From an optimization exercise on the open Yosys and OpenROAD flow, aimed at small area, a short achievable clock period and few clock cycles per item; shortcuts taken in it are not production practice.
In this exercise RTL edits were held to simulation tests only and were not proved equivalent to the original.
Some runs may be left out. An edit can pass the tests and still lose a function that they never use.

Run 1, close-up of the layout:
Region (127, 127) to (147, 147) um. Cells in grey, sequential cells in the stronger grey; small squares are vias.
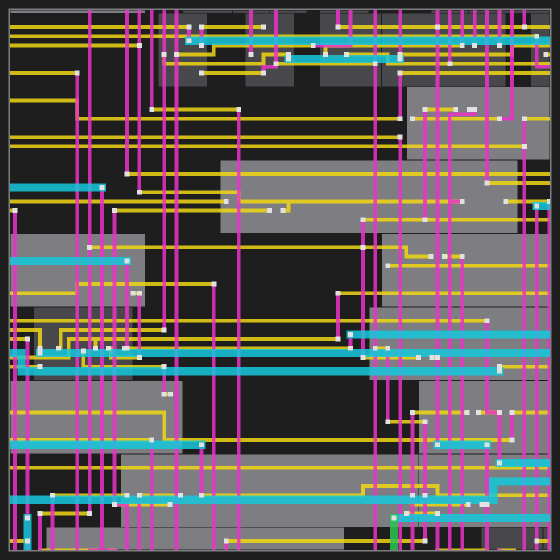
Run 1, wiring heat map:
The die is cut into 27 by 27 equal tiles; white is low, dark blue is high, scaled to the fullest tile. Values are wire area over tile area, all layers added.
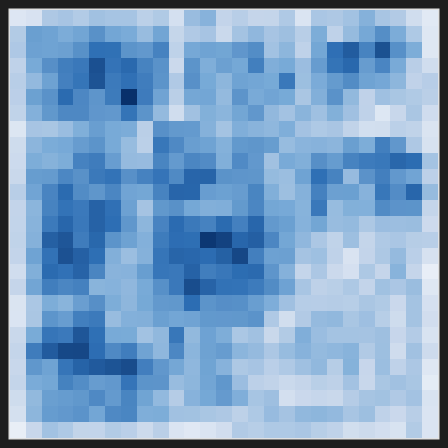
Run 1, full-chip view from the flow's report step:
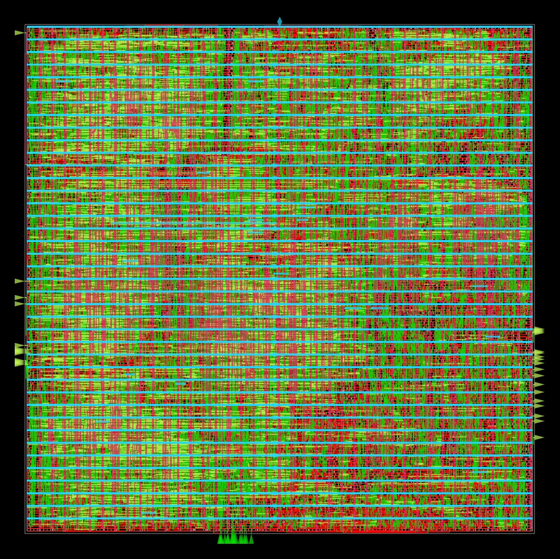
$ cat flow/run.sh
#!/bin/bash
# synth_recipe.tcl (not shown) runs the flow's synth.tcl, then flattens the netlist and writes it again
# the make line also repeats each setting of config.mk as NAME=value (left out here)
make -C /OpenROAD-flow-scripts/flow DESIGN_CONFIG=/design/flow/config.mk WORK_HOME=/design/flow/orfs CLKGATE_MAP_FILE= SYNTH_SCRIPT=/design/flow/synth_recipe.tcl finish
$ cat flow/config.mk
export PLATFORM = sky130hd
export DESIGN_NAME = ntt32_163841
export DESIGN_NICKNAME = ntt32_163841
export VERILOG_FILES = /design/flow/design.v
export SDC_FILE = /design/flow/constraint.sdc
export NUM_CORES = 4
export LEC_CHECK = 0
export CAP_MARGIN = 20
export CORE_MARGIN = 2
export CORE_UTILIZATION = 60
export SETUP_SLACK_MARGIN = 3.3
export SLEW_MARGIN = 20
$ cat flow/constraint.sdc
create_clock -name core_clock -period 8.0 [get_ports {clk}]
set_input_delay 1.6000 -clock core_clock [delete_from_list [all_inputs] [get_ports {clk}]]
set_output_delay 1.6000 -clock core_clock [all_outputs]
set_load 0.01 [all_outputs]
$ cat flow/design.v
module ntt_bank (
  input             clk,
  input             we,
  input      [4:0]  wa,
  input      [17:0] wd,
  input      [4:0]  ra,
  output     [17:0] rd
);
  reg [17:0] mem [0:31];
  always @(posedge clk) begin
    if (we) mem[wa] <= wd;
  end
  reg [17:0] r;
  integer k;
  always @(*) begin
    r = 18'd0;
    for (k = 0; k < 32; k = k + 1)
      r = r | (mem[k] & {18{ra == k[4:0]}});
  end
  assign rd = r;
endmodule
module bmul (
  input  [17:0] a,
  input  [17:0] b,
  output [35:0] S,
  output [35:0] C
);
  wire one0 = b[0] ^ 1'b0;
  wire two0 = (b[1] & ~b[0] & ~1'b0) | (~b[1] & b[0] & 1'b0);
  wire neg0 = b[1];
  wire pp0_0 = ((one0 & a[0]) | (two0 & 1'b0)) ^ neg0;
  wire pp0_1 = ((one0 & a[1]) | (two0 & a[0])) ^ neg0;
  wire pp0_2 = ((one0 & a[2]) | (two0 & a[1])) ^ neg0;
  wire pp0_3 = ((one0 & a[3]) | (two0 & a[2])) ^ neg0;
  wire pp0_4 = ((one0 & a[4]) | (two0 & a[3])) ^ neg0;
  wire pp0_5 = ((one0 & a[5]) | (two0 & a[4])) ^ neg0;
  wire pp0_6 = ((one0 & a[6]) | (two0 & a[5])) ^ neg0;
  wire pp0_7 = ((one0 & a[7]) | (two0 & a[6])) ^ neg0;
  wire pp0_8 = ((one0 & a[8]) | (two0 & a[7])) ^ neg0;
  wire pp0_9 = ((one0 & a[9]) | (two0 & a[8])) ^ neg0;
  wire pp0_10 = ((one0 & a[10]) | (two0 & a[9])) ^ neg0;
  wire pp0_11 = ((one0 & a[11]) | (two0 & a[10])) ^ neg0;
  wire pp0_12 = ((one0 & a[12]) | (two0 & a[11])) ^ neg0;
  wire pp0_13 = ((one0 & a[13]) | (two0 & a[12])) ^ neg0;
  wire pp0_14 = ((one0 & a[14]) | (two0 & a[13])) ^ neg0;
  wire pp0_15 = ((one0 & a[15]) | (two0 & a[14])) ^ neg0;
  wire pp0_16 = ((one0 & a[16]) | (two0 & a[15])) ^ neg0;
  wire pp0_17 = ((one0 & a[17]) | (two0 & a[16])) ^ neg0;
  wire pp0_18 = ((one0 & a[17]) | (two0 & a[17])) ^ neg0;
  wire pp0_19 = ((one0 & a[17]) | (two0 & a[17])) ^ neg0;
  wire one1 = b[2] ^ b[1];
  wire two1 = (b[3] & ~b[2] & ~b[1]) | (~b[3] & b[2] & b[1]);
  wire neg1 = b[3];
  wire pp1_0 = ((one1 & a[0]) | (two1 & 1'b0)) ^ neg1;
  wire pp1_1 = ((one1 & a[1]) | (two1 & a[0])) ^ neg1;
  wire pp1_2 = ((one1 & a[2]) | (two1 & a[1])) ^ neg1;
  wire pp1_3 = ((one1 & a[3]) | (two1 & a[2])) ^ neg1;
  wire pp1_4 = ((one1 & a[4]) | (two1 & a[3])) ^ neg1;
  wire pp1_5 = ((one1 & a[5]) | (two1 & a[4])) ^ neg1;
  wire pp1_6 = ((one1 & a[6]) | (two1 & a[5])) ^ neg1;
  wire pp1_7 = ((one1 & a[7]) | (two1 & a[6])) ^ neg1;
  wire pp1_8 = ((one1 & a[8]) | (two1 & a[7])) ^ neg1;
  wire pp1_9 = ((one1 & a[9]) | (two1 & a[8])) ^ neg1;
  wire pp1_10 = ((one1 & a[10]) | (two1 & a[9])) ^ neg1;
  wire pp1_11 = ((one1 & a[11]) | (two1 & a[10])) ^ neg1;
  wire pp1_12 = ((one1 & a[12]) | (two1 & a[11])) ^ neg1;
  wire pp1_13 = ((one1 & a[13]) | (two1 & a[12])) ^ neg1;
  wire pp1_14 = ((one1 & a[14]) | (two1 & a[13])) ^ neg1;
  wire pp1_15 = ((one1 & a[15]) | (two1 & a[14])) ^ neg1;
  wire pp1_16 = ((one1 & a[16]) | (two1 & a[15])) ^ neg1;
  wire pp1_17 = ((one1 & a[17]) | (two1 & a[16])) ^ neg1;
  wire pp1_18 = ((one1 & a[17]) | (two1 & a[17])) ^ neg1;
  wire pp1_19 = ((one1 & a[17]) | (two1 & a[17])) ^ neg1;
  wire one2 = b[4] ^ b[3];
  wire two2 = (b[5] & ~b[4] & ~b[3]) | (~b[5] & b[4] & b[3]);
  wire neg2 = b[5];
  wire pp2_0 = ((one2 & a[0]) | (two2 & 1'b0)) ^ neg2;
  wire pp2_1 = ((one2 & a[1]) | (two2 & a[0])) ^ neg2;
  wire pp2_2 = ((one2 & a[2]) | (two2 & a[1])) ^ neg2;
  wire pp2_3 = ((one2 & a[3]) | (two2 & a[2])) ^ neg2;
  wire pp2_4 = ((one2 & a[4]) | (two2 & a[3])) ^ neg2;
  wire pp2_5 = ((one2 & a[5]) | (two2 & a[4])) ^ neg2;
  wire pp2_6 = ((one2 & a[6]) | (two2 & a[5])) ^ neg2;
  wire pp2_7 = ((one2 & a[7]) | (two2 & a[6])) ^ neg2;
  wire pp2_8 = ((one2 & a[8]) | (two2 & a[7])) ^ neg2;
  wire pp2_9 = ((one2 & a[9]) | (two2 & a[8])) ^ neg2;
  wire pp2_10 = ((one2 & a[10]) | (two2 & a[9])) ^ neg2;
  wire pp2_11 = ((one2 & a[11]) | (two2 & a[10])) ^ neg2;
  wire pp2_12 = ((one2 & a[12]) | (two2 & a[11])) ^ neg2;
  wire pp2_13 = ((one2 & a[13]) | (two2 & a[12])) ^ neg2;
  wire pp2_14 = ((one2 & a[14]) | (two2 & a[13])) ^ neg2;
  wire pp2_15 = ((one2 & a[15]) | (two2 & a[14])) ^ neg2;
  wire pp2_16 = ((one2 & a[16]) | (two2 & a[15])) ^ neg2;
  wire pp2_17 = ((one2 & a[17]) | (two2 & a[16])) ^ neg2;
  wire pp2_18 = ((one2 & a[17]) | (two2 & a[17])) ^ neg2;
  wire pp2_19 = ((one2 & a[17]) | (two2 & a[17])) ^ neg2;
  wire one3 = b[6] ^ b[5];
  wire two3 = (b[7] & ~b[6] & ~b[5]) | (~b[7] & b[6] & b[5]);
  wire neg3 = b[7];
  wire pp3_0 = ((one3 & a[0]) | (two3 & 1'b0)) ^ neg3;
  wire pp3_1 = ((one3 & a[1]) | (two3 & a[0])) ^ neg3;
  wire pp3_2 = ((one3 & a[2]) | (two3 & a[1])) ^ neg3;
  wire pp3_3 = ((one3 & a[3]) | (two3 & a[2])) ^ neg3;
  wire pp3_4 = ((one3 & a[4]) | (two3 & a[3])) ^ neg3;
  wire pp3_5 = ((one3 & a[5]) | (two3 & a[4])) ^ neg3;
  wire pp3_6 = ((one3 & a[6]) | (two3 & a[5])) ^ neg3;
  wire pp3_7 = ((one3 & a[7]) | (two3 & a[6])) ^ neg3;
  wire pp3_8 = ((one3 & a[8]) | (two3 & a[7])) ^ neg3;
  wire pp3_9 = ((one3 & a[9]) | (two3 & a[8])) ^ neg3;
  wire pp3_10 = ((one3 & a[10]) | (two3 & a[9])) ^ neg3;
  wire pp3_11 = ((one3 & a[11]) | (two3 & a[10])) ^ neg3;
  wire pp3_12 = ((one3 & a[12]) | (two3 & a[11])) ^ neg3;
  wire pp3_13 = ((one3 & a[13]) | (two3 & a[12])) ^ neg3;
  wire pp3_14 = ((one3 & a[14]) | (two3 & a[13])) ^ neg3;
  wire pp3_15 = ((one3 & a[15]) | (two3 & a[14])) ^ neg3;
  wire pp3_16 = ((one3 & a[16]) | (two3 & a[15])) ^ neg3;
  wire pp3_17 = ((one3 & a[17]) | (two3 & a[16])) ^ neg3;
  wire pp3_18 = ((one3 & a[17]) | (two3 & a[17])) ^ neg3;
  wire pp3_19 = ((one3 & a[17]) | (two3 & a[17])) ^ neg3;
  wire one4 = b[8] ^ b[7];
  wire two4 = (b[9] & ~b[8] & ~b[7]) | (~b[9] & b[8] & b[7]);
  wire neg4 = b[9];
  wire pp4_0 = ((one4 & a[0]) | (two4 & 1'b0)) ^ neg4;
  wire pp4_1 = ((one4 & a[1]) | (two4 & a[0])) ^ neg4;
  wire pp4_2 = ((one4 & a[2]) | (two4 & a[1])) ^ neg4;
  wire pp4_3 = ((one4 & a[3]) | (two4 & a[2])) ^ neg4;
  wire pp4_4 = ((one4 & a[4]) | (two4 & a[3])) ^ neg4;
  wire pp4_5 = ((one4 & a[5]) | (two4 & a[4])) ^ neg4;
  wire pp4_6 = ((one4 & a[6]) | (two4 & a[5])) ^ neg4;
  wire pp4_7 = ((one4 & a[7]) | (two4 & a[6])) ^ neg4;
  wire pp4_8 = ((one4 & a[8]) | (two4 & a[7])) ^ neg4;
  wire pp4_9 = ((one4 & a[9]) | (two4 & a[8])) ^ neg4;
  wire pp4_10 = ((one4 & a[10]) | (two4 & a[9])) ^ neg4;
  wire pp4_11 = ((one4 & a[11]) | (two4 & a[10])) ^ neg4;
  wire pp4_12 = ((one4 & a[12]) | (two4 & a[11])) ^ neg4;
  wire pp4_13 = ((one4 & a[13]) | (two4 & a[12])) ^ neg4;
  wire pp4_14 = ((one4 & a[14]) | (two4 & a[13])) ^ neg4;
  wire pp4_15 = ((one4 & a[15]) | (two4 & a[14])) ^ neg4;
  wire pp4_16 = ((one4 & a[16]) | (two4 & a[15])) ^ neg4;
  wire pp4_17 = ((one4 & a[17]) | (two4 & a[16])) ^ neg4;
  wire pp4_18 = ((one4 & a[17]) | (two4 & a[17])) ^ neg4;
  wire pp4_19 = ((one4 & a[17]) | (two4 & a[17])) ^ neg4;
  wire one5 = b[10] ^ b[9];
  wire two5 = (b[11] & ~b[10] & ~b[9]) | (~b[11] & b[10] & b[9]);
  wire neg5 = b[11];
  wire pp5_0 = ((one5 & a[0]) | (two5 & 1'b0)) ^ neg5;
  wire pp5_1 = ((one5 & a[1]) | (two5 & a[0])) ^ neg5;
  wire pp5_2 = ((one5 & a[2]) | (two5 & a[1])) ^ neg5;
  wire pp5_3 = ((one5 & a[3]) | (two5 & a[2])) ^ neg5;
  wire pp5_4 = ((one5 & a[4]) | (two5 & a[3])) ^ neg5;
  wire pp5_5 = ((one5 & a[5]) | (two5 & a[4])) ^ neg5;
  wire pp5_6 = ((one5 & a[6]) | (two5 & a[5])) ^ neg5;
  wire pp5_7 = ((one5 & a[7]) | (two5 & a[6])) ^ neg5;
  wire pp5_8 = ((one5 & a[8]) | (two5 & a[7])) ^ neg5;
  wire pp5_9 = ((one5 & a[9]) | (two5 & a[8])) ^ neg5;
  wire pp5_10 = ((one5 & a[10]) | (two5 & a[9])) ^ neg5;
  wire pp5_11 = ((one5 & a[11]) | (two5 & a[10])) ^ neg5;
  wire pp5_12 = ((one5 & a[12]) | (two5 & a[11])) ^ neg5;
  wire pp5_13 = ((one5 & a[13]) | (two5 & a[12])) ^ neg5;
  wire pp5_14 = ((one5 & a[14]) | (two5 & a[13])) ^ neg5;
  wire pp5_15 = ((one5 & a[15]) | (two5 & a[14])) ^ neg5;
  wire pp5_16 = ((one5 & a[16]) | (two5 & a[15])) ^ neg5;
  wire pp5_17 = ((one5 & a[17]) | (two5 & a[16])) ^ neg5;
  wire pp5_18 = ((one5 & a[17]) | (two5 & a[17])) ^ neg5;
  wire pp5_19 = ((one5 & a[17]) | (two5 & a[17])) ^ neg5;
  wire one6 = b[12] ^ b[11];
  wire two6 = (b[13] & ~b[12] & ~b[11]) | (~b[13] & b[12] & b[11]);
  wire neg6 = b[13];
  wire pp6_0 = ((one6 & a[0]) | (two6 & 1'b0)) ^ neg6;
  wire pp6_1 = ((one6 & a[1]) | (two6 & a[0])) ^ neg6;
  wire pp6_2 = ((one6 & a[2]) | (two6 & a[1])) ^ neg6;
  wire pp6_3 = ((one6 & a[3]) | (two6 & a[2])) ^ neg6;
  wire pp6_4 = ((one6 & a[4]) | (two6 & a[3])) ^ neg6;
  wire pp6_5 = ((one6 & a[5]) | (two6 & a[4])) ^ neg6;
  wire pp6_6 = ((one6 & a[6]) | (two6 & a[5])) ^ neg6;
  wire pp6_7 = ((one6 & a[7]) | (two6 & a[6])) ^ neg6;
  wire pp6_8 = ((one6 & a[8]) | (two6 & a[7])) ^ neg6;
  wire pp6_9 = ((one6 & a[9]) | (two6 & a[8])) ^ neg6;
  wire pp6_10 = ((one6 & a[10]) | (two6 & a[9])) ^ neg6;
  wire pp6_11 = ((one6 & a[11]) | (two6 & a[10])) ^ neg6;
  wire pp6_12 = ((one6 & a[12]) | (two6 & a[11])) ^ neg6;
  wire pp6_13 = ((one6 & a[13]) | (two6 & a[12])) ^ neg6;
  wire pp6_14 = ((one6 & a[14]) | (two6 & a[13])) ^ neg6;
  wire pp6_15 = ((one6 & a[15]) | (two6 & a[14])) ^ neg6;
  wire pp6_16 = ((one6 & a[16]) | (two6 & a[15])) ^ neg6;
  wire pp6_17 = ((one6 & a[17]) | (two6 & a[16])) ^ neg6;
  wire pp6_18 = ((one6 & a[17]) | (two6 & a[17])) ^ neg6;
  wire pp6_19 = ((one6 & a[17]) | (two6 & a[17])) ^ neg6;
  wire one7 = b[14] ^ b[13];
  wire two7 = (b[15] & ~b[14] & ~b[13]) | (~b[15] & b[14] & b[13]);
  wire neg7 = b[15];
  wire pp7_0 = ((one7 & a[0]) | (two7 & 1'b0)) ^ neg7;
  wire pp7_1 = ((one7 & a[1]) | (two7 & a[0])) ^ neg7;
  wire pp7_2 = ((one7 & a[2]) | (two7 & a[1])) ^ neg7;
  wire pp7_3 = ((one7 & a[3]) | (two7 & a[2])) ^ neg7;
  wire pp7_4 = ((one7 & a[4]) | (two7 & a[3])) ^ neg7;
  wire pp7_5 = ((one7 & a[5]) | (two7 & a[4])) ^ neg7;
  wire pp7_6 = ((one7 & a[6]) | (two7 & a[5])) ^ neg7;
  wire pp7_7 = ((one7 & a[7]) | (two7 & a[6])) ^ neg7;
  wire pp7_8 = ((one7 & a[8]) | (two7 & a[7])) ^ neg7;
  wire pp7_9 = ((one7 & a[9]) | (two7 & a[8])) ^ neg7;
  wire pp7_10 = ((one7 & a[10]) | (two7 & a[9])) ^ neg7;
  wire pp7_11 = ((one7 & a[11]) | (two7 & a[10])) ^ neg7;
  wire pp7_12 = ((one7 & a[12]) | (two7 & a[11])) ^ neg7;
  wire pp7_13 = ((one7 & a[13]) | (two7 & a[12])) ^ neg7;
  wire pp7_14 = ((one7 & a[14]) | (two7 & a[13])) ^ neg7;
  wire pp7_15 = ((one7 & a[15]) | (two7 & a[14])) ^ neg7;
  wire pp7_16 = ((one7 & a[16]) | (two7 & a[15])) ^ neg7;
  wire pp7_17 = ((one7 & a[17]) | (two7 & a[16])) ^ neg7;
  wire pp7_18 = ((one7 & a[17]) | (two7 & a[17])) ^ neg7;
  wire pp7_19 = ((one7 & a[17]) | (two7 & a[17])) ^ neg7;
  wire one8 = b[16] ^ b[15];
  wire two8 = (b[17] & ~b[16] & ~b[15]) | (~b[17] & b[16] & b[15]);
  wire neg8 = b[17];
  wire pp8_0 = ((one8 & a[0]) | (two8 & 1'b0)) ^ neg8;
  wire pp8_1 = ((one8 & a[1]) | (two8 & a[0])) ^ neg8;
  wire pp8_2 = ((one8 & a[2]) | (two8 & a[1])) ^ neg8;
  wire pp8_3 = ((one8 & a[3]) | (two8 & a[2])) ^ neg8;
  wire pp8_4 = ((one8 & a[4]) | (two8 & a[3])) ^ neg8;
  wire pp8_5 = ((one8 & a[5]) | (two8 & a[4])) ^ neg8;
  wire pp8_6 = ((one8 & a[6]) | (two8 & a[5])) ^ neg8;
  wire pp8_7 = ((one8 & a[7]) | (two8 & a[6])) ^ neg8;
  wire pp8_8 = ((one8 & a[8]) | (two8 & a[7])) ^ neg8;
  wire pp8_9 = ((one8 & a[9]) | (two8 & a[8])) ^ neg8;
  wire pp8_10 = ((one8 & a[10]) | (two8 & a[9])) ^ neg8;
  wire pp8_11 = ((one8 & a[11]) | (two8 & a[10])) ^ neg8;
  wire pp8_12 = ((one8 & a[12]) | (two8 & a[11])) ^ neg8;
  wire pp8_13 = ((one8 & a[13]) | (two8 & a[12])) ^ neg8;
  wire pp8_14 = ((one8 & a[14]) | (two8 & a[13])) ^ neg8;
  wire pp8_15 = ((one8 & a[15]) | (two8 & a[14])) ^ neg8;
  wire pp8_16 = ((one8 & a[16]) | (two8 & a[15])) ^ neg8;
  wire pp8_17 = ((one8 & a[17]) | (two8 & a[16])) ^ neg8;
  wire pp8_18 = ((one8 & a[17]) | (two8 & a[17])) ^ neg8;
  wire pp8_19 = ((one8 & a[17]) | (two8 & a[17])) ^ neg8;
  wire s1;
  wire c2;
  assign s1 = pp0_16 ^ pp1_14;
  assign c2 = pp0_16 & pp1_14;
  wire s3;
  wire c4;
  assign s3 = pp0_17 ^ pp1_15;
  assign c4 = pp0_17 & pp1_15;
  wire s5;
  wire c6;
  assign s5 = pp0_18 ^ pp1_16;
  assign c6 = pp0_18 & pp1_16;
  wire s7;
  wire c8;
  assign s7 = ~pp0_19 ^ pp1_17 ^ pp2_15;
  assign c8 = (~pp0_19 & pp1_17) | (~pp0_19 & pp2_15) | (pp1_17 & pp2_15);
  wire s9;
  wire c10;
  assign s9 = pp1_18 ^ pp2_16;
  assign c10 = pp1_18 & pp2_16;
  wire s11;
  wire c12;
  assign s11 = pp0_10 ^ pp1_8;
  assign c12 = pp0_10 & pp1_8;
  wire s13;
  wire c14;
  assign s13 = pp0_11 ^ pp1_9;
  assign c14 = pp0_11 & pp1_9;
  wire s15;
  wire c16;
  assign s15 = pp0_12 ^ pp1_10 ^ pp2_8;
  assign c16 = (pp0_12 & pp1_10) | (pp0_12 & pp2_8) | (pp1_10 & pp2_8);
  wire s17;
  wire c18;
  assign s17 = pp3_6 ^ pp4_4;
  assign c18 = pp3_6 & pp4_4;
  wire s19;
  wire c20;
  assign s19 = pp0_13 ^ pp1_11 ^ pp2_9;
  assign c20 = (pp0_13 & pp1_11) | (pp0_13 & pp2_9) | (pp1_11 & pp2_9);
  wire s21;
  wire c22;
  assign s21 = pp3_7 ^ pp4_5;
  assign c22 = pp3_7 & pp4_5;
  wire s23;
  wire c24;
  assign s23 = pp0_14 ^ pp1_12 ^ pp2_10;
  assign c24 = (pp0_14 & pp1_12) | (pp0_14 & pp2_10) | (pp1_12 & pp2_10);
  wire s25;
  wire c26;
  assign s25 = pp3_8 ^ pp4_6 ^ pp5_4;
  assign c26 = (pp3_8 & pp4_6) | (pp3_8 & pp5_4) | (pp4_6 & pp5_4);
  wire s27;
  wire c28;
  assign s27 = pp6_2 ^ pp7_0;
  assign c28 = pp6_2 & pp7_0;
  wire s29;
  wire c30;
  assign s29 = pp0_15 ^ pp1_13 ^ pp2_11;
  assign c30 = (pp0_15 & pp1_13) | (pp0_15 & pp2_11) | (pp1_13 & pp2_11);
  wire s31;
  wire c32;
  assign s31 = pp3_9 ^ pp4_7 ^ pp5_5;
  assign c32 = (pp3_9 & pp4_7) | (pp3_9 & pp5_5) | (pp4_7 & pp5_5);
  wire s33;
  wire c34;
  assign s33 = pp6_3 ^ pp7_1;
  assign c34 = pp6_3 & pp7_1;
  wire s35;
  wire c36;
  assign s35 = pp2_12 ^ pp3_10 ^ pp4_8;
  assign c36 = (pp2_12 & pp3_10) | (pp2_12 & pp4_8) | (pp3_10 & pp4_8);
  wire s37;
  wire c38;
  assign s37 = pp5_6 ^ pp6_4 ^ pp7_2;
  assign c38 = (pp5_6 & pp6_4) | (pp5_6 & pp7_2) | (pp6_4 & pp7_2);
  wire s39;
  wire c40;
  assign s39 = pp8_0 ^ neg8 ^ s1;
  assign c40 = (pp8_0 & neg8) | (pp8_0 & s1) | (neg8 & s1);
  wire s41;
  wire c42;
  assign s41 = pp2_13 ^ pp3_11 ^ pp4_9;
  assign c42 = (pp2_13 & pp3_11) | (pp2_13 & pp4_9) | (pp3_11 & pp4_9);
  wire s43;
  wire c44;
  assign s43 = pp5_7 ^ pp6_5 ^ pp7_3;
  assign c44 = (pp5_7 & pp6_5) | (pp5_7 & pp7_3) | (pp6_5 & pp7_3);
  wire s45;
  wire c46;
  assign s45 = pp8_1 ^ c2 ^ s3;
  assign c46 = (pp8_1 & c2) | (pp8_1 & s3) | (c2 & s3);
  wire s47;
  wire c48;
  assign s47 = pp2_14 ^ pp3_12 ^ pp4_10;
  assign c48 = (pp2_14 & pp3_12) | (pp2_14 & pp4_10) | (pp3_12 & pp4_10);
  wire s49;
  wire c50;
  assign s49 = pp5_8 ^ pp6_6 ^ pp7_4;
  assign c50 = (pp5_8 & pp6_6) | (pp5_8 & pp7_4) | (pp6_6 & pp7_4);
  wire s51;
  wire c52;
  assign s51 = pp8_2 ^ c4 ^ s5;
  assign c52 = (pp8_2 & c4) | (pp8_2 & s5) | (c4 & s5);
  wire s53;
  wire c54;
  assign s53 = pp3_13 ^ pp4_11 ^ pp5_9;
  assign c54 = (pp3_13 & pp4_11) | (pp3_13 & pp5_9) | (pp4_11 & pp5_9);
  wire s55;
  wire c56;
  assign s55 = pp6_7 ^ pp7_5 ^ pp8_3;
  assign c56 = (pp6_7 & pp7_5) | (pp6_7 & pp8_3) | (pp7_5 & pp8_3);
  wire s57;
  wire c58;
  assign s57 = 1'b1 ^ c6 ^ s7;
  assign c58 = (1'b1 & c6) | (1'b1 & s7) | (c6 & s7);
  wire s59;
  wire c60;
  assign s59 = pp3_14 ^ pp4_12 ^ pp5_10;
  assign c60 = (pp3_14 & pp4_12) | (pp3_14 & pp5_10) | (pp4_12 & pp5_10);
  wire s61;
  wire c62;
  assign s61 = pp6_8 ^ pp7_6 ^ pp8_4;
  assign c62 = (pp6_8 & pp7_6) | (pp6_8 & pp8_4) | (pp7_6 & pp8_4);
  wire s63;
  wire c64;
  assign s63 = 1'b1 ^ c8 ^ s9;
  assign c64 = (1'b1 & c8) | (1'b1 & s9) | (c8 & s9);
  wire s65;
  wire c66;
  assign s65 = ~pp1_19 ^ pp2_17 ^ pp3_15;
  assign c66 = (~pp1_19 & pp2_17) | (~pp1_19 & pp3_15) | (pp2_17 & pp3_15);
  wire s67;
  wire c68;
  assign s67 = pp4_13 ^ pp5_11 ^ pp6_9;
  assign c68 = (pp4_13 & pp5_11) | (pp4_13 & pp6_9) | (pp5_11 & pp6_9);
  wire s69;
  wire c70;
  assign s69 = pp7_7 ^ pp8_5 ^ c10;
  assign c70 = (pp7_7 & pp8_5) | (pp7_7 & c10) | (pp8_5 & c10);
  wire s71;
  wire c72;
  assign s71 = pp2_18 ^ pp3_16 ^ pp4_14;
  assign c72 = (pp2_18 & pp3_16) | (pp2_18 & pp4_14) | (pp3_16 & pp4_14);
  wire s73;
  wire c74;
  assign s73 = pp5_12 ^ pp6_10 ^ pp7_8;
  assign c74 = (pp5_12 & pp6_10) | (pp5_12 & pp7_8) | (pp6_10 & pp7_8);
  wire s75;
  wire c76;
  assign s75 = pp8_6 ^ 1'b1;
  assign c76 = pp8_6 & 1'b1;
  wire s77;
  wire c78;
  assign s77 = ~pp2_19 ^ pp3_17 ^ pp4_15;
  assign c78 = (~pp2_19 & pp3_17) | (~pp2_19 & pp4_15) | (pp3_17 & pp4_15);
  wire s79;
  wire c80;
  assign s79 = pp5_13 ^ pp6_11 ^ pp7_9;
  assign c80 = (pp5_13 & pp6_11) | (pp5_13 & pp7_9) | (pp6_11 & pp7_9);
  wire s81;
  wire c82;
  assign s81 = pp3_18 ^ pp4_16 ^ pp5_14;
  assign c82 = (pp3_18 & pp4_16) | (pp3_18 & pp5_14) | (pp4_16 & pp5_14);
  wire s83;
  wire c84;
  assign s83 = pp6_12 ^ pp7_10;
  assign c84 = pp6_12 & pp7_10;
  wire s85;
  wire c86;
  assign s85 = ~pp3_19 ^ pp4_17 ^ pp5_15;
  assign c86 = (~pp3_19 & pp4_17) | (~pp3_19 & pp5_15) | (pp4_17 & pp5_15);
  wire s87;
  wire c88;
  assign s87 = pp4_18 ^ pp5_16;
  assign c88 = pp4_18 & pp5_16;
  wire s89;
  wire c90;
  assign s89 = pp0_6 ^ pp1_4;
  assign c90 = pp0_6 & pp1_4;
  wire s91;
  wire c92;
  assign s91 = pp0_7 ^ pp1_5;
  assign c92 = pp0_7 & pp1_5;
  wire s93;
  wire c94;
  assign s93 = pp0_8 ^ pp1_6 ^ pp2_4;
  assign c94 = (pp0_8 & pp1_6) | (pp0_8 & pp2_4) | (pp1_6 & pp2_4);
  wire s95;
  wire c96;
  assign s95 = pp3_2 ^ pp4_0;
  assign c96 = pp3_2 & pp4_0;
  wire s97;
  wire c98;
  assign s97 = pp0_9 ^ pp1_7 ^ pp2_5;
  assign c98 = (pp0_9 & pp1_7) | (pp0_9 & pp2_5) | (pp1_7 & pp2_5);
  wire s99;
  wire c100;
  assign s99 = pp3_3 ^ pp4_1;
  assign c100 = pp3_3 & pp4_1;
  wire s101;
  wire c102;
  assign s101 = pp2_6 ^ pp3_4 ^ pp4_2;
  assign c102 = (pp2_6 & pp3_4) | (pp2_6 & pp4_2) | (pp3_4 & pp4_2);
  wire s103;
  wire c104;
  assign s103 = pp5_0 ^ neg5 ^ s11;
  assign c104 = (pp5_0 & neg5) | (pp5_0 & s11) | (neg5 & s11);
  wire s105;
  wire c106;
  assign s105 = pp2_7 ^ pp3_5 ^ pp4_3;
  assign c106 = (pp2_7 & pp3_5) | (pp2_7 & pp4_3) | (pp3_5 & pp4_3);
  wire s107;
  wire c108;
  assign s107 = pp5_1 ^ c12 ^ s13;
  assign c108 = (pp5_1 & c12) | (pp5_1 & s13) | (c12 & s13);
  wire s109;
  wire c110;
  assign s109 = pp5_2 ^ pp6_0 ^ neg6;
  assign c110 = (pp5_2 & pp6_0) | (pp5_2 & neg6) | (pp6_0 & neg6);
  wire s111;
  wire c112;
  assign s111 = c14 ^ s15 ^ s17;
  assign c112 = (c14 & s15) | (c14 & s17) | (s15 & s17);
  wire s113;
  wire c114;
  assign s113 = pp5_3 ^ pp6_1 ^ c16;
  assign c114 = (pp5_3 & pp6_1) | (pp5_3 & c16) | (pp6_1 & c16);
  wire s115;
  wire c116;
  assign s115 = c18 ^ s19 ^ s21;
  assign c116 = (c18 & s19) | (c18 & s21) | (s19 & s21);
  wire s117;
  wire c118;
  assign s117 = neg7 ^ c20 ^ c22;
  assign c118 = (neg7 & c20) | (neg7 & c22) | (c20 & c22);
  wire s119;
  wire c120;
  assign s119 = s23 ^ s25 ^ s27;
  assign c120 = (s23 & s25) | (s23 & s27) | (s25 & s27);
  wire s121;
  wire c122;
  assign s121 = c24 ^ c26 ^ c28;
  assign c122 = (c24 & c26) | (c24 & c28) | (c26 & c28);
  wire s123;
  wire c124;
  assign s123 = s29 ^ s31 ^ s33;
  assign c124 = (s29 & s31) | (s29 & s33) | (s31 & s33);
  wire s125;
  wire c126;
  assign s125 = c30 ^ c32 ^ c34;
  assign c126 = (c30 & c32) | (c30 & c34) | (c32 & c34);
  wire s127;
  wire c128;
  assign s127 = s35 ^ s37 ^ s39;
  assign c128 = (s35 & s37) | (s35 & s39) | (s37 & s39);
  wire s129;
  wire c130;
  assign s129 = c36 ^ c38 ^ c40;
  assign c130 = (c36 & c38) | (c36 & c40) | (c38 & c40);
  wire s131;
  wire c132;
  assign s131 = s41 ^ s43 ^ s45;
  assign c132 = (s41 & s43) | (s41 & s45) | (s43 & s45);
  wire s133;
  wire c134;
  assign s133 = c42 ^ c44 ^ c46;
  assign c134 = (c42 & c44) | (c42 & c46) | (c44 & c46);
  wire s135;
  wire c136;
  assign s135 = s47 ^ s49 ^ s51;
  assign c136 = (s47 & s49) | (s47 & s51) | (s49 & s51);
  wire s137;
  wire c138;
  assign s137 = c48 ^ c50 ^ c52;
  assign c138 = (c48 & c50) | (c48 & c52) | (c50 & c52);
  wire s139;
  wire c140;
  assign s139 = s53 ^ s55 ^ s57;
  assign c140 = (s53 & s55) | (s53 & s57) | (s55 & s57);
  wire s141;
  wire c142;
  assign s141 = c54 ^ c56 ^ c58;
  assign c142 = (c54 & c56) | (c54 & c58) | (c56 & c58);
  wire s143;
  wire c144;
  assign s143 = s59 ^ s61 ^ s63;
  assign c144 = (s59 & s61) | (s59 & s63) | (s61 & s63);
  wire s145;
  wire c146;
  assign s145 = c60 ^ c62 ^ c64;
  assign c146 = (c60 & c62) | (c60 & c64) | (c62 & c64);
  wire s147;
  wire c148;
  assign s147 = s65 ^ s67 ^ s69;
  assign c148 = (s65 & s67) | (s65 & s69) | (s67 & s69);
  wire s149;
  wire c150;
  assign s149 = c66 ^ c68 ^ c70;
  assign c150 = (c66 & c68) | (c66 & c70) | (c68 & c70);
  wire s151;
  wire c152;
  assign s151 = s71 ^ s73 ^ s75;
  assign c152 = (s71 & s73) | (s71 & s75) | (s73 & s75);
  wire s153;
  wire c154;
  assign s153 = pp8_7 ^ c72 ^ c74;
  assign c154 = (pp8_7 & c72) | (pp8_7 & c74) | (c72 & c74);
  wire s155;
  wire c156;
  assign s155 = c76 ^ s77 ^ s79;
  assign c156 = (c76 & s77) | (c76 & s79) | (s77 & s79);
  wire s157;
  wire c158;
  assign s157 = pp8_8 ^ 1'b1 ^ c78;
  assign c158 = (pp8_8 & 1'b1) | (pp8_8 & c78) | (1'b1 & c78);
  wire s159;
  wire c160;
  assign s159 = c80 ^ s81 ^ s83;
  assign c160 = (c80 & s81) | (c80 & s83) | (s81 & s83);
  wire s161;
  wire c162;
  assign s161 = pp6_13 ^ pp7_11 ^ pp8_9;
  assign c162 = (pp6_13 & pp7_11) | (pp6_13 & pp8_9) | (pp7_11 & pp8_9);
  wire s163;
  wire c164;
  assign s163 = c82 ^ c84 ^ s85;
  assign c164 = (c82 & c84) | (c82 & s85) | (c84 & s85);
  wire s165;
  wire c166;
  assign s165 = pp6_14 ^ pp7_12 ^ pp8_10;
  assign c166 = (pp6_14 & pp7_12) | (pp6_14 & pp8_10) | (pp7_12 & pp8_10);
  wire s167;
  wire c168;
  assign s167 = 1'b1 ^ c86 ^ s87;
  assign c168 = (1'b1 & c86) | (1'b1 & s87) | (c86 & s87);
  wire s169;
  wire c170;
  assign s169 = ~pp4_19 ^ pp5_17 ^ pp6_15;
  assign c170 = (~pp4_19 & pp5_17) | (~pp4_19 & pp6_15) | (pp5_17 & pp6_15);
  wire s171;
  wire c172;
  assign s171 = pp7_13 ^ pp8_11 ^ c88;
  assign c172 = (pp7_13 & pp8_11) | (pp7_13 & c88) | (pp8_11 & c88);
  wire s173;
  wire c174;
  assign s173 = pp5_18 ^ pp6_16 ^ pp7_14;
  assign c174 = (pp5_18 & pp6_16) | (pp5_18 & pp7_14) | (pp6_16 & pp7_14);
  wire s175;
  wire c176;
  assign s175 = pp8_12 ^ 1'b1;
  assign c176 = pp8_12 & 1'b1;
  wire s177;
  wire c178;
  assign s177 = ~pp5_19 ^ pp6_17 ^ pp7_15;
  assign c178 = (~pp5_19 & pp6_17) | (~pp5_19 & pp7_15) | (pp6_17 & pp7_15);
  wire s179;
  wire c180;
  assign s179 = pp6_18 ^ pp7_16;
  assign c180 = pp6_18 & pp7_16;
  wire s181;
  wire c182;
  assign s181 = pp0_4 ^ pp1_2;
  assign c182 = pp0_4 & pp1_2;
  wire s183;
  wire c184;
  assign s183 = pp0_5 ^ pp1_3;
  assign c184 = pp0_5 & pp1_3;
  wire s185;
  wire c186;
  assign s185 = pp2_2 ^ pp3_0 ^ neg3;
  assign c186 = (pp2_2 & pp3_0) | (pp2_2 & neg3) | (pp3_0 & neg3);
  wire s187;
  wire c188;
  assign s187 = pp2_3 ^ pp3_1 ^ c90;
  assign c188 = (pp2_3 & pp3_1) | (pp2_3 & c90) | (pp3_1 & c90);
  wire s189;
  wire c190;
  assign s189 = neg4 ^ c92 ^ s93;
  assign c190 = (neg4 & c92) | (neg4 & s93) | (c92 & s93);
  wire s191;
  wire c192;
  assign s191 = c94 ^ c96 ^ s97;
  assign c192 = (c94 & c96) | (c94 & s97) | (c96 & s97);
  wire s193;
  wire c194;
  assign s193 = c98 ^ c100 ^ s101;
  assign c194 = (c98 & c100) | (c98 & s101) | (c100 & s101);
  wire s195;
  wire c196;
  assign s195 = c102 ^ c104 ^ s105;
  assign c196 = (c102 & c104) | (c102 & s105) | (c104 & s105);
  wire s197;
  wire c198;
  assign s197 = c106 ^ c108 ^ s109;
  assign c198 = (c106 & c108) | (c106 & s109) | (c108 & s109);
  wire s199;
  wire c200;
  assign s199 = c110 ^ c112 ^ s113;
  assign c200 = (c110 & c112) | (c110 & s113) | (c112 & s113);
  wire s201;
  wire c202;
  assign s201 = c114 ^ c116 ^ s117;
  assign c202 = (c114 & c116) | (c114 & s117) | (c116 & s117);
  wire s203;
  wire c204;
  assign s203 = c118 ^ c120 ^ s121;
  assign c204 = (c118 & c120) | (c118 & s121) | (c120 & s121);
  wire s205;
  wire c206;
  assign s205 = c122 ^ c124 ^ s125;
  assign c206 = (c122 & c124) | (c122 & s125) | (c124 & s125);
  wire s207;
  wire c208;
  assign s207 = c126 ^ c128 ^ s129;
  assign c208 = (c126 & c128) | (c126 & s129) | (c128 & s129);
  wire s209;
  wire c210;
  assign s209 = c130 ^ c132 ^ s133;
  assign c210 = (c130 & c132) | (c130 & s133) | (c132 & s133);
  wire s211;
  wire c212;
  assign s211 = c134 ^ c136 ^ s137;
  assign c212 = (c134 & c136) | (c134 & s137) | (c136 & s137);
  wire s213;
  wire c214;
  assign s213 = c138 ^ c140 ^ s141;
  assign c214 = (c138 & c140) | (c138 & s141) | (c140 & s141);
  wire s215;
  wire c216;
  assign s215 = c142 ^ c144 ^ s145;
  assign c216 = (c142 & c144) | (c142 & s145) | (c144 & s145);
  wire s217;
  wire c218;
  assign s217 = c146 ^ c148 ^ s149;
  assign c218 = (c146 & c148) | (c146 & s149) | (c148 & s149);
  wire s219;
  wire c220;
  assign s219 = c150 ^ c152 ^ s153;
  assign c220 = (c150 & c152) | (c150 & s153) | (c152 & s153);
  wire s221;
  wire c222;
  assign s221 = c154 ^ c156 ^ s157;
  assign c222 = (c154 & c156) | (c154 & s157) | (c156 & s157);
  wire s223;
  wire c224;
  assign s223 = c158 ^ c160 ^ s161;
  assign c224 = (c158 & c160) | (c158 & s161) | (c160 & s161);
  wire s225;
  wire c226;
  assign s225 = c162 ^ c164 ^ s165;
  assign c226 = (c162 & c164) | (c162 & s165) | (c164 & s165);
  wire s227;
  wire c228;
  assign s227 = c166 ^ c168 ^ s169;
  assign c228 = (c166 & c168) | (c166 & s169) | (c168 & s169);
  wire s229;
  wire c230;
  assign s229 = c170 ^ c172 ^ s173;
  assign c230 = (c170 & c172) | (c170 & s173) | (c172 & s173);
  wire s231;
  wire c232;
  assign s231 = pp8_13 ^ c174 ^ c176;
  assign c232 = (pp8_13 & c174) | (pp8_13 & c176) | (c174 & c176);
  wire s233;
  wire c234;
  assign s233 = pp8_14 ^ 1'b1 ^ c178;
  assign c234 = (pp8_14 & 1'b1) | (pp8_14 & c178) | (1'b1 & c178);
  wire s235;
  wire c236;
  assign s235 = ~pp6_19 ^ pp7_17 ^ pp8_15;
  assign c236 = (~pp6_19 & pp7_17) | (~pp6_19 & pp8_15) | (pp7_17 & pp8_15);
  wire s237;
  wire c238;
  assign s237 = pp7_18 ^ pp8_16;
  assign c238 = pp7_18 & pp8_16;
  wire s239;
  wire c240;
  assign s239 = pp0_2 ^ pp1_0;
  assign c240 = pp0_2 & pp1_0;
  wire s241;
  wire c242;
  assign s241 = pp0_3 ^ pp1_1;
  assign c242 = pp0_3 & pp1_1;
  wire s243;
  wire c244;
  assign s243 = pp2_0 ^ neg2 ^ s181;
  assign c244 = (pp2_0 & neg2) | (pp2_0 & s181) | (neg2 & s181);
  wire s245;
  wire c246;
  assign s245 = pp2_1 ^ c182 ^ s183;
  assign c246 = (pp2_1 & c182) | (pp2_1 & s183) | (c182 & s183);
  wire s247;
  wire c248;
  assign s247 = s89 ^ c184 ^ s185;
  assign c248 = (s89 & c184) | (s89 & s185) | (c184 & s185);
  wire s249;
  wire c250;
  assign s249 = s91 ^ c186 ^ s187;
  assign c250 = (s91 & c186) | (s91 & s187) | (c186 & s187);
  wire s251;
  wire c252;
  assign s251 = s95 ^ c188 ^ s189;
  assign c252 = (s95 & c188) | (s95 & s189) | (c188 & s189);
  wire s253;
  wire c254;
  assign s253 = s99 ^ c190 ^ s191;
  assign c254 = (s99 & c190) | (s99 & s191) | (c190 & s191);
  wire s255;
  wire c256;
  assign s255 = s103 ^ c192 ^ s193;
  assign c256 = (s103 & c192) | (s103 & s193) | (c192 & s193);
  wire s257;
  wire c258;
  assign s257 = s107 ^ c194 ^ s195;
  assign c258 = (s107 & c194) | (s107 & s195) | (c194 & s195);
  wire s259;
  wire c260;
  assign s259 = s111 ^ c196 ^ s197;
  assign c260 = (s111 & c196) | (s111 & s197) | (c196 & s197);
  wire s261;
  wire c262;
  assign s261 = s115 ^ c198 ^ s199;
  assign c262 = (s115 & c198) | (s115 & s199) | (c198 & s199);
  wire s263;
  wire c264;
  assign s263 = s119 ^ c200 ^ s201;
  assign c264 = (s119 & c200) | (s119 & s201) | (c200 & s201);
  wire s265;
  wire c266;
  assign s265 = s123 ^ c202 ^ s203;
  assign c266 = (s123 & c202) | (s123 & s203) | (c202 & s203);
  wire s267;
  wire c268;
  assign s267 = s127 ^ c204 ^ s205;
  assign c268 = (s127 & c204) | (s127 & s205) | (c204 & s205);
  wire s269;
  wire c270;
  assign s269 = s131 ^ c206 ^ s207;
  assign c270 = (s131 & c206) | (s131 & s207) | (c206 & s207);
  wire s271;
  wire c272;
  assign s271 = s135 ^ c208 ^ s209;
  assign c272 = (s135 & c208) | (s135 & s209) | (c208 & s209);
  wire s273;
  wire c274;
  assign s273 = s139 ^ c210 ^ s211;
  assign c274 = (s139 & c210) | (s139 & s211) | (c210 & s211);
  wire s275;
  wire c276;
  assign s275 = s143 ^ c212 ^ s213;
  assign c276 = (s143 & c212) | (s143 & s213) | (c212 & s213);
  wire s277;
  wire c278;
  assign s277 = s147 ^ c214 ^ s215;
  assign c278 = (s147 & c214) | (s147 & s215) | (c214 & s215);
  wire s279;
  wire c280;
  assign s279 = s151 ^ c216 ^ s217;
  assign c280 = (s151 & c216) | (s151 & s217) | (c216 & s217);
  wire s281;
  wire c282;
  assign s281 = s155 ^ c218 ^ s219;
  assign c282 = (s155 & c218) | (s155 & s219) | (c218 & s219);
  wire s283;
  wire c284;
  assign s283 = s159 ^ c220 ^ s221;
  assign c284 = (s159 & c220) | (s159 & s221) | (c220 & s221);
  wire s285;
  wire c286;
  assign s285 = s163 ^ c222 ^ s223;
  assign c286 = (s163 & c222) | (s163 & s223) | (c222 & s223);
  wire s287;
  wire c288;
  assign s287 = s167 ^ c224 ^ s225;
  assign c288 = (s167 & c224) | (s167 & s225) | (c224 & s225);
  wire s289;
  wire c290;
  assign s289 = s171 ^ c226 ^ s227;
  assign c290 = (s171 & c226) | (s171 & s227) | (c226 & s227);
  wire s291;
  wire c292;
  assign s291 = s175 ^ c228 ^ s229;
  assign c292 = (s175 & c228) | (s175 & s229) | (c228 & s229);
  wire s293;
  wire c294;
  assign s293 = s177 ^ c230 ^ s231;
  assign c294 = (s177 & c230) | (s177 & s231) | (c230 & s231);
  wire s295;
  wire c296;
  assign s295 = s179 ^ c232 ^ s233;
  assign c296 = (s179 & c232) | (s179 & s233) | (c232 & s233);
  wire s297;
  wire c298;
  assign s297 = c180 ^ c234 ^ s235;
  assign c298 = (c180 & c234) | (c180 & s235) | (c234 & s235);
  wire s299;
  wire c300;
  assign s299 = 1'b1 ^ c236 ^ s237;
  assign c300 = (1'b1 & c236) | (1'b1 & s237) | (c236 & s237);
  wire s301;
  wire c302;
  assign s301 = ~pp7_19 ^ pp8_17 ^ c238;
  assign c302 = (~pp7_19 & pp8_17) | (~pp7_19 & c238) | (pp8_17 & c238);
  wire s303;
  wire c304;
  assign s303 = pp8_18 ^ 1'b1;
  assign c304 = pp8_18 & 1'b1;
  assign S = {~pp8_19, c302, c300, c298, c296, c294, c292, c290, c288, c286, c284, c282, c280, c278, c276, c274, c272, c270, c268, c266, c264, c262, c260, c258, c256, c254, c252, c250, c248, c246, c244, c242, c240, neg1, pp0_1, pp0_0};
  assign C = {c304, s303, s301, s299, s297, s295, s293, s291, s289, s287, s285, s283, s281, s279, s277, s275, s273, s271, s269, s267, s265, s263, s261, s259, s257, s255, s253, s251, s249, s247, s245, s243, s241, s239, 1'b0, neg0};
endmodule
module csa #(parameter W = 8) (
  input  [W-1:0] x, y, z,
  output [W-1:0] s, c
);
  assign s = x ^ y ^ z;
  assign c = {((x[W-2:0] & y[W-2:0]) | (x[W-2:0] & z[W-2:0]) | (y[W-2:0] & z[W-2:0])), 1'b0};
endmodule
module kmul (
  input                     clk,
  input                     hold,      
  input      signed [17:0]  a,
  input      signed [17:0]  b,
  output reg signed [18:0]  x,
  output     signed [17:0]  xc,
  output     [18:0]         rs,
  output     [18:0]         rc
);
  wire [35:0] ps, pc;
  bmul bm (.a(a), .b(b), .S(ps), .C(pc));
  reg  [35:0] cs_s, cs_c;
  always @(posedge clk) begin
    cs_s <= ps;
    cs_c <= pc;
  end
  reg  [15:0] lr;
  reg  [20:0] hr;
  always @(posedge clk) begin
    lr <= cs_s[14:0] + cs_c[14:0];
    hr <= cs_s[35:15] + cs_c[35:15];
  end
  wire [21:0] k3s, k3c;
  csa #(22) kc (.x({4'd0, lr, 2'b00}), .y({6'd0, lr}), .z(~{hr[20], hr}), .s(k3s), .c(k3c));
  reg  signed [21:0] r1;
  always @(posedge clk) r1 <= k3s + k3c + 22'd1;
  wire [18:0] q1 = {2'b00, r1[14:0], 2'b00};
  wire [18:0] q2 = {4'd0, r1[14:0]};
  wire [18:0] q3 = ~{{12{r1[21]}}, r1[21:15]};
  wire [18:0] m1s, m1c, m2s, m2c;
  csa #(19) kd (.x(q1), .y(q2), .z(q3), .s(m1s), .c(m1c));
  assign rs = m1s;
  assign rc = m1c;
  csa #(19) ke (.x(m1s), .y(m1c), .z(19'd360448), .s(m2s), .c(m2c));
  wire signed [18:0] r2  = m1s + m1c + 19'd1;
  wire signed [18:0] r2m = m2s + m2c;       
  wire [18:0] m3s, m3c;
  csa #(19) kf (.x(m1s), .y(m1c), .z(19'd442368), .s(m3s), .c(m3c));
  wire [18:0] dcmp = m3s + m3c;
  assign xc = dcmp[18] ? r2[17:0] : r2m[17:0];
  always @(posedge clk) if (!hold) x <= r2;
endmodule
module jmul (
  input                     clk,
  input      signed [18:0]  s,
  output reg [16:0]         jl,
  output reg [20:0]         jh
);
  wire [35:0] se = {{17{s[18]}}, s};
  wire [35:0] j1s, j1c, j2s, j2c, j3s, j3c;
  csa #(36) ja (.x(se << 16), .y(se << 13), .z(~(se << 8)), .s(j1s), .c(j1c));
  csa #(36) jb (.x(~(se << 6)), .y(~(se << 2)), .z(j1s), .s(j2s), .c(j2c));
  csa #(36) jc (.x(j1c), .y(j2c), .z(j2s), .s(j3s), .c(j3c));
  always @(posedge clk) begin
    jl <= j3s[14:0] + j3c[14:0] + 17'd3;
    jh <= j3s[35:15] + j3c[35:15];
  end
endmodule
module kred5 (
  input  [21:0] v,
  output [17:0] r
);
  wire [17:0] l  = {{3{v[14]}}, v[14:0]};
  wire [17:0] hn = ~{{11{v[21]}}, v[21:15]};        
  wire [17:0] cs, cc;
  csa #(18) c0 (.x({l[15:0], 2'b00}), .y(l), .z(hn), .s(cs), .c(cc));
  assign r = cs + cc + {17'd0, ~v[14]};
endmodule
module ntt32_163841 ( clk, rst, start, input_fg, addr, din, dout, valid );
  input                      clk;
  input                      rst;
  input                      start;
  input                      input_fg;
  input             [5 : 0]  addr;
  input  signed     [17 : 0] din;
  output reg signed [17 : 0] dout;
  output                     valid;
  localparam signed [18:0] Q = 19'sd163841;
  localparam signed [17:0] C_OUT = 18'sd55847;   
  localparam ST_IDLE = 2'd0, ST_COMP = 2'd1, ST_VALID = 2'd2;
  localparam [7:0] PW0  = 8'd96;     
  localparam [7:0] IV1  = 8'd128;    
  localparam [7:0] IV2  = 8'd149;    
  localparam [7:0] IEND = 8'd165;
  localparam [7:0] WLAT = 8'd8;      
  localparam [7:0] DONE = 8'd172;    
  function [15:0] seq;
    input [7:0] c;
    reg       act, pl;
    reg [1:0] md, vd, a2, a1, a0;
    reg [3:0] e, g;
    reg [7:0] cc;
    begin
      act = 1'b1; md = 2'd0; pl = 1'b0; vd = 2'd0;
      a2 = 2'd0; a1 = 2'd0; a0 = 2'd0; e = 4'd0;
      g = c[3:0];
      cc = c - IV2;
      if (c < PW0) begin
        pl = c[4];
        case (c[6:5])
          2'd0:    begin vd = 2'd2; a1 = g[3:2]; a0 = g[1:0]; end
          2'd1:    begin vd = 2'd1; a2 = g[3:2]; a0 = g[1:0]; e = {g[3:2], 2'b00}; end
          default: begin vd = 2'd0; a2 = g[3:2]; a1 = g[1:0]; e = {g[1:0], g[3:2]}; end
        endcase
      end else if (c < IV1) begin
        md = 2'd1; a2 = c[4:3]; a1 = c[2:1]; a0 = {1'b0, c[0]};
      end else if (c < IV1 + 8'd16) begin
        md = 2'd2; vd = 2'd1; a2 = g[3:2]; a0 = g[1:0]; e = {g[1:0], 2'b00};
      end else if (c >= IV2 && c < IEND) begin
        md = 2'd2; vd = 2'd2; a0 = cc[3:2]; a1 = cc[1:0]; e = {cc[1:0], cc[3:2]};
      end else begin
        act = 1'b0;
      end
      seq = {act, md, pl, vd, a2, a1, a0, e};
    end
  endfunction
  function [4:0] laddr;
    input [1:0] md;
    input       pl;
    input [1:0] vd, a2, a1, base, b;
    reg   [1:0] t;
    begin
      t = b - base;
      if (md == 2'd1) laddr = {t[0], a2, a1};
      else case (vd)
        2'd2:    laddr = {pl, t, a1};
        2'd1:    laddr = {pl, a2, t};
        default: laddr = {pl, a2, a1};
      endcase
    end
  endfunction
  function signed [17:0] tw1;
    input [4:0] ie;
    begin
      case (ie)
        5'd0: tw1 = -18'sd72090;
        5'd1: tw1 = -18'sd76400;
        5'd2: tw1 = -18'sd3604;
        5'd3: tw1 = 18'sd24226;
        5'd4: tw1 = -18'sd12462;
        5'd5: tw1 = -18'sd72798;
        5'd6: tw1 = 18'sd23827;
        5'd7: tw1 = 18'sd53047;
        5'd8: tw1 = -18'sd4077;
        5'd9: tw1 = 18'sd34952;
        5'd10: tw1 = 18'sd6178;
        5'd11: tw1 = 18'sd12661;
        5'd12: tw1 = -18'sd69923;
        5'd13: tw1 = 18'sd68783;
        5'd14: tw1 = 18'sd48168;
        5'd15: tw1 = -18'sd62475;
        5'd16: tw1 = -18'sd72090;
        5'd17: tw1 = 18'sd26550;
        5'd18: tw1 = -18'sd11619;
        5'd19: tw1 = 18'sd48461;
        5'd20: tw1 = 18'sd68266;
        5'd21: tw1 = 18'sd18222;
        5'd22: tw1 = -18'sd53961;
        5'd23: tw1 = 18'sd11896;
        5'd24: tw1 = -18'sd19313;
        5'd25: tw1 = 18'sd79931;
        5'd26: tw1 = 18'sd27835;
        5'd27: tw1 = -18'sd49115;
        5'd28: tw1 = 18'sd17884;
        5'd29: tw1 = 18'sd60709;
        5'd30: tw1 = 18'sd51687;
        5'd31: tw1 = -18'sd76104;
        default: tw1 = 18'sd0;
      endcase
    end
  endfunction
  function signed [17:0] tw2;
    input [4:0] ie;
    begin
      case (ie)
        5'd0: tw2 = -18'sd72090;
        5'd1: tw2 = -18'sd3604;
        5'd2: tw2 = -18'sd12462;
        5'd3: tw2 = 18'sd23827;
        5'd4: tw2 = -18'sd4077;
        5'd5: tw2 = 18'sd6178;
        5'd6: tw2 = -18'sd69923;
        5'd7: tw2 = 18'sd48168;
        5'd8: tw2 = 18'sd47449;
        5'd9: tw2 = -18'sd51687;
        5'd10: tw2 = -18'sd17884;
        5'd11: tw2 = -18'sd27835;
        5'd12: tw2 = 18'sd19313;
        5'd13: tw2 = 18'sd53961;
        5'd14: tw2 = -18'sd68266;
        5'd15: tw2 = 18'sd11619;
        5'd16: tw2 = -18'sd72090;
        5'd17: tw2 = -18'sd11619;
        5'd18: tw2 = 18'sd68266;
        5'd19: tw2 = -18'sd53961;
        5'd20: tw2 = -18'sd19313;
        5'd21: tw2 = 18'sd27835;
        5'd22: tw2 = 18'sd17884;
        5'd23: tw2 = 18'sd51687;
        5'd24: tw2 = -18'sd47449;
        5'd25: tw2 = -18'sd48168;
        5'd26: tw2 = 18'sd69923;
        5'd27: tw2 = -18'sd6178;
        5'd28: tw2 = 18'sd4077;
        5'd29: tw2 = -18'sd23827;
        5'd30: tw2 = 18'sd12462;
        5'd31: tw2 = 18'sd3604;
        default: tw2 = 18'sd0;
      endcase
    end
  endfunction
  function signed [17:0] tw3;
    input [4:0] ie;
    begin
      case (ie)
        5'd0: tw3 = -18'sd72090;
        5'd1: tw3 = 18'sd24226;
        5'd2: tw3 = 18'sd23827;
        5'd3: tw3 = 18'sd34952;
        5'd4: tw3 = -18'sd69923;
        5'd5: tw3 = -18'sd62475;
        5'd6: tw3 = -18'sd51687;
        5'd7: tw3 = 18'sd49115;
        5'd8: tw3 = 18'sd19313;
        5'd9: tw3 = -18'sd18222;
        5'd10: tw3 = 18'sd11619;
        5'd11: tw3 = 18'sd76400;
        5'd12: tw3 = 18'sd12462;
        5'd13: tw3 = -18'sd53047;
        5'd14: tw3 = -18'sd6178;
        5'd15: tw3 = -18'sd68783;
        5'd16: tw3 = -18'sd72090;
        5'd17: tw3 = 18'sd48461;
        5'd18: tw3 = -18'sd53961;
        5'd19: tw3 = 18'sd79931;
        5'd20: tw3 = 18'sd17884;
        5'd21: tw3 = -18'sd76104;
        5'd22: tw3 = -18'sd48168;
        5'd23: tw3 = -18'sd12661;
        5'd24: tw3 = 18'sd4077;
        5'd25: tw3 = 18'sd72798;
        5'd26: tw3 = 18'sd3604;
        5'd27: tw3 = -18'sd26550;
        5'd28: tw3 = -18'sd68266;
        5'd29: tw3 = -18'sd11896;
        5'd30: tw3 = -18'sd27835;
        5'd31: tw3 = -18'sd60709;
        default: tw3 = 18'sd0;
      endcase
    end
  endfunction
  reg [1:0] state;
  reg [7:0] cnt, cntw;    
  always @(posedge clk) begin
    if (rst) begin
      state <= ST_IDLE;
      cnt   <= 8'd0;
      cntw  <= 8'd1 - WLAT;
    end else begin
      case (state)
        ST_IDLE:  begin
          cnt  <= start ? 8'd1 : 8'd0;
          cntw <= start ? 8'd2 - WLAT : 8'd1 - WLAT;
          if (start) state <= ST_COMP;
        end
        ST_COMP:  begin
          cnt  <= cnt + 8'd1;
          cntw <= cntw + 8'd1;
          if (cnt == DONE) state <= ST_VALID;
        end
        default:  begin
          cnt  <= 8'd0;
          cntw <= 8'd1 - WLAT;
          if (start) state <= ST_IDLE;
        end
      endcase
    end
  end
  assign valid = (state == ST_VALID);
  wire comp = (state == ST_COMP);
  wire iss  = comp | ((state == ST_IDLE) & start);    
  reg  [15:0] rs;
  always @(posedge clk) begin
    if (rst | ~(comp | start)) rs <= seq(8'd0);
    else if (~comp)            rs <= seq(8'd1);
    else                       rs <= seq(cnt + 8'd1);
  end
  wire        rs_act = rs[15] & iss;
  wire [1:0]  rs_md  = rs[14:13];
  wire        rs_pl  = rs[12];
  wire [1:0]  rs_vd  = rs[11:10];
  wire [1:0]  rs_a2  = rs[9:8];
  wire [1:0]  rs_a1  = rs[7:6];
  wire [1:0]  rs_a0  = rs[5:4];
  wire [3:0]  rs_e   = rs[3:0];
  wire [1:0]  rs_base = rs_a2 + rs_a1 + rs_a0 + {1'b0, rs_pl};
  reg  [15:0] ws;
  always @(posedge clk) ws <= seq(cntw);
  wire        ws_pw  = (ws[14:13] == 2'd1);
  wire        ws_act = ws[15] & comp & ~rst & ~(ws_pw & ~ws[4]);
  wire [1:0]  ws_md  = ws_pw ? 2'd2 : ws[14:13];
  wire        ws_pl  = ws[12];
  wire [1:0]  ws_vd  = ws[11:10];
  wire [1:0]  ws_a2  = ws[9:8];
  wire [1:0]  ws_a1  = ws[7:6];
  wire [1:0]  ws_a0  = ws_pw ? 2'd0 : ws[5:4];
  wire [1:0]  ws_base = ws_a2 + ws_a1 + ws_a0 + {1'b0, ws_pl};
  reg [4:0] ra [0:3];
  reg [1:0] rbase;
  reg       rpw, rpwb, rout, rinv;
  reg [3:0] re;
  wire [1:0] addr_bank = addr[5:4] + addr[3:2] + addr[1:0];
  integer i;
  always @(posedge clk) begin
    if (iss) begin
      for (i = 0; i < 4; i = i + 1)
        ra[i] <= laddr(rs_md, rs_pl, rs_vd, rs_a2, rs_a1, rs_base, i[1:0]);
      rbase <= rs_base;
      rpw   <= rs_act & (rs_md == 2'd1);
      rpwb  <= rs_act & (rs_md == 2'd1) & rs_a0[0];
      rinv  <= (rs_md == 2'd2);
      rout  <= 1'b0;
      re    <= rs_e;
    end else begin
      for (i = 0; i < 4; i = i + 1)
        ra[i] <= {1'b0, addr[5:2]};
      rbase <= addr_bank - 2'd1;     
      rpw   <= 1'b0;
      rpwb  <= 1'b0;
      rinv  <= 1'b0;
      rout  <= 1'b1;
      re    <= 4'd0;
    end
  end
  wire [17:0] rd [0:3];
  reg         bwe [0:3];
  reg  [4:0]  bwa [0:3];
  reg  [17:0] bwd [0:3];
  ntt_bank bank0 (.clk(clk), .we(bwe[0]), .wa(bwa[0]), .wd(bwd[0]), .ra(ra[0]), .rd(rd[0]));
  ntt_bank bank1 (.clk(clk), .we(bwe[1]), .wa(bwa[1]), .wd(bwd[1]), .ra(ra[1]), .rd(rd[1]));
  ntt_bank bank2 (.clk(clk), .we(bwe[2]), .wa(bwa[2]), .wd(bwd[2]), .ra(ra[2]), .rd(rd[2]));
  ntt_bank bank3 (.clk(clk), .we(bwe[3]), .wa(bwa[3]), .wd(bwd[3]), .ra(ra[3]), .rd(rd[3]));
  wire [17:0] xc0 = rd[rbase];
  wire [17:0] xm1 = rd[rbase + 2'd1];
  wire [17:0] xm2 = rd[rbase + 2'd2];
  wire [17:0] xm3 = rd[rbase + 2'd3];
  reg  signed [17:0] x0, x1, x2, x3, w1, w2, w3;
  always @(posedge clk) begin
    x0 <= xc0;
    x1 <= xm1;
    x2 <= xm2;
    x3 <= xm3;
    w1 <= rpw ? xc0 : (rout ? C_OUT : tw1({rinv, re}));
    w2 <= rpw ? xm3 : tw2({rinv, re});
    w3 <= rpw ? (rpwb ? xm2 : 18'sd0) : tw3({rinv, re});
  end
  reg [4:1] pwbp;
  always @(posedge clk) pwbp <= {pwbp[3:1], rpwb};
  wire signed [18:0] X1, X2, X3;
  wire signed [17:0] kc1, kc2, kc3;
  wire        [18:0] rs1, rs2, rs3, rc1, rc2, rc3;
  kmul m1 (.clk(clk), .hold(1'b0), .a(x1), .b(w1), .x(X1), .xc(kc1), .rs(rs1), .rc(rc1));
  kmul m2 (.clk(clk), .hold(pwbp[4]), .a(x2), .b(w2), .x(X2), .xc(kc2), .rs(rs2), .rc(rc2));
  kmul m3 (.clk(clk), .hold(1'b0), .a(x3), .b(w3), .x(X3), .xc(kc3), .rs(rs3), .rc(rc3));
  wire [19:0] f1s, f1c, f2s, f2c;
  csa #(20) sa (.x({rs1[18], rs1}), .y({rc1[18], rc1}), .z(~{rs3[18], rs3}), .s(f1s), .c(f1c));
  csa #(20) sb (.x(f1s), .y(f1c), .z(~{rc3[18], rc3}), .s(f2s), .c(f2c));
  wire [19:0] s3w = f2s + f2c + 20'd2;
  reg signed [17:0] x0d1, x0d2, x0d3;
  reg signed [18:0] X0;
  reg signed [18:0] s3;
  always @(posedge clk) begin
    x0d1 <= x0;
    x0d2 <= x0d1;
    x0d3 <= x0d2;
    X0   <= pwbp[4] ? X1 : x0d3;    
    s3   <= s3w[18:0];
    dout <= kc1;           
  end
  reg  signed [21:0] v0, v2;
  reg  signed [19:0] s1;
  always @(posedge clk) begin
    v0 <= X0 + X1 + X2 + X3;
    v2 <= X0 + X2 - X1 - X3;
    s1 <= X0 - X2;
  end
  wire        [16:0] jl;
  wire        [20:0] jh;
  jmul mj (.clk(clk), .s(s3), .jl(jl), .jh(jh));
  wire [17:0] k0, k2;
  kred5 r0 (.v(v0), .r(k0));
  kred5 r2 (.v(v2), .r(k2));
  wire [21:0] t1 = {3'd0, jl, 2'b00};
  wire [21:0] t2 = {5'd0, jl};
  wire [21:0] t4 = {{2{s1[19]}}, s1};
  wire [21:0] pa_s, pa_c, pb_s, pb_c, ma_s, ma_c, mb_s, mb_c;
  csa #(22) cp1 (.x(t1), .y(t2), .z(~{jh[20], jh}), .s(pa_s), .c(pa_c));
  csa #(22) cp2 (.x(pa_s), .y(pa_c), .z(t4), .s(pb_s), .c(pb_c));
  csa #(22) cm1 (.x(~t1), .y(~t2), .z({jh[20], jh}), .s(ma_s), .c(ma_c));
  csa #(22) cm2 (.x(ma_s), .y(ma_c), .z(t4), .s(mb_s), .c(mb_c));
  reg  [21:0] v1, v3;
  reg  [17:0] y0e, y2e;
  always @(posedge clk) begin
    v1  <= pb_s + pb_c + 22'd1;
    v3  <= mb_s + mb_c + 22'd2;
    y0e <= k0;
    y2e <= k2;
  end
  wire [17:0] k1, k3;
  kred5 r1 (.v(v1), .r(k1));
  kred5 r3 (.v(v3), .r(k3));
  reg  signed [17:0] y [0:3];
  always @(posedge clk) begin
    y[0] <= y0e;
    y[2] <= y2e;
    y[1] <= k1;
    y[3] <= k3;
  end
  reg       wwe [0:3];
  reg [4:0] wwa [0:3];
  reg [1:0] wsel [0:3];
  always @(posedge clk) begin
    for (i = 0; i < 4; i = i + 1) begin
      wwe[i]  <= ws_act & ((ws_md != 2'd1) | ~(i[0] ^ ws_base[0]));
      wwa[i]  <= laddr(ws_md, ws_pl, ws_vd, ws_a2, ws_a1, ws_base, i[1:0]);
      wsel[i] <= (ws_md == 2'd2) ? (ws_base - i[1:0]) : (i[1:0] - ws_base);
    end
  end
  reg        ldv, ld_fg;
  reg [5:0]  ld_addr;
  reg [17:0] din_r;
  always @(posedge clk) begin
    ldv     <= (state == ST_IDLE);
    ld_fg   <= input_fg;
    ld_addr <= addr;
    din_r   <= din;
  end
  wire [1:0] ld_bank = ld_addr[5:4] + ld_addr[3:2] + ld_addr[1:0] + {1'b0, ld_fg};
  always @(*) begin
    for (i = 0; i < 4; i = i + 1) begin
      if (ldv) begin
        bwe[i] = (ld_bank == i[1:0]);
        bwa[i] = {ld_fg, ld_addr[5:2]};
        bwd[i] = din_r;
      end else begin
        bwe[i] = wwe[i];
        bwa[i] = wwa[i];
        bwd[i] = y[wsel[i]];
      end
    end
  end
endmodule
==> flow_metrics.py, run 1 <==
metrics = {
    "status": {
        "status": "complete, no violations",
    },
    "clocking": {
        "cts_max_level": 5,
        "cts_root_buf": "clkbuf_16",
        "clk_path_buf_depth": 4,
        "clock-sinks": 3406,
        "cts_hold_buf": 0,
        "cts_tree": "built",
        "clkTransAtPathRegs_ps": 70,
    },
    "finish": {
        "fill_cells": 22207,
        "layout-drive-gt1-share_pct": 9.61,
        "regArea_um2": 91500,
        "finalNetCount": 17128,
        "multi_input_area_um2": 79200,
        "layout-area-overhead-vs-synth_pct": 10.1,
        "finish.utilization_pct": 66.3,
    },
    "synthesis": {
        "yosys.area_share.adder_pct": 13.5,
        "netlist_area_um2": 178000,
        "synth_ff_type": "edfxtp_1",
        "synth_top_family_by_area": "compound AO/OA/AOI/OAI gates",
        "syn_nets": 17367,
        "synth_compound_area_share_pct": 14.9,
        "synth_edf_count": 2323,
        "ys_async_sr_fraction_pct": 0,
        "synthDistinctLibCells": 97,
        "ys_ff_latch": 3406,
        "ys_seq_area_share_pct": 51.3,
        "synthesis.instances": 15931,
        "synth-xor-area-share_pct": 2.63,
    },
    "timing": {
        "slew_violations": 0,
        "setup-tns-final_ps": 0,
        "fmax_ghz": 0.211,
        "finalSetupViolations": 0,
        "fin_ws_ps": 3250,
        "grt_setup_unrepaired": "yes",
        "tightest_slew_ps": 1290,
        "fin_skew_ps": 104,
        "fin_crit_ps": 4750,
        "fin_crit_sh_pct": 59.4,
        "relSlewSlack_pct": 14.2,
    },
    "global_routing": {
        "grt_max_degree": 91,
        "grt_pass1_vias": 128804,
        "grt_pass1_wl_mm": 898,
        "overflow": 0,
    },
    "critical_path": {
        "cpPeakStageDelay_ps": 770,
        "worst_ep_arrival_time_ps": 5560,
        "crit_type": "register to register",
        "cp-end-kind": "register",
        "critPathLaunchType": "register",
        "crit_slowest_cell": "nor2_1",
        "worstPathCellList": "buf_4, or3b_2, nor2_1, buf_4, a22oi_1, nand4_1, or4_1, mux2i_1, mux2i_1, o22a_1",
        "cp_max_fo": 32,
    },
    "job": {
        "cap_viol_max_count": 0,
    },
    "route": {
        "vias": 135265,
        "viasPerCell": 6.78,
        "drt-initial-drc-count": 21086,
        "postRouteAntennaNets": 0,
        "drc": 0,
    },
    "floorplanning": {
        "die_x_um": 549,
        "rows": 200,
        "io_pins": 47,
    },
    "placement": {
        "port_buffers": 46,
        "dp_slack_ps": 2890,
    },
    "worst_hold_path": {
        "min_path_type": "register to register",
    },
}
Testbench counts for the RTL of run 1, summed over its fixed seeds: cycles 35,720, txns 96.
## Picture notes: 'close-up of the layout'
yellow -> met1
cyan -> met3
magenta -> met2
green -> met4
netlist names of flops here include = bank1.mem (5)
cells with their middle in the window = 11
most frequent = edfxtp_1 (5)
sequential cells in the window = 5

## Picture notes: 'wiring heat map'
densest ninth of the die = centre
fullest tile = 0.77
mean over tiles = 0.37
emptiest ninth of the die = lower right
gr usage total: 40.9%
Avg WL per Cell: 31.5 um

## Picture notes: 'full-chip view from the flow's report step'
Final Routed Wirelength: 628 mm
Vert. Die Dim: 549 um

-- run 1: stage by stage --
stage	instances	instance area (um^2)	hold WS, ps
after floorplan	15931	178000	310
after global placement	19254	184000	311
after detailed placement	19256	184000	312
after CTS	19917	196000	324
after global routing	19934	196000	331
final	19951	196000	319
-- run 1: flip-flops by register name, indices dropped and copies added (netlist names), 22 cells and up, named ones only --
name,flops
m3.cs_c,35
bank3.mem,576
m2.cs_s,35
bank2.mem,576
v0,22
m2.r1,22
bank1.mem,576
m1.r1,22
m2.cs_c,35
bank0.mem,576
v2,22
m1.cs_s,35
y,72
m3.r1,22
v3,22
m3.cs_s,35
m1.cs_c,35
-- run 1: worst paths after layout --
path	slack, ps	from	to	cells after the start
min reg2reg	320	x0d2[0]	x0d3[0]	0
max reg2reg	3250	ra[0][0]	w1[1]	10
min	320	x0d2[0]	x0d3[0]	0
max	3250	ra[0][0]	w1[1]	10
-- run 1: final cells by class --
| type | instances | share of cell area [%] |
|---|---|---|
| multi-input cells | 10070 | 40.3 |
| repair buffers | 423 | 1.71 |
| flip-flops and latches | 3406 | 46.6 |
| diodes | 24 | 0.0306 |
| well taps | 3939 | 2.51 |
| clock buffers | 499 | 5.21 |
| repair inverters | 3 | 0.00765 |
| inverters | 1434 | 2.75 |
| clock inverters | 153 | 0.830 |
-- run 1: layer usage --
layer | vias to the layer above | wire [um] | GRT usage, %
li1 | 57540 | - | -
met4 | 38 | 42800 | 23.1
met5 | - | 411 | 0
met1 | 66249 | 233000 | 55.3
met3 | 1967 | 78500 | 9.58
met2 | 9471 | 273000 | 61.0
-- run 1: cells by family (layout without fill, tap and decap cells) --
family | after synthesis | count (layout)
AOI/OAI and AO/OA | 4065 | 4065
xor gates and xnor gates | 536 | 536
adders and majority gates | 1503 | 1503
buffers and inverters | 2455 | 2512
DFF | 3406 | 3406
muxes | 355 | 355
other | 0 | 24
and+or+nand+nor | 3611 | 3611
-- run 1: repair_timing --
item | 4_1_cts | 5_1_grt
setup buffers | 8 | 5
endpoints found under the setup margin | 66 | 91
cloned | 1 | 2
pin swaps | 8 | 13
gates resized for setup | 19 | 39
-- run 1: critical path, delay by kind of cell, from the launching register on --
family | cells | cell delay [ps]
buffers and inverters | 2 | 850
AOI/OAI and AO/OA | 2 | 430
muxes | 2 | 640
and+or+nand+nor | 4 | 2050
DFF | 1 | 530
-- run 1: synth_stat cells (126+ instances only) --
cell type,n,area share [%]
o21ai_0,808,2.3
nand3_1,430,1.2
a211oi_1,198,0.83
xor2_1,137,0.67
nand4_1,175,0.61
dfxtp_1,1083,12
edfxtp_1,2323,39
nor3_1,147,0.41
o211ai_1,127,0.53
o22ai_1,175,0.61
mux2i_1,190,1.1
and3_1,406,1.4
xnor2_1,399,2.0
a21oi_1,1005,2.8
clkbuf_1,804,1.7
ha_1,684,4.8
a22oi_1,789,3.3
nand2_1,804,1.7
buf_1,126,0.27
nor2_1,1074,2.3
inv_1,1406,3.0
fa_1,724,8.1
nor2b_1,126,0.44
-- run 1: placed cells by master, fill, tap and decap left out, types with 73 or more instances in the layout --
| master | count |
|---|---|
| a21oi_1 | 1002 |
| nand4_1 | 175 |
| fa_1 | 722 |
| mux2_2 | 84 |
| buf_4 | 370 |
| a221oi_1 | 78 |
| xnor2_1 | 396 |
| maj3_1 | 95 |
| xor2_1 | 137 |
| a22oi_1 | 789 |
| nand3_1 | 430 |
| nor2_4 | 114 |
| dfxtp_1 | 1029 |
| clkbuf_16 | 367 |
| a21o_1 | 88 |
| a2111oi_0 | 107 |
| ha_1 | 680 |
| nor2_1 | 888 |
| mux4_2 | 79 |
| and3_1 | 406 |
| inv_1 | 1401 |
| and2_1 | 73 |
| clkbuf_1 | 75 |
| o22ai_1 | 175 |
| mux2i_1 | 190 |
| edfxtp_1 | 2323 |
| nand2b_1 | 78 |
| nor2b_1 | 117 |
| nor3_1 | 141 |
| nand2_1 | 803 |
| o211ai_1 | 127 |
| o21ai_0 | 733 |
| a211oi_1 | 197 |
Run 1, met1 routing:
Drawn at 1 px/um. Supply wires on this layer in grey.
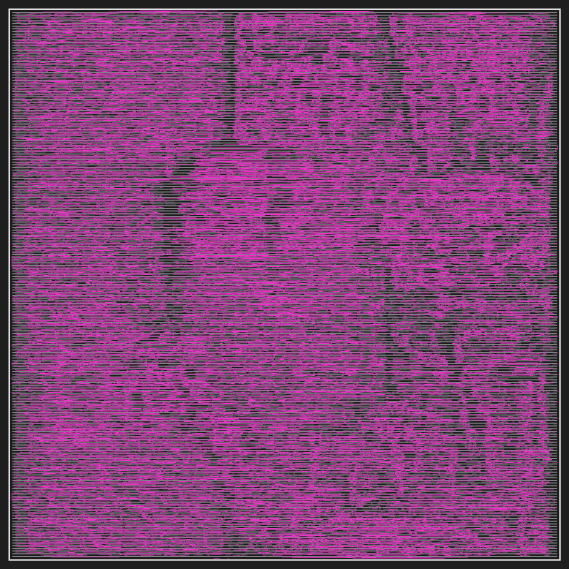

==> run 2: changes to the inputs <==
--- a/flow/config.mk
+++ b/flow/config.mk
@@ -7,6 +7,6 @@
 export LEC_CHECK = 0
 export CAP_MARGIN = 20
 export CORE_MARGIN = 2
-export CORE_UTILIZATION = 60
-export SETUP_SLACK_MARGIN = 3.3
+export CORE_UTILIZATION = 45
+export SETUP_SLACK_MARGIN = 3.8
 export SLEW_MARGIN = 20
Run 2, met1 routing:
Drawn at 1 px/um. Supply wires on this layer in grey.
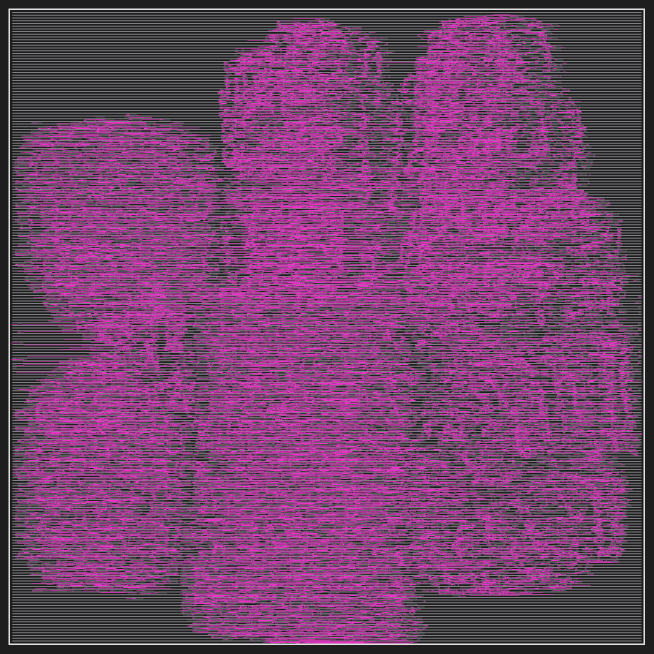
longest straight run = 134 um
main direction = horizontal
nets with wire on the layer = 16,610
wire length on this layer = 249 mm
share of all routed wire = 40%
Final Routed Wirelength: 622 mm
via count: 132,008
GR Layer Usage met1: 42.1%

Run 2, close-up of the layout:
Region (148, 148) to (168, 168) um. Cells in grey, sequential cells in the stronger grey; small squares are vias.
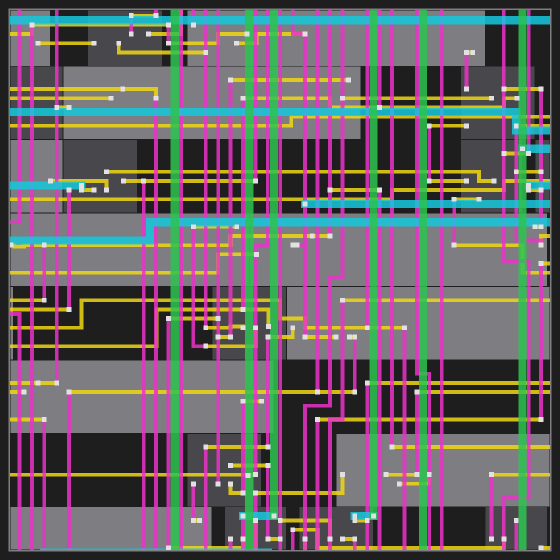
yellow -> met1
magenta -> met2
cyan -> met3
green -> met4
sequential cells in the window = 8
netlist names of flops here include = bank3.mem (8)
cells with their middle in the window = 17
most frequent = edfxtp_1 (8), a22oi_1 (5), nand4_1 (3)

==> run 2 against run 1 <==
Synthesized cell count is the same. Critical path depth grew 7. Critical endpoint is now s3[18]. Cell area grew 2.1%. Core utilization shrank 16 points. Clock skew grew 6.4 ps. Largest cell class unchanged. Flip-flop and latch count is the same. Routed wire length shrank 0.91%. Worst hold slack gained 2.7 ps.
==> flow_metrics.py, run 2 <==
metrics = {
    "status": {
        "status": "complete, no violations",
    },
    "synthesis": {
        "syn_nets": 17367,
        "ys_ff_latch": 3406,
        "synth_ff_type": "edfxtp_1",
        "yosysMostFrequentCell": "edfxtp_1",
        "synth_commonest_cells": "2,323 x edfxtp_1, 1,406 x inv_1, 1,083 x dfxtp_1, 1,074 x nor2_1, 1,005 x a21oi_1",
        "ys_seq_area_share_pct": 51.3,
        "synthDistinctLibCells": 97,
        "synth_edf_count": 2323,
        "ys_warn_count": 20,
        "synthesis.instances": 15931,
        "ys_async_sr_fraction_pct": 0,
        "netlist_area_um2": 178000,
        "synth_area_leaders": "edfxtp_1 39%, dfxtp_1 12%, fa_1 8.1%",
        "synth.largest_area_cell": "edfxtp_1",
        "syn_area_per_cell_um2": 11.2,
        "synth_top_area_share_pct": 39.1,
    },
    "route": {
        "first_pass_iters": 6,
        "postRouteAntennaNets": 0,
        "drc": 0,
        "drt-initial-drc-count": 17784,
        "viasPerCell": 6.15,
    },
    "critical_path": {
        "cp-end-kind": "register",
        "crit_type": "register to register",
        "path_common_cell": "fa_1",
        "cp_max_fo": 3,
        "crit_required_ps": 8880,
        "crit_slowest_cell": "fa_1",
        "crit_family": "adder cells",
        "worstPathCellList": "inv_2, fa_1, inv_2, fa_1, fa_1, inv_1, ha_1, ha_2, fa_2, a21oi_2, o21ai_2, o41a_1, a41o_1, o41ai_4, o2111ai_1, a21oi_1, xnor2_1",
        "critPathBufInv": 3,
        "cpPeakStageDelay_ps": 510,
        "critPathLaunchType": "register",
        "worst_ep_arrival_time_ps": 5400,
    },
    "timing": {
        "fin_ws_ps": 3480,
        "relSlewSlack_pct": 18.4,
        "finalHoldViolCount": 0,
        "fmax_ghz": 0.221,
        "fin_skew_ps": 110,
        "finalSetupViolations": 0,
        "slew_violations": 0,
        "tightest_slew_ps": 1220,
        "hold_slack_ps": 322,
        "setup-tns-final_ps": 0,
        "fin_crit_sh_pct": 56.5,
        "fin_crit_ps": 4520,
        "grt_setup_unrepaired": "yes",
    },
    "floorplanning": {
        "die_x_um": 634,
        "die_h_um": 634,
        "die-area_um2": 401000,
        "rows": 231,
        "io_pins": 47,
        "coreArea_um2": 395000,
        "start_util_pct": 45.1,
    },
    "clocking": {
        "cts_root_buf": "clkbuf_16",
        "cts_max_level": 5,
        "clk_path_buf_depth": 4,
        "clkTransAtPathRegs_ps": 60,
        "insertion_delay_ps": 1010,
        "clock-sinks": 3406,
        "cts_tree": "built",
        "cts_buffers": 364,
    },
    "finish": {
        "finalNetCount": 17335,
        "layout_common_cells": "2,323 x edfxtp_1, 1,383 x inv_1, 1,017 x dfxtp_1, 998 x a21oi_1, 874 x nor2_1",
        "fin_area_um2": 200000,
        "layout-area-overhead-vs-synth_pct": 12.4,
        "layout-drive-gt1-share_pct": 11.6,
        "finish.utilization_pct": 50.7,
        "post_layout_nonfiller_instances": 21448,
        "final_common_cell": "edfxtp_1",
        "fill_cells": 34694,
    },
    "placement": {
        "dp_slack_ps": 2530,
        "port_buffers": 46,
        "place_area_um2": 186000,
        "dp.cells": 20660,
        "dp_hpwl_mm": 416,
        "gp_congestion": 0.927,
    },
    "global_routing": {
        "grt_pass1_wl_mm": 880,
        "overflow": 0,
        "grt_pass1_vias": 122057,
        "grt_antenna_before_repair": 40,
        "grt_max_degree": 91,
    },
    "job": {
        "cap_viol_max_count": 0,
    },
    "worst_hold_path": {
        "min_path_type": "register to register",
    },
}
Run 2, wiring heat map:
Drawn at 0.5 px/um. The die is cut into 32 by 32 equal tiles; white is low, dark blue is high, scaled to the fullest tile. Values are wire area over tile area, all layers added.
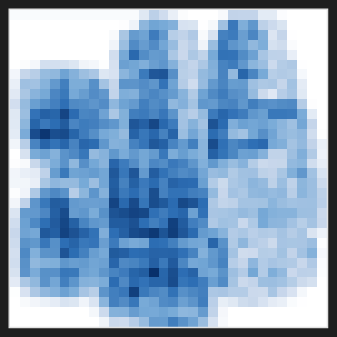
mean over tiles = 0.27
tiles over half the peak = 44%
fullest tile = 0.63
nearly empty tiles = 13%
gr usage total: 30.1%
Avg WL per Cell: 29.0 um

-- run 2: cell counts after synthesis --
No cell type changed its count.
-- run 2: path summary, 6_finish.rpt --
| path | to | slack, ps | startpoint | cells past startpoint |
|---|---|---|---|---|
| setup / recovery | s3[18] | 3480 | m3.r1[0] | 17 |
| setup reg to reg | s3[18] | 3480 | m3.r1[0] | 17 |
| hold / removal | x0d2[9] | 320 | x0d1[9] | 0 |
| hold reg to reg | x0d2[9] | 320 | x0d1[9] | 0 |
-- run 2: final cells by class --
class,count,area [um^2],area share [%]
Tap cell,5242,6560,3.27
Sequential cell,3406,91600,45.7
Antenna cell,14,35.0,0.0175
Multi-Input combinational cell,10071,79400,39.6
Inverter,1434,5490,2.74
Clock inverter,213,2230,1.11
Timing Repair Buffer,617,5450,2.72
Clock buffer,446,9620,4.80
Timing Repair inverter,5,25.0,0.0125
-- run 2: repair_timing --
item | CTS | global route
pin swaps | 19 | 26
cloned | 5 | 3
endpoints found under the setup margin | 602 | 426
hold buffers | 0 | 0
gates resized for setup | 158 | 170
setup buffers | 28 | 75
-- run 2: kinds of logic after synthesis --
group           after synthesis  synth area share [%]
simple gates               3611                  9.81
xor+xnor                    536                  2.63
mux                         355                  2.61
flops                      3406                  51.3
compound gates             4065                  14.9
buf+inv                    2455                  5.30
fa+ha+maj                  1503                  13.5
-- run 2: routing by layer --
layer / routed length, um / part of all wire [%] / GRT usage [%]
met1: 249000 / 40 / 42.1
met2: 271000 / 44 / 45.3
met3: 70100 / 11 / 6.12
met4: 31900 / 5.1 / 13.3
met5: 125 / 0.020 / 0
Run 2, clock network drawn from the DEF:
Drawn at 1 px/um.
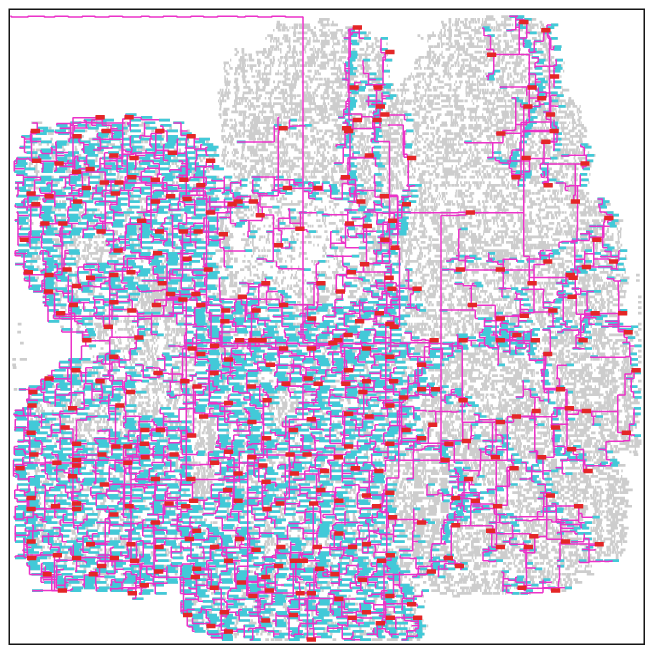

==> run 3: changes to the inputs <==
--- a/flow/design.v
+++ b/flow/design.v
@@ -856,9 +856,7 @@
   input      signed [17:0]  a,
   input      signed [17:0]  b,
   output reg signed [18:0]  x,
-  output     signed [17:0]  xc,
-  output     [18:0]         rs,
-  output     [18:0]         rc
+  output     signed [17:0]  xc
 );
   wire [35:0] ps, pc;
   bmul bm (.a(a), .b(b), .S(ps), .C(pc));
@@ -882,8 +880,6 @@
   wire [18:0] q3 = ~{{12{r1[21]}}, r1[21:15]};
   wire [18:0] m1s, m1c, m2s, m2c;
   csa #(19) kd (.x(q1), .y(q2), .z(q3), .s(m1s), .c(m1c));
-  assign rs = m1s;
-  assign rc = m1c;
   csa #(19) ke (.x(m1s), .y(m1c), .z(19'd360448), .s(m2s), .c(m2c));
   wire signed [18:0] r2  = m1s + m1c + 19'd1;
   wire signed [18:0] r2m = m2s + m2c;       
@@ -933,10 +929,10 @@
   localparam ST_IDLE = 2'd0, ST_COMP = 2'd1, ST_VALID = 2'd2;
   localparam [7:0] PW0  = 8'd96;     
   localparam [7:0] IV1  = 8'd128;    
-  localparam [7:0] IV2  = 8'd149;    
-  localparam [7:0] IEND = 8'd165;
-  localparam [7:0] WLAT = 8'd8;      
-  localparam [7:0] DONE = 8'd172;    
+  localparam [7:0] IV2  = 8'd150;    
+  localparam [7:0] IEND = 8'd166;
+  localparam [7:0] WLAT = 8'd9;      
+  localparam [7:0] DONE = 8'd174;    
   function [15:0] seq;
     input [7:0] c;
     reg       act, pl;
@@ -1211,41 +1207,43 @@
   always @(posedge clk) pwbp <= {pwbp[3:1], rpwb};
   wire signed [18:0] X1, X2, X3;
   wire signed [17:0] kc1, kc2, kc3;
-  wire        [18:0] rs1, rs2, rs3, rc1, rc2, rc3;
-  kmul m1 (.clk(clk), .hold(1'b0), .a(x1), .b(w1), .x(X1), .xc(kc1), .rs(rs1), .rc(rc1));
-  kmul m2 (.clk(clk), .hold(pwbp[4]), .a(x2), .b(w2), .x(X2), .xc(kc2), .rs(rs2), .rc(rc2));
-  kmul m3 (.clk(clk), .hold(1'b0), .a(x3), .b(w3), .x(X3), .xc(kc3), .rs(rs3), .rc(rc3));
-  wire [19:0] f1s, f1c, f2s, f2c;
-  csa #(20) sa (.x({rs1[18], rs1}), .y({rc1[18], rc1}), .z(~{rs3[18], rs3}), .s(f1s), .c(f1c));
-  csa #(20) sb (.x(f1s), .y(f1c), .z(~{rc3[18], rc3}), .s(f2s), .c(f2c));
-  wire [19:0] s3w = f2s + f2c + 20'd2;
+  kmul m1 (.clk(clk), .hold(1'b0), .a(x1), .b(w1), .x(X1), .xc(kc1));
+  kmul m2 (.clk(clk), .hold(pwbp[4]), .a(x2), .b(w2), .x(X2), .xc(kc2));
+  kmul m3 (.clk(clk), .hold(1'b0), .a(x3), .b(w3), .x(X3), .xc(kc3));
   reg signed [17:0] x0d1, x0d2, x0d3;
   reg signed [18:0] X0;
-  reg signed [18:0] s3;
   always @(posedge clk) begin
     x0d1 <= x0;
     x0d2 <= x0d1;
     x0d3 <= x0d2;
     X0   <= pwbp[4] ? X1 : x0d3;    
-    s3   <= s3w[18:0];
     dout <= kc1;           
   end
   reg  signed [21:0] v0, v2;
   reg  signed [19:0] s1;
+  reg  signed [18:0] s3;
   always @(posedge clk) begin
     v0 <= X0 + X1 + X2 + X3;
     v2 <= X0 + X2 - X1 - X3;
     s1 <= X0 - X2;
+    s3 <= X1 - X3;
   end
-  wire        [16:0] jl;
-  wire        [20:0] jh;
-  jmul mj (.clk(clk), .s(s3), .jl(jl), .jh(jh));
   wire [17:0] k0, k2;
   kred5 r0 (.v(v0), .r(k0));
   kred5 r2 (.v(v2), .r(k2));
+  wire        [16:0] jl;
+  wire        [20:0] jh;
+  jmul mj (.clk(clk), .s(s3), .jl(jl), .jh(jh));
+  reg  [17:0] y0d, y2d;
+  reg  signed [19:0] s1d;
+  always @(posedge clk) begin
+    y0d <= k0;
+    y2d <= k2;
+    s1d <= s1;
+  end
   wire [21:0] t1 = {3'd0, jl, 2'b00};
   wire [21:0] t2 = {5'd0, jl};
-  wire [21:0] t4 = {{2{s1[19]}}, s1};
+  wire [21:0] t4 = {{2{s1d[19]}}, s1d};
   wire [21:0] pa_s, pa_c, pb_s, pb_c, ma_s, ma_c, mb_s, mb_c;
   csa #(22) cp1 (.x(t1), .y(t2), .z(~{jh[20], jh}), .s(pa_s), .c(pa_c));
   csa #(22) cp2 (.x(pa_s), .y(pa_c), .z(t4), .s(pb_s), .c(pb_c));
@@ -1256,8 +1254,8 @@
   always @(posedge clk) begin
     v1  <= pb_s + pb_c + 22'd1;
     v3  <= mb_s + mb_c + 22'd2;
-    y0e <= k0;
-    y2e <= k2;
+    y0e <= y0d;
+    y2e <= y2d;
   end
   wire [17:0] k1, k3;
   kred5 r1 (.v(v1), .r(k1));
Run 3, clock network drawn from the DEF:
Drawn at 1 px/um.
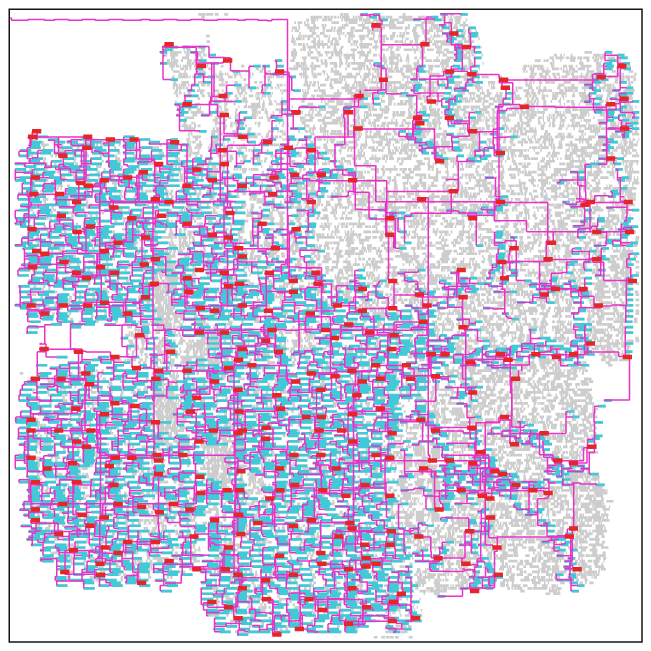
magenta -> clock wires  # length 42.9 mm
cyan -> flip-flops  # count 3,462
red -> cells driving clock nets  # count 369
flops lie = all over the die
Clock Skews: 104 ps
Clock Latency Late Sink: 1020 ps

Run 3, met1 routing:
Drawn at 1 px/um. Supply wires on this layer in grey.
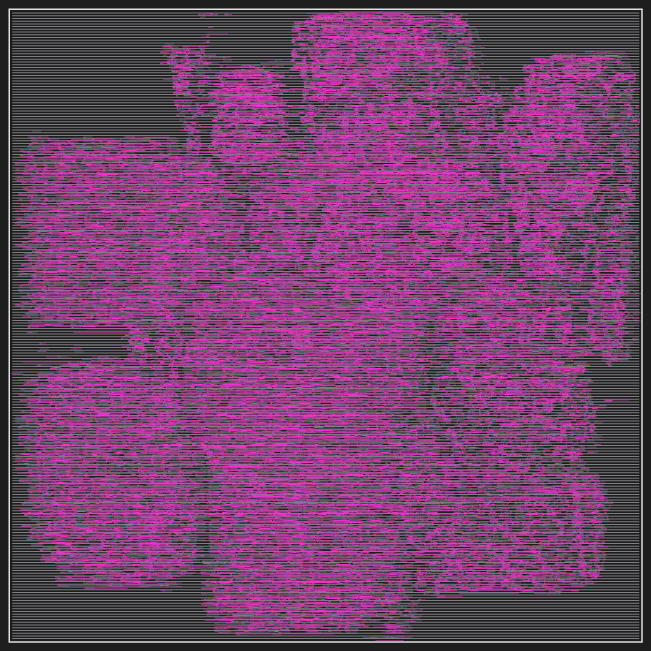
main direction = horizontal
share of all routed wire = 40%
via count: 129,494
Final Routed Wirelength: 613 mm
GR Layer Usage met1: 41.2%

Run 3, full-chip view from the flow's report step:
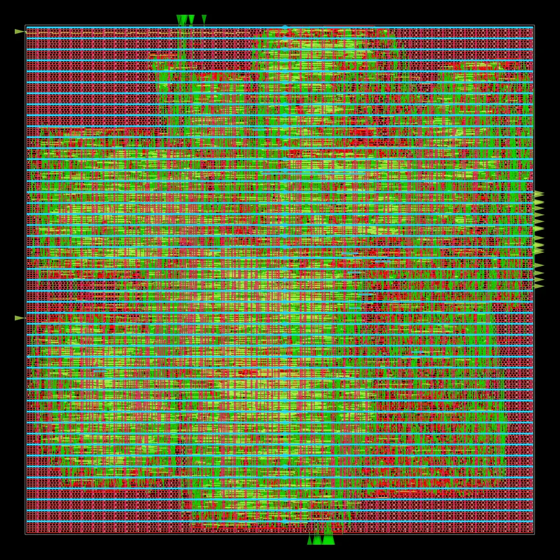
num rows: 230
final core area utilization: 50.9%
IO Count: 47

==> run 3 against run 2 <==
Non-clock buffer count decreased by 34. Clock skew down 6.3 ps. Fmax rose by 4.7%. Register-to-register slack improved by 200 ps. Sequential share of layout area is 0.75 points higher. Flip-flop and latch count is 56 higher. Cell area is 0.39% lower. Die area down 0.72%. First-iteration DRC count decreased by 2.3%. Via count fell by 1.9%. Largest cell class unchanged.
==> flow_metrics.py, run 3 <==
metrics = {
    "route": {
        "postRouteAntennaNets": 0,
        "drc": 0,
        "first_pass_iters": 8,
        "post_drt_wl_per_cell_um": 29.0,
        "drt-initial-drc-count": 17378,
        "viasPerCell": 6.12,
    },
    "floorplanning": {
        "die-area_um2": 399000,
        "coreArea_um2": 392000,
        "die_x_um": 631,
        "die_h_um": 631,
        "start_util_pct": 45.2,
    },
    "synthesis": {
        "synth_ff_type": "edfxtp_1",
        "synthDistinctLibCells": 104,
        "synth_area_leaders": "edfxtp_1 39%, dfxtp_1 13%, fa_1 7.8%",
        "syn_area_per_cell_um2": 11.3,
        "synth.largest_area_cell": "edfxtp_1",
        "yosysMostFrequentCell": "edfxtp_1",
        "ys_ff_latch": 3462,
        "synth_top_area_share_pct": 39.4,
        "synth_edf_count": 2323,
        "netlist_area_um2": 177000,
        "ys_seq_area_share_pct": 52.3,
        "synthesis.instances": 15608,
        "synth_commonest_cells": "2,323 x edfxtp_1, 1,309 x inv_1, 1,139 x dfxtp_1, 1,004 x nor2_1, 991 x a21oi_1",
        "ys_async_sr_fraction_pct": 0,
        "ys_warn_count": 20,
        "syn_nets": 17009,
    },
    "finish": {
        "layout-area-overhead-vs-synth_pct": 12.7,
        "post_layout_nonfiller_instances": 21148,
        "layout-drive-gt1-share_pct": 11.3,
        "layout_common_cells": "2,323 x edfxtp_1, 1,293 x inv_1, 1,072 x dfxtp_1, 983 x a21oi_1, 922 x a22oi_1",
        "finalNetCount": 16989,
        "final_common_cell": "edfxtp_1",
    },
    "clocking": {
        "clock-sinks": 3462,
        "cts_hold_buf": 0,
        "cts_root_buf": "clkbuf_16",
        "cts_buffers": 369,
        "cts_tree": "built",
        "cts_max_level": 5,
        "clkTransAtPathRegs_ps": 60,
        "clk_path_buf_depth": 4,
    },
    "global_routing": {
        "grt.total_usage_pct": 29.9,
        "grt_antenna_before_repair": 38,
        "grt_max_degree": 99,
        "grt_pass1_vias": 120271,
        "grt_pass1_wl_mm": 869,
        "overflow": 0,
    },
    "placement": {
        "port_buffers": 46,
        "dp.cells": 20281,
        "dp_slack_ps": 2850,
        "dp_hpwl_mm": 410,
        "gp_congestion": 0.939,
    },
    "critical_path": {
        "cp-end-kind": "register",
        "worst_ep_arrival_time_ps": 5130,
        "critPathLaunchType": "register",
        "cp_max_fo": 36,
        "crit_required_ps": 8810,
        "crit_type": "register to register",
    },
    "timing": {
        "fin_ws_ps": 3680,
        "fin_crit_ps": 4320,
        "relSlewSlack_pct": 4.77,
        "fin_crit_sh_pct": 54.0,
        "finalHoldViolCount": 0,
        "setup-tns-final_ps": 0,
        "tightest_slew_ps": 1430,
        "grt_setup_unrepaired": "yes",
        "slew_violations": 0,
        "finalSetupViolations": 0,
        "fmax_ghz": 0.232,
    },
    "status": {
        "status": "complete, no violations",
    },
    "worst_hold_path": {
        "min_path_type": "register to register",
    },
    "job": {
        "cap_viol_max_count": 0,
    },
}
Testbench counts for the RTL of run 3, summed over its fixed seeds: cycles 35,912, txns 96.
==> run 3: area by class of cell <==
type                       instances  area (um^2)
tap                             5220         6530
multi-input combinational       9828        77300
inverter                        1339         5140
sequential                      3462        92700
timing repair inverter             5         25.0
clock buffer                     472        10100
clock inverter                   207         2120
fill                           33988       193000
timing repair buffer             583         5630
antenna                           32         80.1
==> run 3: critical path: stages, from the launching register on <==
cell	delay (ps)
dfxtp_1	310
buf_4	400
or3b_2	560
nor2_1	840
buf_4	370
a22oi_1	120
nand3_1	150
or4_1	270
mux2i_1	130
mux2i_1	520
a22o_1	460
==> run 3: logic make-up (layout without fill, tap and decap cells) <==
family,after synthesis,after routing,share of synthesized area (%)
compound gates,4032,4032,15.0
xor+xnor,536,536,2.66
fa+ha+maj,1471,1471,13.2
buf+inv,2319,2606,5.05
flops,3462,3462,52.3
mux,313,313,2.35
other cells,0,32,0
simple gates,3475,3476,9.45
==> run 3: worst paths after layout <==
check                start  endpoint  slack [ps]  cells after the start
setup / recovery  ra[0][3]     w1[6]        3680                     10
hold / removal       s1[1]    s1d[1]         310                      0
setup reg to reg  ra[0][3]     w1[6]        3680                     10
hold reg to reg      s1[1]    s1d[1]         310                      0
==> run 3: metrics by stage <==
stage / hold WS (ps) / area (um^2)
3_3_place_gp: 311 / 184000
5_1_grt: 318 / 200000
6_report: 309 / 200000
3_5_place_dp: 312 / 184000
4_1_cts: 309 / 198000
2_1_floorplan: 310 / 177000
==> run 3: metal layers <==
layer,track usage (%),wire [um],vias to the layer above
met1,41.2,243000,63976
met5,0,253,-
li1,-,-,56805
met4,13.1,31600,20
met3,6.13,68300,1247
met2,45.8,270000,7446
==> run 3: repair_timing <==
action                                   CTS  global route
gates resized for setup                  126           168
endpoints found under the setup margin  1033           894
pin swaps                                 53            57
buffers inserted                          75            73
cloned                                     2             4
Run 3, wiring heat map:
Drawn at 0.5 px/um. The die is cut into 32 by 32 equal tiles; white is low, dark blue is high, scaled to the fullest tile. Values are wire area over tile area, all layers added.
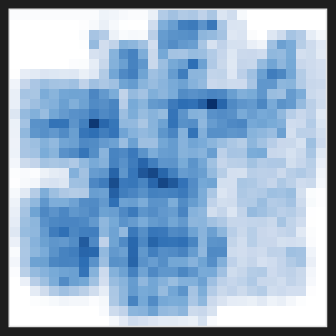

==> run 4: changes to the inputs <==
--- a/flow/config.mk
+++ b/flow/config.mk
@@ -8,5 +8,5 @@
 export CAP_MARGIN = 20
 export CORE_MARGIN = 2
 export CORE_UTILIZATION = 45
-export SETUP_SLACK_MARGIN = 3.8
+export SETUP_SLACK_MARGIN = 4.3
 export SLEW_MARGIN = 20
Run 4, wiring heat map:
Drawn at 0.5 px/um. The die is cut into 32 by 32 equal tiles; white is low, dark blue is high, scaled to the fullest tile. Values are wire area over tile area, all layers added.
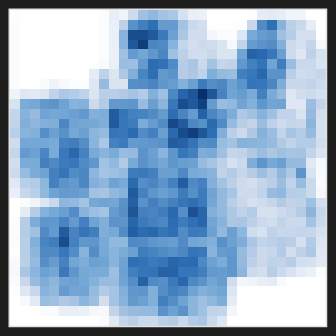
emptiest ninth of the die = upper left
fullest tile = 0.73
densest ninth of the die = centre
tiles over half the peak = 37%
mean over tiles = 0.28
gr usage total: 30.4%
via count: 132,537
Final Routed Wirelength: 636 mm
Avg WL per Cell: 29.6 um

Run 4, close-up of the layout:
Region (148, 148) to (168, 168) um. Cells in grey, sequential cells in the stronger grey; small squares are vias.
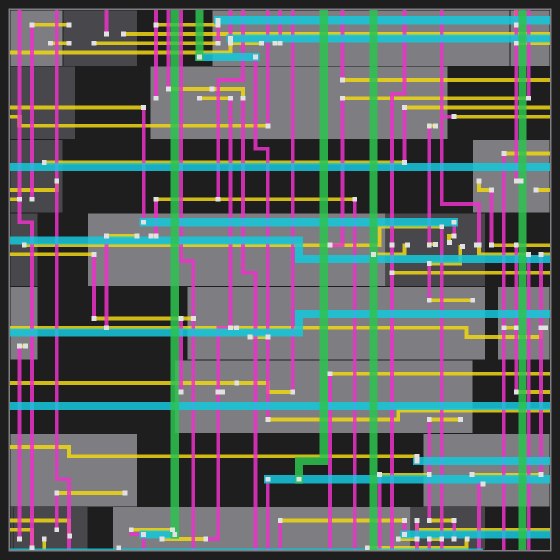
magenta -> met2
green -> met4
yellow -> met1
cyan -> met3
sequential cells in the window = 6
most frequent = edfxtp_1 (6), a22oi_1 (3)
netlist names of flops here include = bank1.mem (6)
cells with their middle in the window = 11

==> run 4 against run 3 <==
Still clean on timing, DRC and antenna. Worst hold slack better by 11 ps. Non-clock buffer count is 363 higher. Cell area grew 3.7%. Cell count up 1.6%. Flip-flop and latch count unchanged. Register-to-register slack improved by 290 ps. Critical endpoint is now mj.jh[18]. Highest routed layer unchanged.
==> flow_metrics.py, run 4 <==
metrics = {
    "timing": {
        "setup-tns-final_ps": 0,
        "relSlewSlack_pct": 24.3,
        "grt_setup_unrepaired": "yes",
        "fmax_ghz": 0.248,
        "finalSetupViolations": 0,
        "fin_skew_ps": 106,
        "fin_crit_sh_pct": 50.4,
        "finalHoldViolCount": 0,
        "slew_violations": 0,
        "fin_crit_ps": 4030,
        "tightest_slew_ps": 1130,
    },
    "synthesis": {
        "syn_nets": 17009,
        "ys_seq_area_share_pct": 52.3,
        "syn_area_per_cell_um2": 11.3,
        "ys_async_sr_fraction_pct": 0,
        "synth.largest_area_cell": "edfxtp_1",
        "synthDistinctLibCells": 104,
        "ys_warn_count": 20,
        "synth_ff_type": "edfxtp_1",
        "synth_edf_count": 2323,
        "synth_area_leaders": "edfxtp_1 39%, dfxtp_1 13%, fa_1 7.8%",
        "ys_ff_latch": 3462,
        "synthesis.instances": 15608,
        "synth_commonest_cells": "2,323 x edfxtp_1, 1,309 x inv_1, 1,139 x dfxtp_1, 1,004 x nor2_1, 991 x a21oi_1",
        "netlist_area_um2": 177000,
        "synth_top_area_share_pct": 39.4,
        "yosysMostFrequentCell": "edfxtp_1",
    },
    "critical_path": {
        "crit_type": "register to register",
        "crit_slowest_cell": "or4_4",
        "worst_ep_arrival_time_ps": 4890,
        "crit_required_ps": 8860,
        "path_common_cell": "fa_1",
        "critPathBufInv": 4,
        "cp-end-kind": "register",
        "critPathLaunchType": "register",
        "cpPeakStageDelay_ps": 550,
        "crit_family": "adder cells",
        "cp_max_fo": 3,
        "worstPathCellList": "buf_4, fa_1, inv_1, fa_1, inv_2, fa_1, ha_2, or4_4, o221ai_4, o22ai_4, o21ai_4, buf_6, o21ai_4, o21a_1, nor2_2, xnor2_1",
    },
    "placement": {
        "dp_hpwl_mm": 406,
        "gp_congestion": 0.912,
        "port_buffers": 46,
    },
    "floorplanning": {
        "rows": 230,
        "coreArea_um2": 392000,
        "io_pins": 47,
        "die_x_um": 631,
        "die_h_um": 631,
        "die-area_um2": 399000,
        "start_util_pct": 45.2,
    },
    "finish": {
        "multi_input_area_um2": 79500,
        "layout_common_cells": "2,323 x edfxtp_1, 1,225 x inv_1, 1,026 x dfxtp_1, 940 x a21oi_1, 922 x a22oi_1",
        "finalNetCount": 17350,
        "final_common_cell": "edfxtp_1",
        "layout-area-overhead-vs-synth_pct": 16.9,
        "layout-drive-gt1-share_pct": 16.2,
        "regArea_um2": 92900,
        "fill_cells": 33469,
    },
    "global_routing": {
        "grt_use_met3_pct": 6.32,
        "grt_antenna_before_repair": 32,
        "grt_pass1_vias": 122493,
        "grt_pass1_wl_mm": 885,
        "grt_max_degree": 82,
        "grtUsageMet2_pct": 46.4,
        "busiest_layer": "met2",
        "overflow": 0,
    },
    "clocking": {
        "clk_path_buf_depth": 4,
        "cts_tree": "built",
        "insertion_delay_ps": 1000,
        "cts_root_buf": "clkbuf_16",
        "cts_hold_buf": 0,
        "cts_max_level": 5,
        "clock-sinks": 3462,
        "clkTransAtPathRegs_ps": 70,
        "cts_buffers": 363,
    },
    "job": {
        "cap_viol_max_count": 0,
    },
    "route": {
        "viasPerCell": 6.17,
        "drt-initial-drc-count": 19082,
        "postRouteAntennaNets": 0,
        "first_pass_iters": 8,
        "drc": 0,
    },
    "status": {
        "status": "complete, no violations",
    },
    "worst_hold_path": {
        "min_path_type": "register to register",
    },
}
Run 4, met1 routing:
Drawn at 1 px/um. Supply wires on this layer in grey.
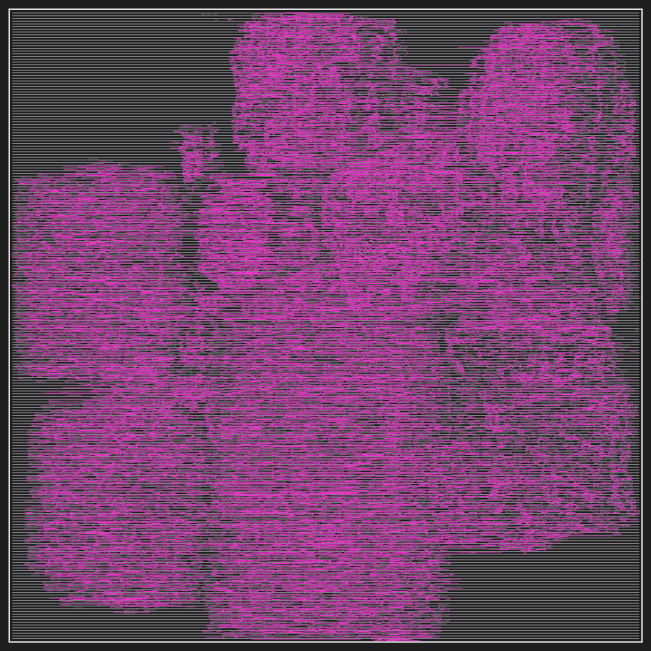
wire length on this layer = 245 mm
nets with wire on the layer = 16,577
main direction = horizontal
share of all routed wire = 38%
GR Layer Usage met1: 41.9%

## run 4: kinds of logic (layout without fill, tap and decap cells)
| logic type | after synthesis | after routing | share of synthesized area, % |
|---|---|---|---|
| AO/OA/AOI/OAI | 4032 | 4032 | 15.0 |
| XOR/XNOR | 536 | 536 | 2.66 |
| adder cells (fa/ha/maj) | 1471 | 1471 | 13.2 |
| buffers and inverters | 2319 | 2959 | 5.05 |
| flip-flops | 3462 | 3462 | 52.3 |
| multiplexers | 313 | 313 | 2.35 |
| other | 0 | 14 | 0 |
| AND/OR/NAND/NOR | 3475 | 3480 | 9.45 |
## run 4: cell type report
type	count	area share, %
multi-input cells	9832	38.4
clock buffers	488	4.83
well taps	5220	3.15
inverters	1339	2.57
flip-flops and latches	3462	44.8
diodes	14	0.0169
repair inverters	5	0.0157
clock inverters	181	0.854
repair buffers	946	5.31
## run 4: layer usage
layer | vias to the layer above | wire length [um]
met3 | 1474 | 79200
met4 | 6 | 35200
met1 | 65358 | 245000
met2 | 8131 | 277000
li1 | 57568 | -
met5 | - | 36
## run 4: repair_timing
| action | 4_1_cts | 5_1_grt |
|---|---|---|
| setup buffers | 303 | 121 |
| gates resized for setup | 728 | 607 |
| pin swaps | 173 | 213 |
| endpoints found under the setup margin | 2229 | 1287 |
| cloned | 32 | 41 |
## run 4: final timing paths
kind              cells past startpoint  slack (ps)   from         to
setup / recovery                     16        3970  s3[9]  mj.jh[18]
hold / removal                        0         320  s1[2]     s1d[2]
setup reg to reg                     16        3970  s3[9]  mj.jh[18]
hold reg to reg                       0         320  s1[2]     s1d[2]
## run 4: stage by stage
| step | instance area (um^2) | util, % | hold slack, ps | std cells | worst slack [ps] |
|---|---|---|---|---|---|
| after floorplan | 177000 | - | 310 | 15608 | 4270 |
| after CTS | 203000 | 51.7 | 318 | 21310 | 4000 |
| after global placement | 184000 | 47.0 | 311 | 20305 | 2750 |
| after global routing | 207000 | 52.8 | 325 | 21475 | 3890 |
| final | 207000 | 52.8 | 319 | 21487 | 3970 |
| after detailed placement | 184000 | 47.0 | 312 | 20306 | 2780 |
## run 4: worst register-to-register path, stage by stage, from the launching register on
cell	delay (ps)
dfxtp_4	360
buf_4	150
fa_1	500
inv_1	50
fa_1	490
inv_2	50
fa_1	460
ha_2	200
or4_4	560
o221ai_4	220
o22ai_4	120
o21ai_4	210
buf_6	130
o21ai_4	50
o21a_1	200
nor2_2	90
xnor2_1	120
Run 4, clock network drawn from the DEF:
Drawn at 1 px/um.
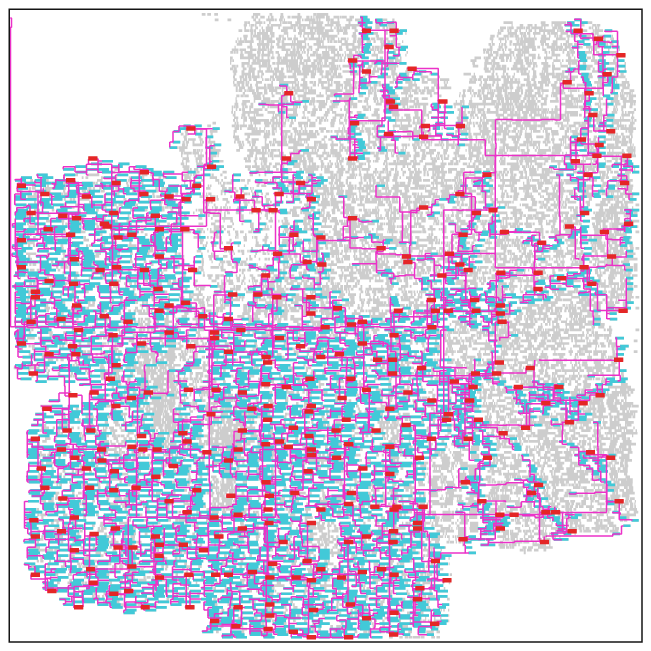

==> run 5: changes to the inputs <==
--- a/flow/config.mk
+++ b/flow/config.mk
@@ -7,6 +7,8 @@
 export LEC_CHECK = 0
 export CAP_MARGIN = 20
 export CORE_MARGIN = 2
-export CORE_UTILIZATION = 45
-export SETUP_SLACK_MARGIN = 4.3
+export CORE_UTILIZATION = 60
+export CTS_BUF_LIST = sky130_fd_sc_hd__clkbuf_8
+export CTS_CLUSTER_SIZE = 30
+export SETUP_SLACK_MARGIN = 3.8
 export SLEW_MARGIN = 20
Run 5, clock network drawn from the DEF:
Drawn at 1 px/um.
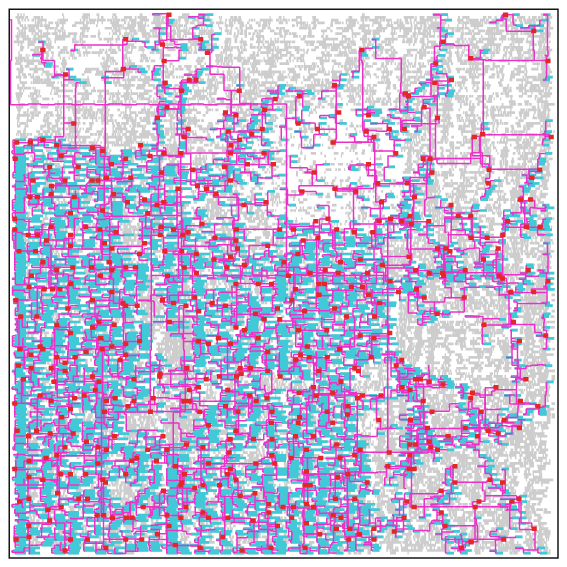
red -> cells driving clock nets  # count 562
cyan -> flip-flops  # count 3,462
magenta -> clock wires  # length 42.4 mm
flops lie = all over the die
Clock Skews: 125 ps
Clock Latency Late Sink: 1230 ps

Run 5, full-chip view from the flow's report step:
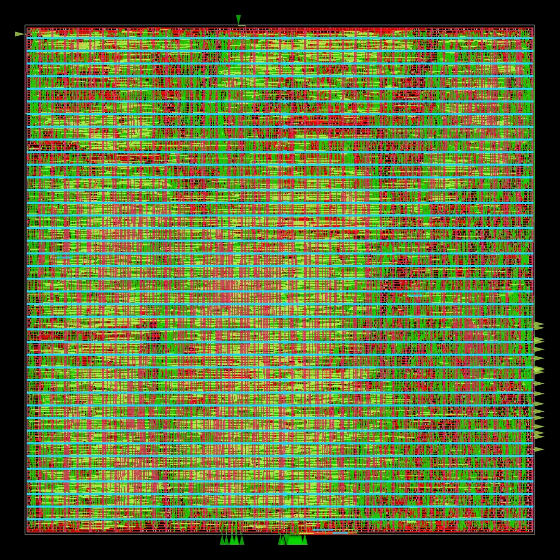
fin area: 197,000 um^2
Vert. Die Dim: 547 um
chip width: 547 um
Final Routed Wirelength: 627 mm

Run 5, wiring heat map:
The die is cut into 27 by 27 equal tiles; white is low, dark blue is high, scaled to the fullest tile. Values are wire area over tile area, all layers added.
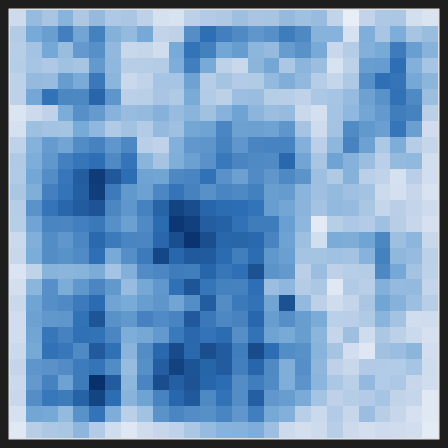
tiles over half the peak = 49%
fullest tile = 0.76
mean over tiles = 0.38
via count: 135,100
Avg WL per Cell: 31.1 um
gr usage total: 40.7%

==> run 5 against run 4 <==
Still clean. Setup slack got worse by 400 ps. Critical path depth decreased by 6. Core utilization increased by 14 points. Cell count decreased by 6.2%. Synthesized cell count unchanged. Critical path type unchanged.
==> flow_metrics.py, run 5 <==
metrics = {
    "floorplanning": {
        "die-area_um2": 300000,
        "coreArea_um2": 294000,
        "rows": 199,
        "start_util_pct": 60.3,
        "io_pins": 47,
    },
    "synthesis": {
        "syn_area_per_cell_um2": 11.3,
        "synth_ff_type": "edfxtp_1",
        "ys_seq_area_share_pct": 52.3,
        "ys_ff_latch": 3462,
        "syn_nets": 17009,
        "netlist_area_um2": 177000,
        "ys_warn_count": 20,
        "synthDistinctLibCells": 104,
        "synthesis.instances": 15608,
        "synth_edf_count": 2323,
        "ys_async_sr_fraction_pct": 0,
        "synth_top_area_share_pct": 39.4,
        "yosysMostFrequentCell": "edfxtp_1",
        "synth.largest_area_cell": "edfxtp_1",
    },
    "global_routing": {
        "overflow": 0,
        "grt_max_degree": 91,
        "grt_pass1_vias": 129397,
        "grt_antenna_before_repair": 33,
    },
    "worst_hold_path": {
        "min_path_type": "register to register",
        "worstHoldStart": "s1[16]",
    },
    "finish": {
        "layout_common_cells": "2,323 x edfxtp_1, 1,457 x inv_1, 1,071 x dfxtp_1, 984 x a21oi_1, 922 x a22oi_1",
        "post_layout_nonfiller_instances": 20159,
        "final_common_cell": "edfxtp_1",
        "regArea_um2": 92700,
        "finalNetCount": 17177,
        "layout-area-overhead-vs-synth_pct": 11.1,
        "multi_input_area_um2": 77400,
        "layout-drive-gt1-share_pct": 12.3,
        "fill_cells": 21824,
    },
    "timing": {
        "fmax_ghz": 0.226,
        "tightest_slew_ps": 1250,
        "fin_crit_sh_pct": 55.4,
        "slew_violations": 0,
        "relSlewSlack_pct": 16.7,
        "finalSetupViolations": 0,
        "fin_crit_ps": 4430,
        "setup-tns-final_ps": 0,
        "hold_slack_ps": 311,
        "grt_setup_unrepaired": "yes",
    },
    "clocking": {
        "cts_root_buf": "clkbuf_8",
        "cts_hold_buf": 0,
        "clkTransAtPathRegs_ps": 60,
        "cts_tree": "built",
        "clock-sinks": 3462,
        "cts_buffers": 562,
        "cts_max_level": 6,
    },
    "critical_path": {
        "crit_required_ps": 9080,
        "worst_ep_arrival_time_ps": 5510,
        "critical_path.reg2reg.startpoint": "ra[1][4]",
        "crit_type": "register to register",
        "r2r_cells": 10,
        "cp-end-kind": "register",
        "cp_max_fo": 15,
        "critPathLaunchType": "register",
        "crit_path_start": "ra[1][4]",
    },
    "status": {
        "status": "complete, no violations",
    },
    "route": {
        "drt-initial-drc-count": 21456,
        "drc": 0,
        "first_pass_iters": 27,
        "viasPerCell": 6.70,
    },
    "placement": {
        "gp_congestion": 0.974,
        "dp_hpwl_mm": 419,
        "dp.cells": 18951,
        "port_buffers": 46,
    },
    "job": {
        "cap_viol_max_count": 0,
    },
}
## run 5: cell counts after synthesis
No cell type changed its count.
## run 5: worst paths after layout
| path | slack [ps] | endpoint |
|---|---|---|
| worst max-delay path | 3570 | w1[10] |
| worst min-delay path | 310 | s1d[16] |
| worst max register to register | 3570 | w1[10] |
| worst min register to register | 310 | s1d[16] |
## run 5: routing by layer
layer  global-route usage, %  routed length (um)  share of wire (%)
met5                       0                  59             0.0094
met2                    60.5              271000                 43
met4                    22.2               40800                6.5
met3                    11.0               88500                 14
met1                    54.5              227000                 36
## run 5: timing repair
item,in CTS,in global routing
buffers inserted,46,125
cloned,3,6
endpoints found under the setup margin,465,756
resized for setup,146,177
pin swaps,25,67
## run 5: through the flow
stage                     instance area, um^2  util [%]  worst slack (ps)
after global routing                   197000      67.0              3640
after detailed placement               182000      62.1              2600
final                                  197000      67.0              3570
after floorplan                        177000         -              3830
after CTS                              194000      66.2              3800
after global placement                 182000      62.1              2640
## run 5: kinds of logic after synthesis
group                    Yosys count  synth area share, %
AO/OA/AOI/OAI                   4032                 15.0
buffers and inverters           2319                 5.05
flip-flops                      3462                 52.3
adder cells (fa/ha/maj)         1471                 13.2
multiplexers                     313                 2.35
XOR/XNOR                         536                 2.66
AND/OR/NAND/NOR                 3475                 9.45
## run 5: area by class of cell
class,instances,share of cell area [%]
clock buffer,611,4.27
antenna,15,0.0191
multi-input combinational,9827,39.3
inverter,1339,2.62
timing repair inverter,4,0.0114
tap,3919,2.49
timing repair buffer,580,2.82
sequential,3462,47.1
clock inverter,402,1.30
## run 5: critical path, cell delays in order (launching register included)
cell and delay, ps:
dfxtp_2 620, buf_4 300, nand2b_1 160, nor2_1 840, buf_4 430, a22oi_1 140, nand4_1 120, or4_1 420
mux2i_1 170, mux2i_1 800, a22o_1 270
Run 5, met1 routing:
Drawn at 1 px/um. Supply wires on this layer in grey.
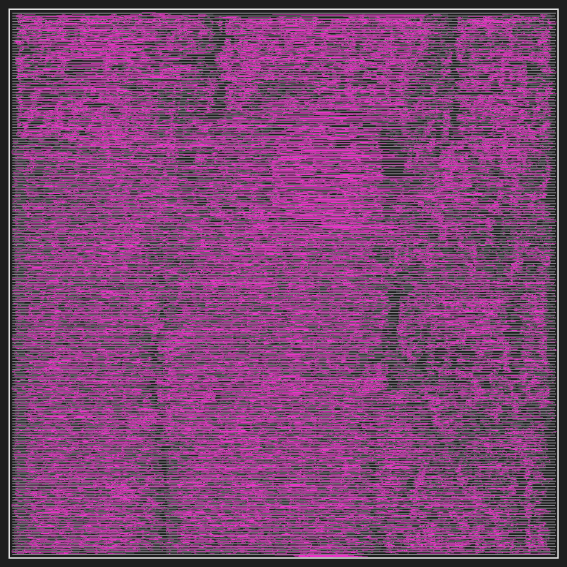

==> run 6: changes to the inputs <==
--- a/flow/design.v
+++ b/flow/design.v
@@ -891,18 +891,16 @@
 endmodule
 module jmul (
   input                     clk,
-  input      signed [18:0]  s,
+  input      signed [21:0]  t,
   output reg [16:0]         jl,
   output reg [20:0]         jh
 );
-  wire [35:0] se = {{17{s[18]}}, s};
-  wire [35:0] j1s, j1c, j2s, j2c, j3s, j3c;
-  csa #(36) ja (.x(se << 16), .y(se << 13), .z(~(se << 8)), .s(j1s), .c(j1c));
-  csa #(36) jb (.x(~(se << 6)), .y(~(se << 2)), .z(j1s), .s(j2s), .c(j2c));
-  csa #(36) jc (.x(j1c), .y(j2c), .z(j2s), .s(j3s), .c(j3c));
+  wire [35:0] te = {{14{t[21]}}, t};
+  wire [35:0] j1s, j1c;
+  csa #(36) ja (.x(te << 13), .y(~(te << 5)), .z(~(te << 2)), .s(j1s), .c(j1c));
   always @(posedge clk) begin
-    jl <= j3s[14:0] + j3c[14:0] + 17'd3;
-    jh <= j3s[35:15] + j3c[35:15];
+    jl <= j1s[14:0] + j1c[14:0] + 17'd2;
+    jh <= j1s[35:15] + j1c[35:15];
   end
 endmodule
 module kred5 (
@@ -1221,19 +1219,24 @@
   end
   reg  signed [21:0] v0, v2;
   reg  signed [19:0] s1;
-  reg  signed [18:0] s3;
+  wire [21:0] x1e = {{3{X1[18]}}, X1};
+  wire [21:0] x3e = {{3{X3[18]}}, X3};
+  wire [21:0] n1s, n1c, n2s, n2c;
+  csa #(22) c91 (.x(x1e << 3), .y(x1e), .z(~(x3e << 3)), .s(n1s), .c(n1c));
+  csa #(22) c92 (.x(n1s), .y(n1c), .z(~x3e), .s(n2s), .c(n2c));
+  reg  signed [21:0] s9;
   always @(posedge clk) begin
     v0 <= X0 + X1 + X2 + X3;
     v2 <= X0 + X2 - X1 - X3;
     s1 <= X0 - X2;
-    s3 <= X1 - X3;
+    s9 <= n2s + n2c + 22'd2;
   end
   wire [17:0] k0, k2;
   kred5 r0 (.v(v0), .r(k0));
   kred5 r2 (.v(v2), .r(k2));
   wire        [16:0] jl;
   wire        [20:0] jh;
-  jmul mj (.clk(clk), .s(s3), .jl(jl), .jh(jh));
+  jmul mj (.clk(clk), .t(s9), .jl(jl), .jh(jh));
   reg  [17:0] y0d, y2d;
   reg  signed [19:0] s1d;
   always @(posedge clk) begin
@@ -1278,20 +1281,22 @@
     end
   end
   reg        ldv, ld_fg;
-  reg [5:0]  ld_addr;
+  reg [3:0]  ld_be;       
+  reg [3:0]  ld_wa;       
   reg [17:0] din_r;
+  wire [1:0] in_bank = addr[5:4] + addr[3:2] + addr[1:0] + {1'b0, input_fg};
   always @(posedge clk) begin
-    ldv     <= (state == ST_IDLE);
-    ld_fg   <= input_fg;
-    ld_addr <= addr;
-    din_r   <= din;
+    ldv   <= (state == ST_IDLE);
+    ld_fg <= input_fg;
+    ld_wa <= addr[5:2];
+    ld_be <= 4'd1 << in_bank;
+    din_r <= din;
   end
-  wire [1:0] ld_bank = ld_addr[5:4] + ld_addr[3:2] + ld_addr[1:0] + {1'b0, ld_fg};
   always @(*) begin
     for (i = 0; i < 4; i = i + 1) begin
       if (ldv) begin
-        bwe[i] = (ld_bank == i[1:0]);
-        bwa[i] = {ld_fg, ld_addr[5:2]};
+        bwe[i] = ld_be[i];
+        bwa[i] = {ld_fg, ld_wa};
         bwd[i] = din_r;
       end else begin
         bwe[i] = wwe[i];
--- a/flow/config.mk
+++ b/flow/config.mk
@@ -7,8 +7,6 @@
 export LEC_CHECK = 0
 export CAP_MARGIN = 20
 export CORE_MARGIN = 2
-export CORE_UTILIZATION = 60
-export CTS_BUF_LIST = sky130_fd_sc_hd__clkbuf_8
-export CTS_CLUSTER_SIZE = 30
-export SETUP_SLACK_MARGIN = 3.8
+export CORE_UTILIZATION = 45
+export SETUP_SLACK_MARGIN = 4.3
 export SLEW_MARGIN = 20
Run 6, met1 routing:
Drawn at 1 px/um. Supply wires on this layer in grey.
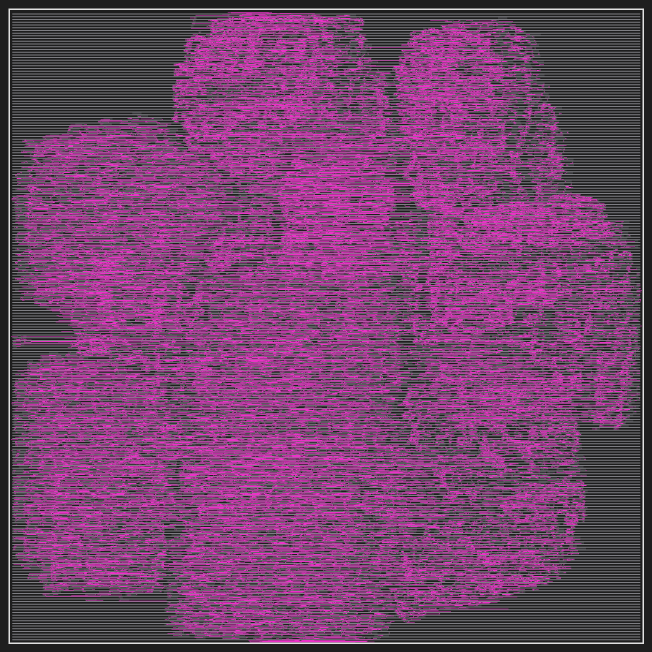
share of all routed wire = 39%
wire length on this layer = 251 mm
nets with wire on the layer = 16,737
main direction = horizontal
via count: 133,002
GR Layer Usage met1: 41.8%

Run 6, clock network drawn from the DEF:
Drawn at 1 px/um.
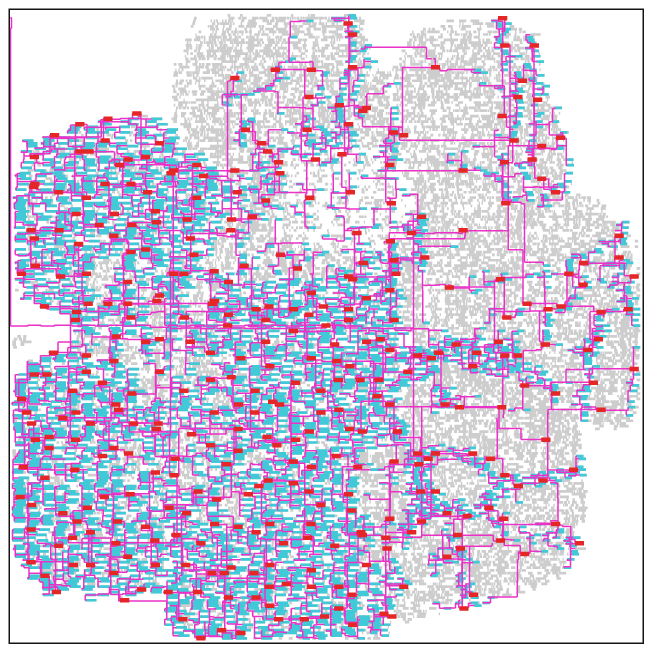
red -> cells driving clock nets  # count 368
magenta -> clock wires  # length 42.6 mm
cyan -> flip-flops  # count 3,467
flops lie = all over the die
routed clock nets = 369
Clock Skews: 96.0 ps
Clock Latency Late Sink: 1010 ps

Run 6, wiring heat map:
Drawn at 0.5 px/um. The die is cut into 32 by 32 equal tiles; white is low, dark blue is high, scaled to the fullest tile. Values are wire area over tile area, all layers added.
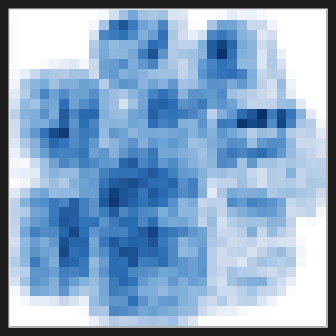
fullest tile = 0.68
mean over tiles = 0.27
densest ninth of the die = centre
Final Routed Wirelength: 636 mm
gr usage total: 30.4%

==> run 6 against run 5 <==
Routed wire length up 1.4%. Fmax increased by 11%. Clock skew fell by 29 ps. Area after synthesis rose by 0.35%. Die area up 34%. Cell area up 5.0%. Register-to-register slack improved by 440 ps.
==> flow_metrics.py, run 6 <==
metrics = {
    "finish": {
        "clkbuf_count": 487,
        "post_layout_nonfiller_instances": 21568,
        "regArea_um2": 92900,
        "clk_share_pct": 5.98,
        "n_all_buffers": 868,
        "seq_cells": 3467,
        "num-nonclk-inverters": 1386,
        "multi_input_area_um2": 80200,
        "final_common_cell": "edfxtp_1",
        "layout-area-overhead-vs-synth_pct": 16.3,
        "finalNetCount": 17420,
        "multi_input_area_share_pct": 38.8,
    },
    "floorplanning": {
        "tap_cells": 5220,
        "rows": 230,
        "start_util_pct": 45.2,
        "die_x_um": 632,
    },
    "timing": {
        "setup-tns-final_ps": 0,
        "finalSetupViolations": 0,
        "tightest_slew_ps": 1170,
        "relSlewSlack_pct": 21.7,
        "grt_setup_unrepaired": "yes",
        "slew_violations": 0,
        "fmax_ghz": 0.251,
    },
    "placement": {
        "dp.cells": 20475,
        "port_buffers": 46,
        "dp_hpwl_mm": 408,
        "gp_congestion": 0.919,
    },
    "synthesis": {
        "ys_ff_latch": 3467,
        "ys_seq_area_share_pct": 52.1,
        "syn_nets": 17201,
        "synth_edf_count": 2323,
        "synthDistinctLibCells": 88,
        "synth_top_area_share_pct": 39.3,
        "synth_ff_type": "edfxtp_1",
        "synth_area_leaders": "edfxtp_1 39%, dfxtp_1 13%, fa_1 7.9%",
        "synthesis.instances": 15802,
    },
    "clocking": {
        "clkTransAtPathRegs_ps": 60,
        "cts_tree": "built",
        "cts_root_buf": "clkbuf_16",
        "cts_hold_buf": 0,
        "clk_path_buf_depth": 4,
        "cts_buffers": 368,
    },
    "critical_path": {
        "cp-end-kind": "register",
        "crit_type": "register to register",
    },
    "route": {
        "drc": 0,
        "first_pass_iters": 8,
    },
    "global_routing": {
        "grt_pass1_vias": 122591,
        "grt_pass1_wl_mm": 885,
        "grt_antenna_before_repair": 40,
        "overflow": 0,
    },
    "status": {
        "status": "complete, no violations",
    },
    "job": {
        "cap_viol_max_count": 0,
    },
}
Testbench counts for the RTL of run 6, summed over its fixed seeds: cycles 35,912, txns 96.
## run 6: changes by cell type after synthesis, sizes merged, moves of 19 or more
cell,delta
o21ai,+66
and2,+33
inv,+46
and3,-19
a22oi,-96
a21oi,-21
a22o,+20
nand2,-128
nand4,+21
buf,-48
clkbuf,+96
nand3,+167
## run 6: cell families (layout without fill, tap and decap cells)
| logic type | after synthesis | after routing | synth area share, % |
|---|---|---|---|
| AOI/OAI and AO/OA | 4018 | 4018 | 14.7 |
| and+or+nand+nor | 3595 | 3598 | 9.88 |
| DFF | 3467 | 3467 | 52.1 |
| buffers and inverters | 2408 | 2930 | 5.12 |
| adders and majority gates | 1466 | 1466 | 13.1 |
| xor gates and xnor gates | 531 | 531 | 2.62 |
| muxes | 317 | 317 | 2.36 |
| other | 0 | 21 | 0 |
## run 6: worst max-delay path, stage by stage, from the launching register on
cell      delay [ps]
dfxtp_2          320
inv_2             50
fa_1             510
inv_2             50
ha_4             220
ha_4             160
fa_2             390
a21oi_2          140
nor2b_2           60
o31a_1           270
o211ai_1         250
o21ai_2          110
o31ai_2          270
mux2_4           340
a21oi_4          130
buf_12           150
buf_12           120
mux2_4           300
## run 6: repair_timing
action                     CTS  global route
setup endpoints to repair  371           392
gates resized for setup    668           569
pin swaps                  101           173
buffers inserted           194           143
cloned                      22            37
## run 6: layer usage
metal	GRT usage, %	share of wire (%)	vias up
li1	-	-	58014
met1	41.8	39	65793
met2	45.9	44	7710
met3	6.43	11	1477
met4	14.4	5.7	8
met5	0	0.0072	-
## run 6: worst paths after layout
kind / startpoint / endpoint / slack [ps] / depth (start not counted)
worst min register to register: y2d[1] / y2e[1] / 320 / 0
worst max register to register: m1.r1[2] / dout[8] / 4010 / 17
worst max-delay path: m1.r1[2] / dout[8] / 4010 / 17
worst min-delay path: y2d[1] / y2e[1] / 320 / 0
## run 6: metrics by stage
stage	instance area, um^2	hold WS, ps	util [%]	setup WS (ps)
finish	207000	321	52.6	4010
global placement	185000	311	47.2	2420
global route	207000	328	52.6	3890
floorplan	178000	310	-	4100
CTS	202000	317	51.5	3970
detailed placement	185000	312	47.2	2490

afterwards: timing with drivers on the ports:
Ports are ideal in the flow. The routed layouts listed here were re-timed in OpenROAD. Step 1, drivers: a clkbuf_16 drives clk and a buf_2 each remaining input, both assumed. Step 2 times the ports against the registers' clock, not the clock port: input delays grow and output delays shrink by t, the midpoint of the rising clock arrivals with the driver on. Slacks: ideal ports / drivers / drivers and shift; pairs: ideal ports / drivers.
run	shift t [ns]	slack for setup (ns)	worst setup path at the end	worst register clock-pin slew, ns	worst data-port slew with drivers (ns)
run 1	1.059	3.250 / 3.250 / 2.776	input to register	0.07 / 0.07	0.17
run 2	1.075	3.477 / 3.477 / 2.912	input to register	0.07 / 0.07	0.16
run 3	1.079	3.680 / 3.680 / 3.117	input to register	0.07 / 0.07	0.05
run 4	1.052	3.970 / 3.970 / 3.352	input to register	0.08 / 0.08	0.23
run 5	1.280	3.572 / 3.572 / 2.545	input to register	0.08 / 0.08	0.35
run 6	1.071	4.011 / 4.011 / 3.247	input to register	0.07 / 0.07	0.20
After both steps every run listed still meets setup and hold. For run 5, which loses most, drivers alone change the setup slack by 0.000 ns; drivers and shift together by -1.027 ns.
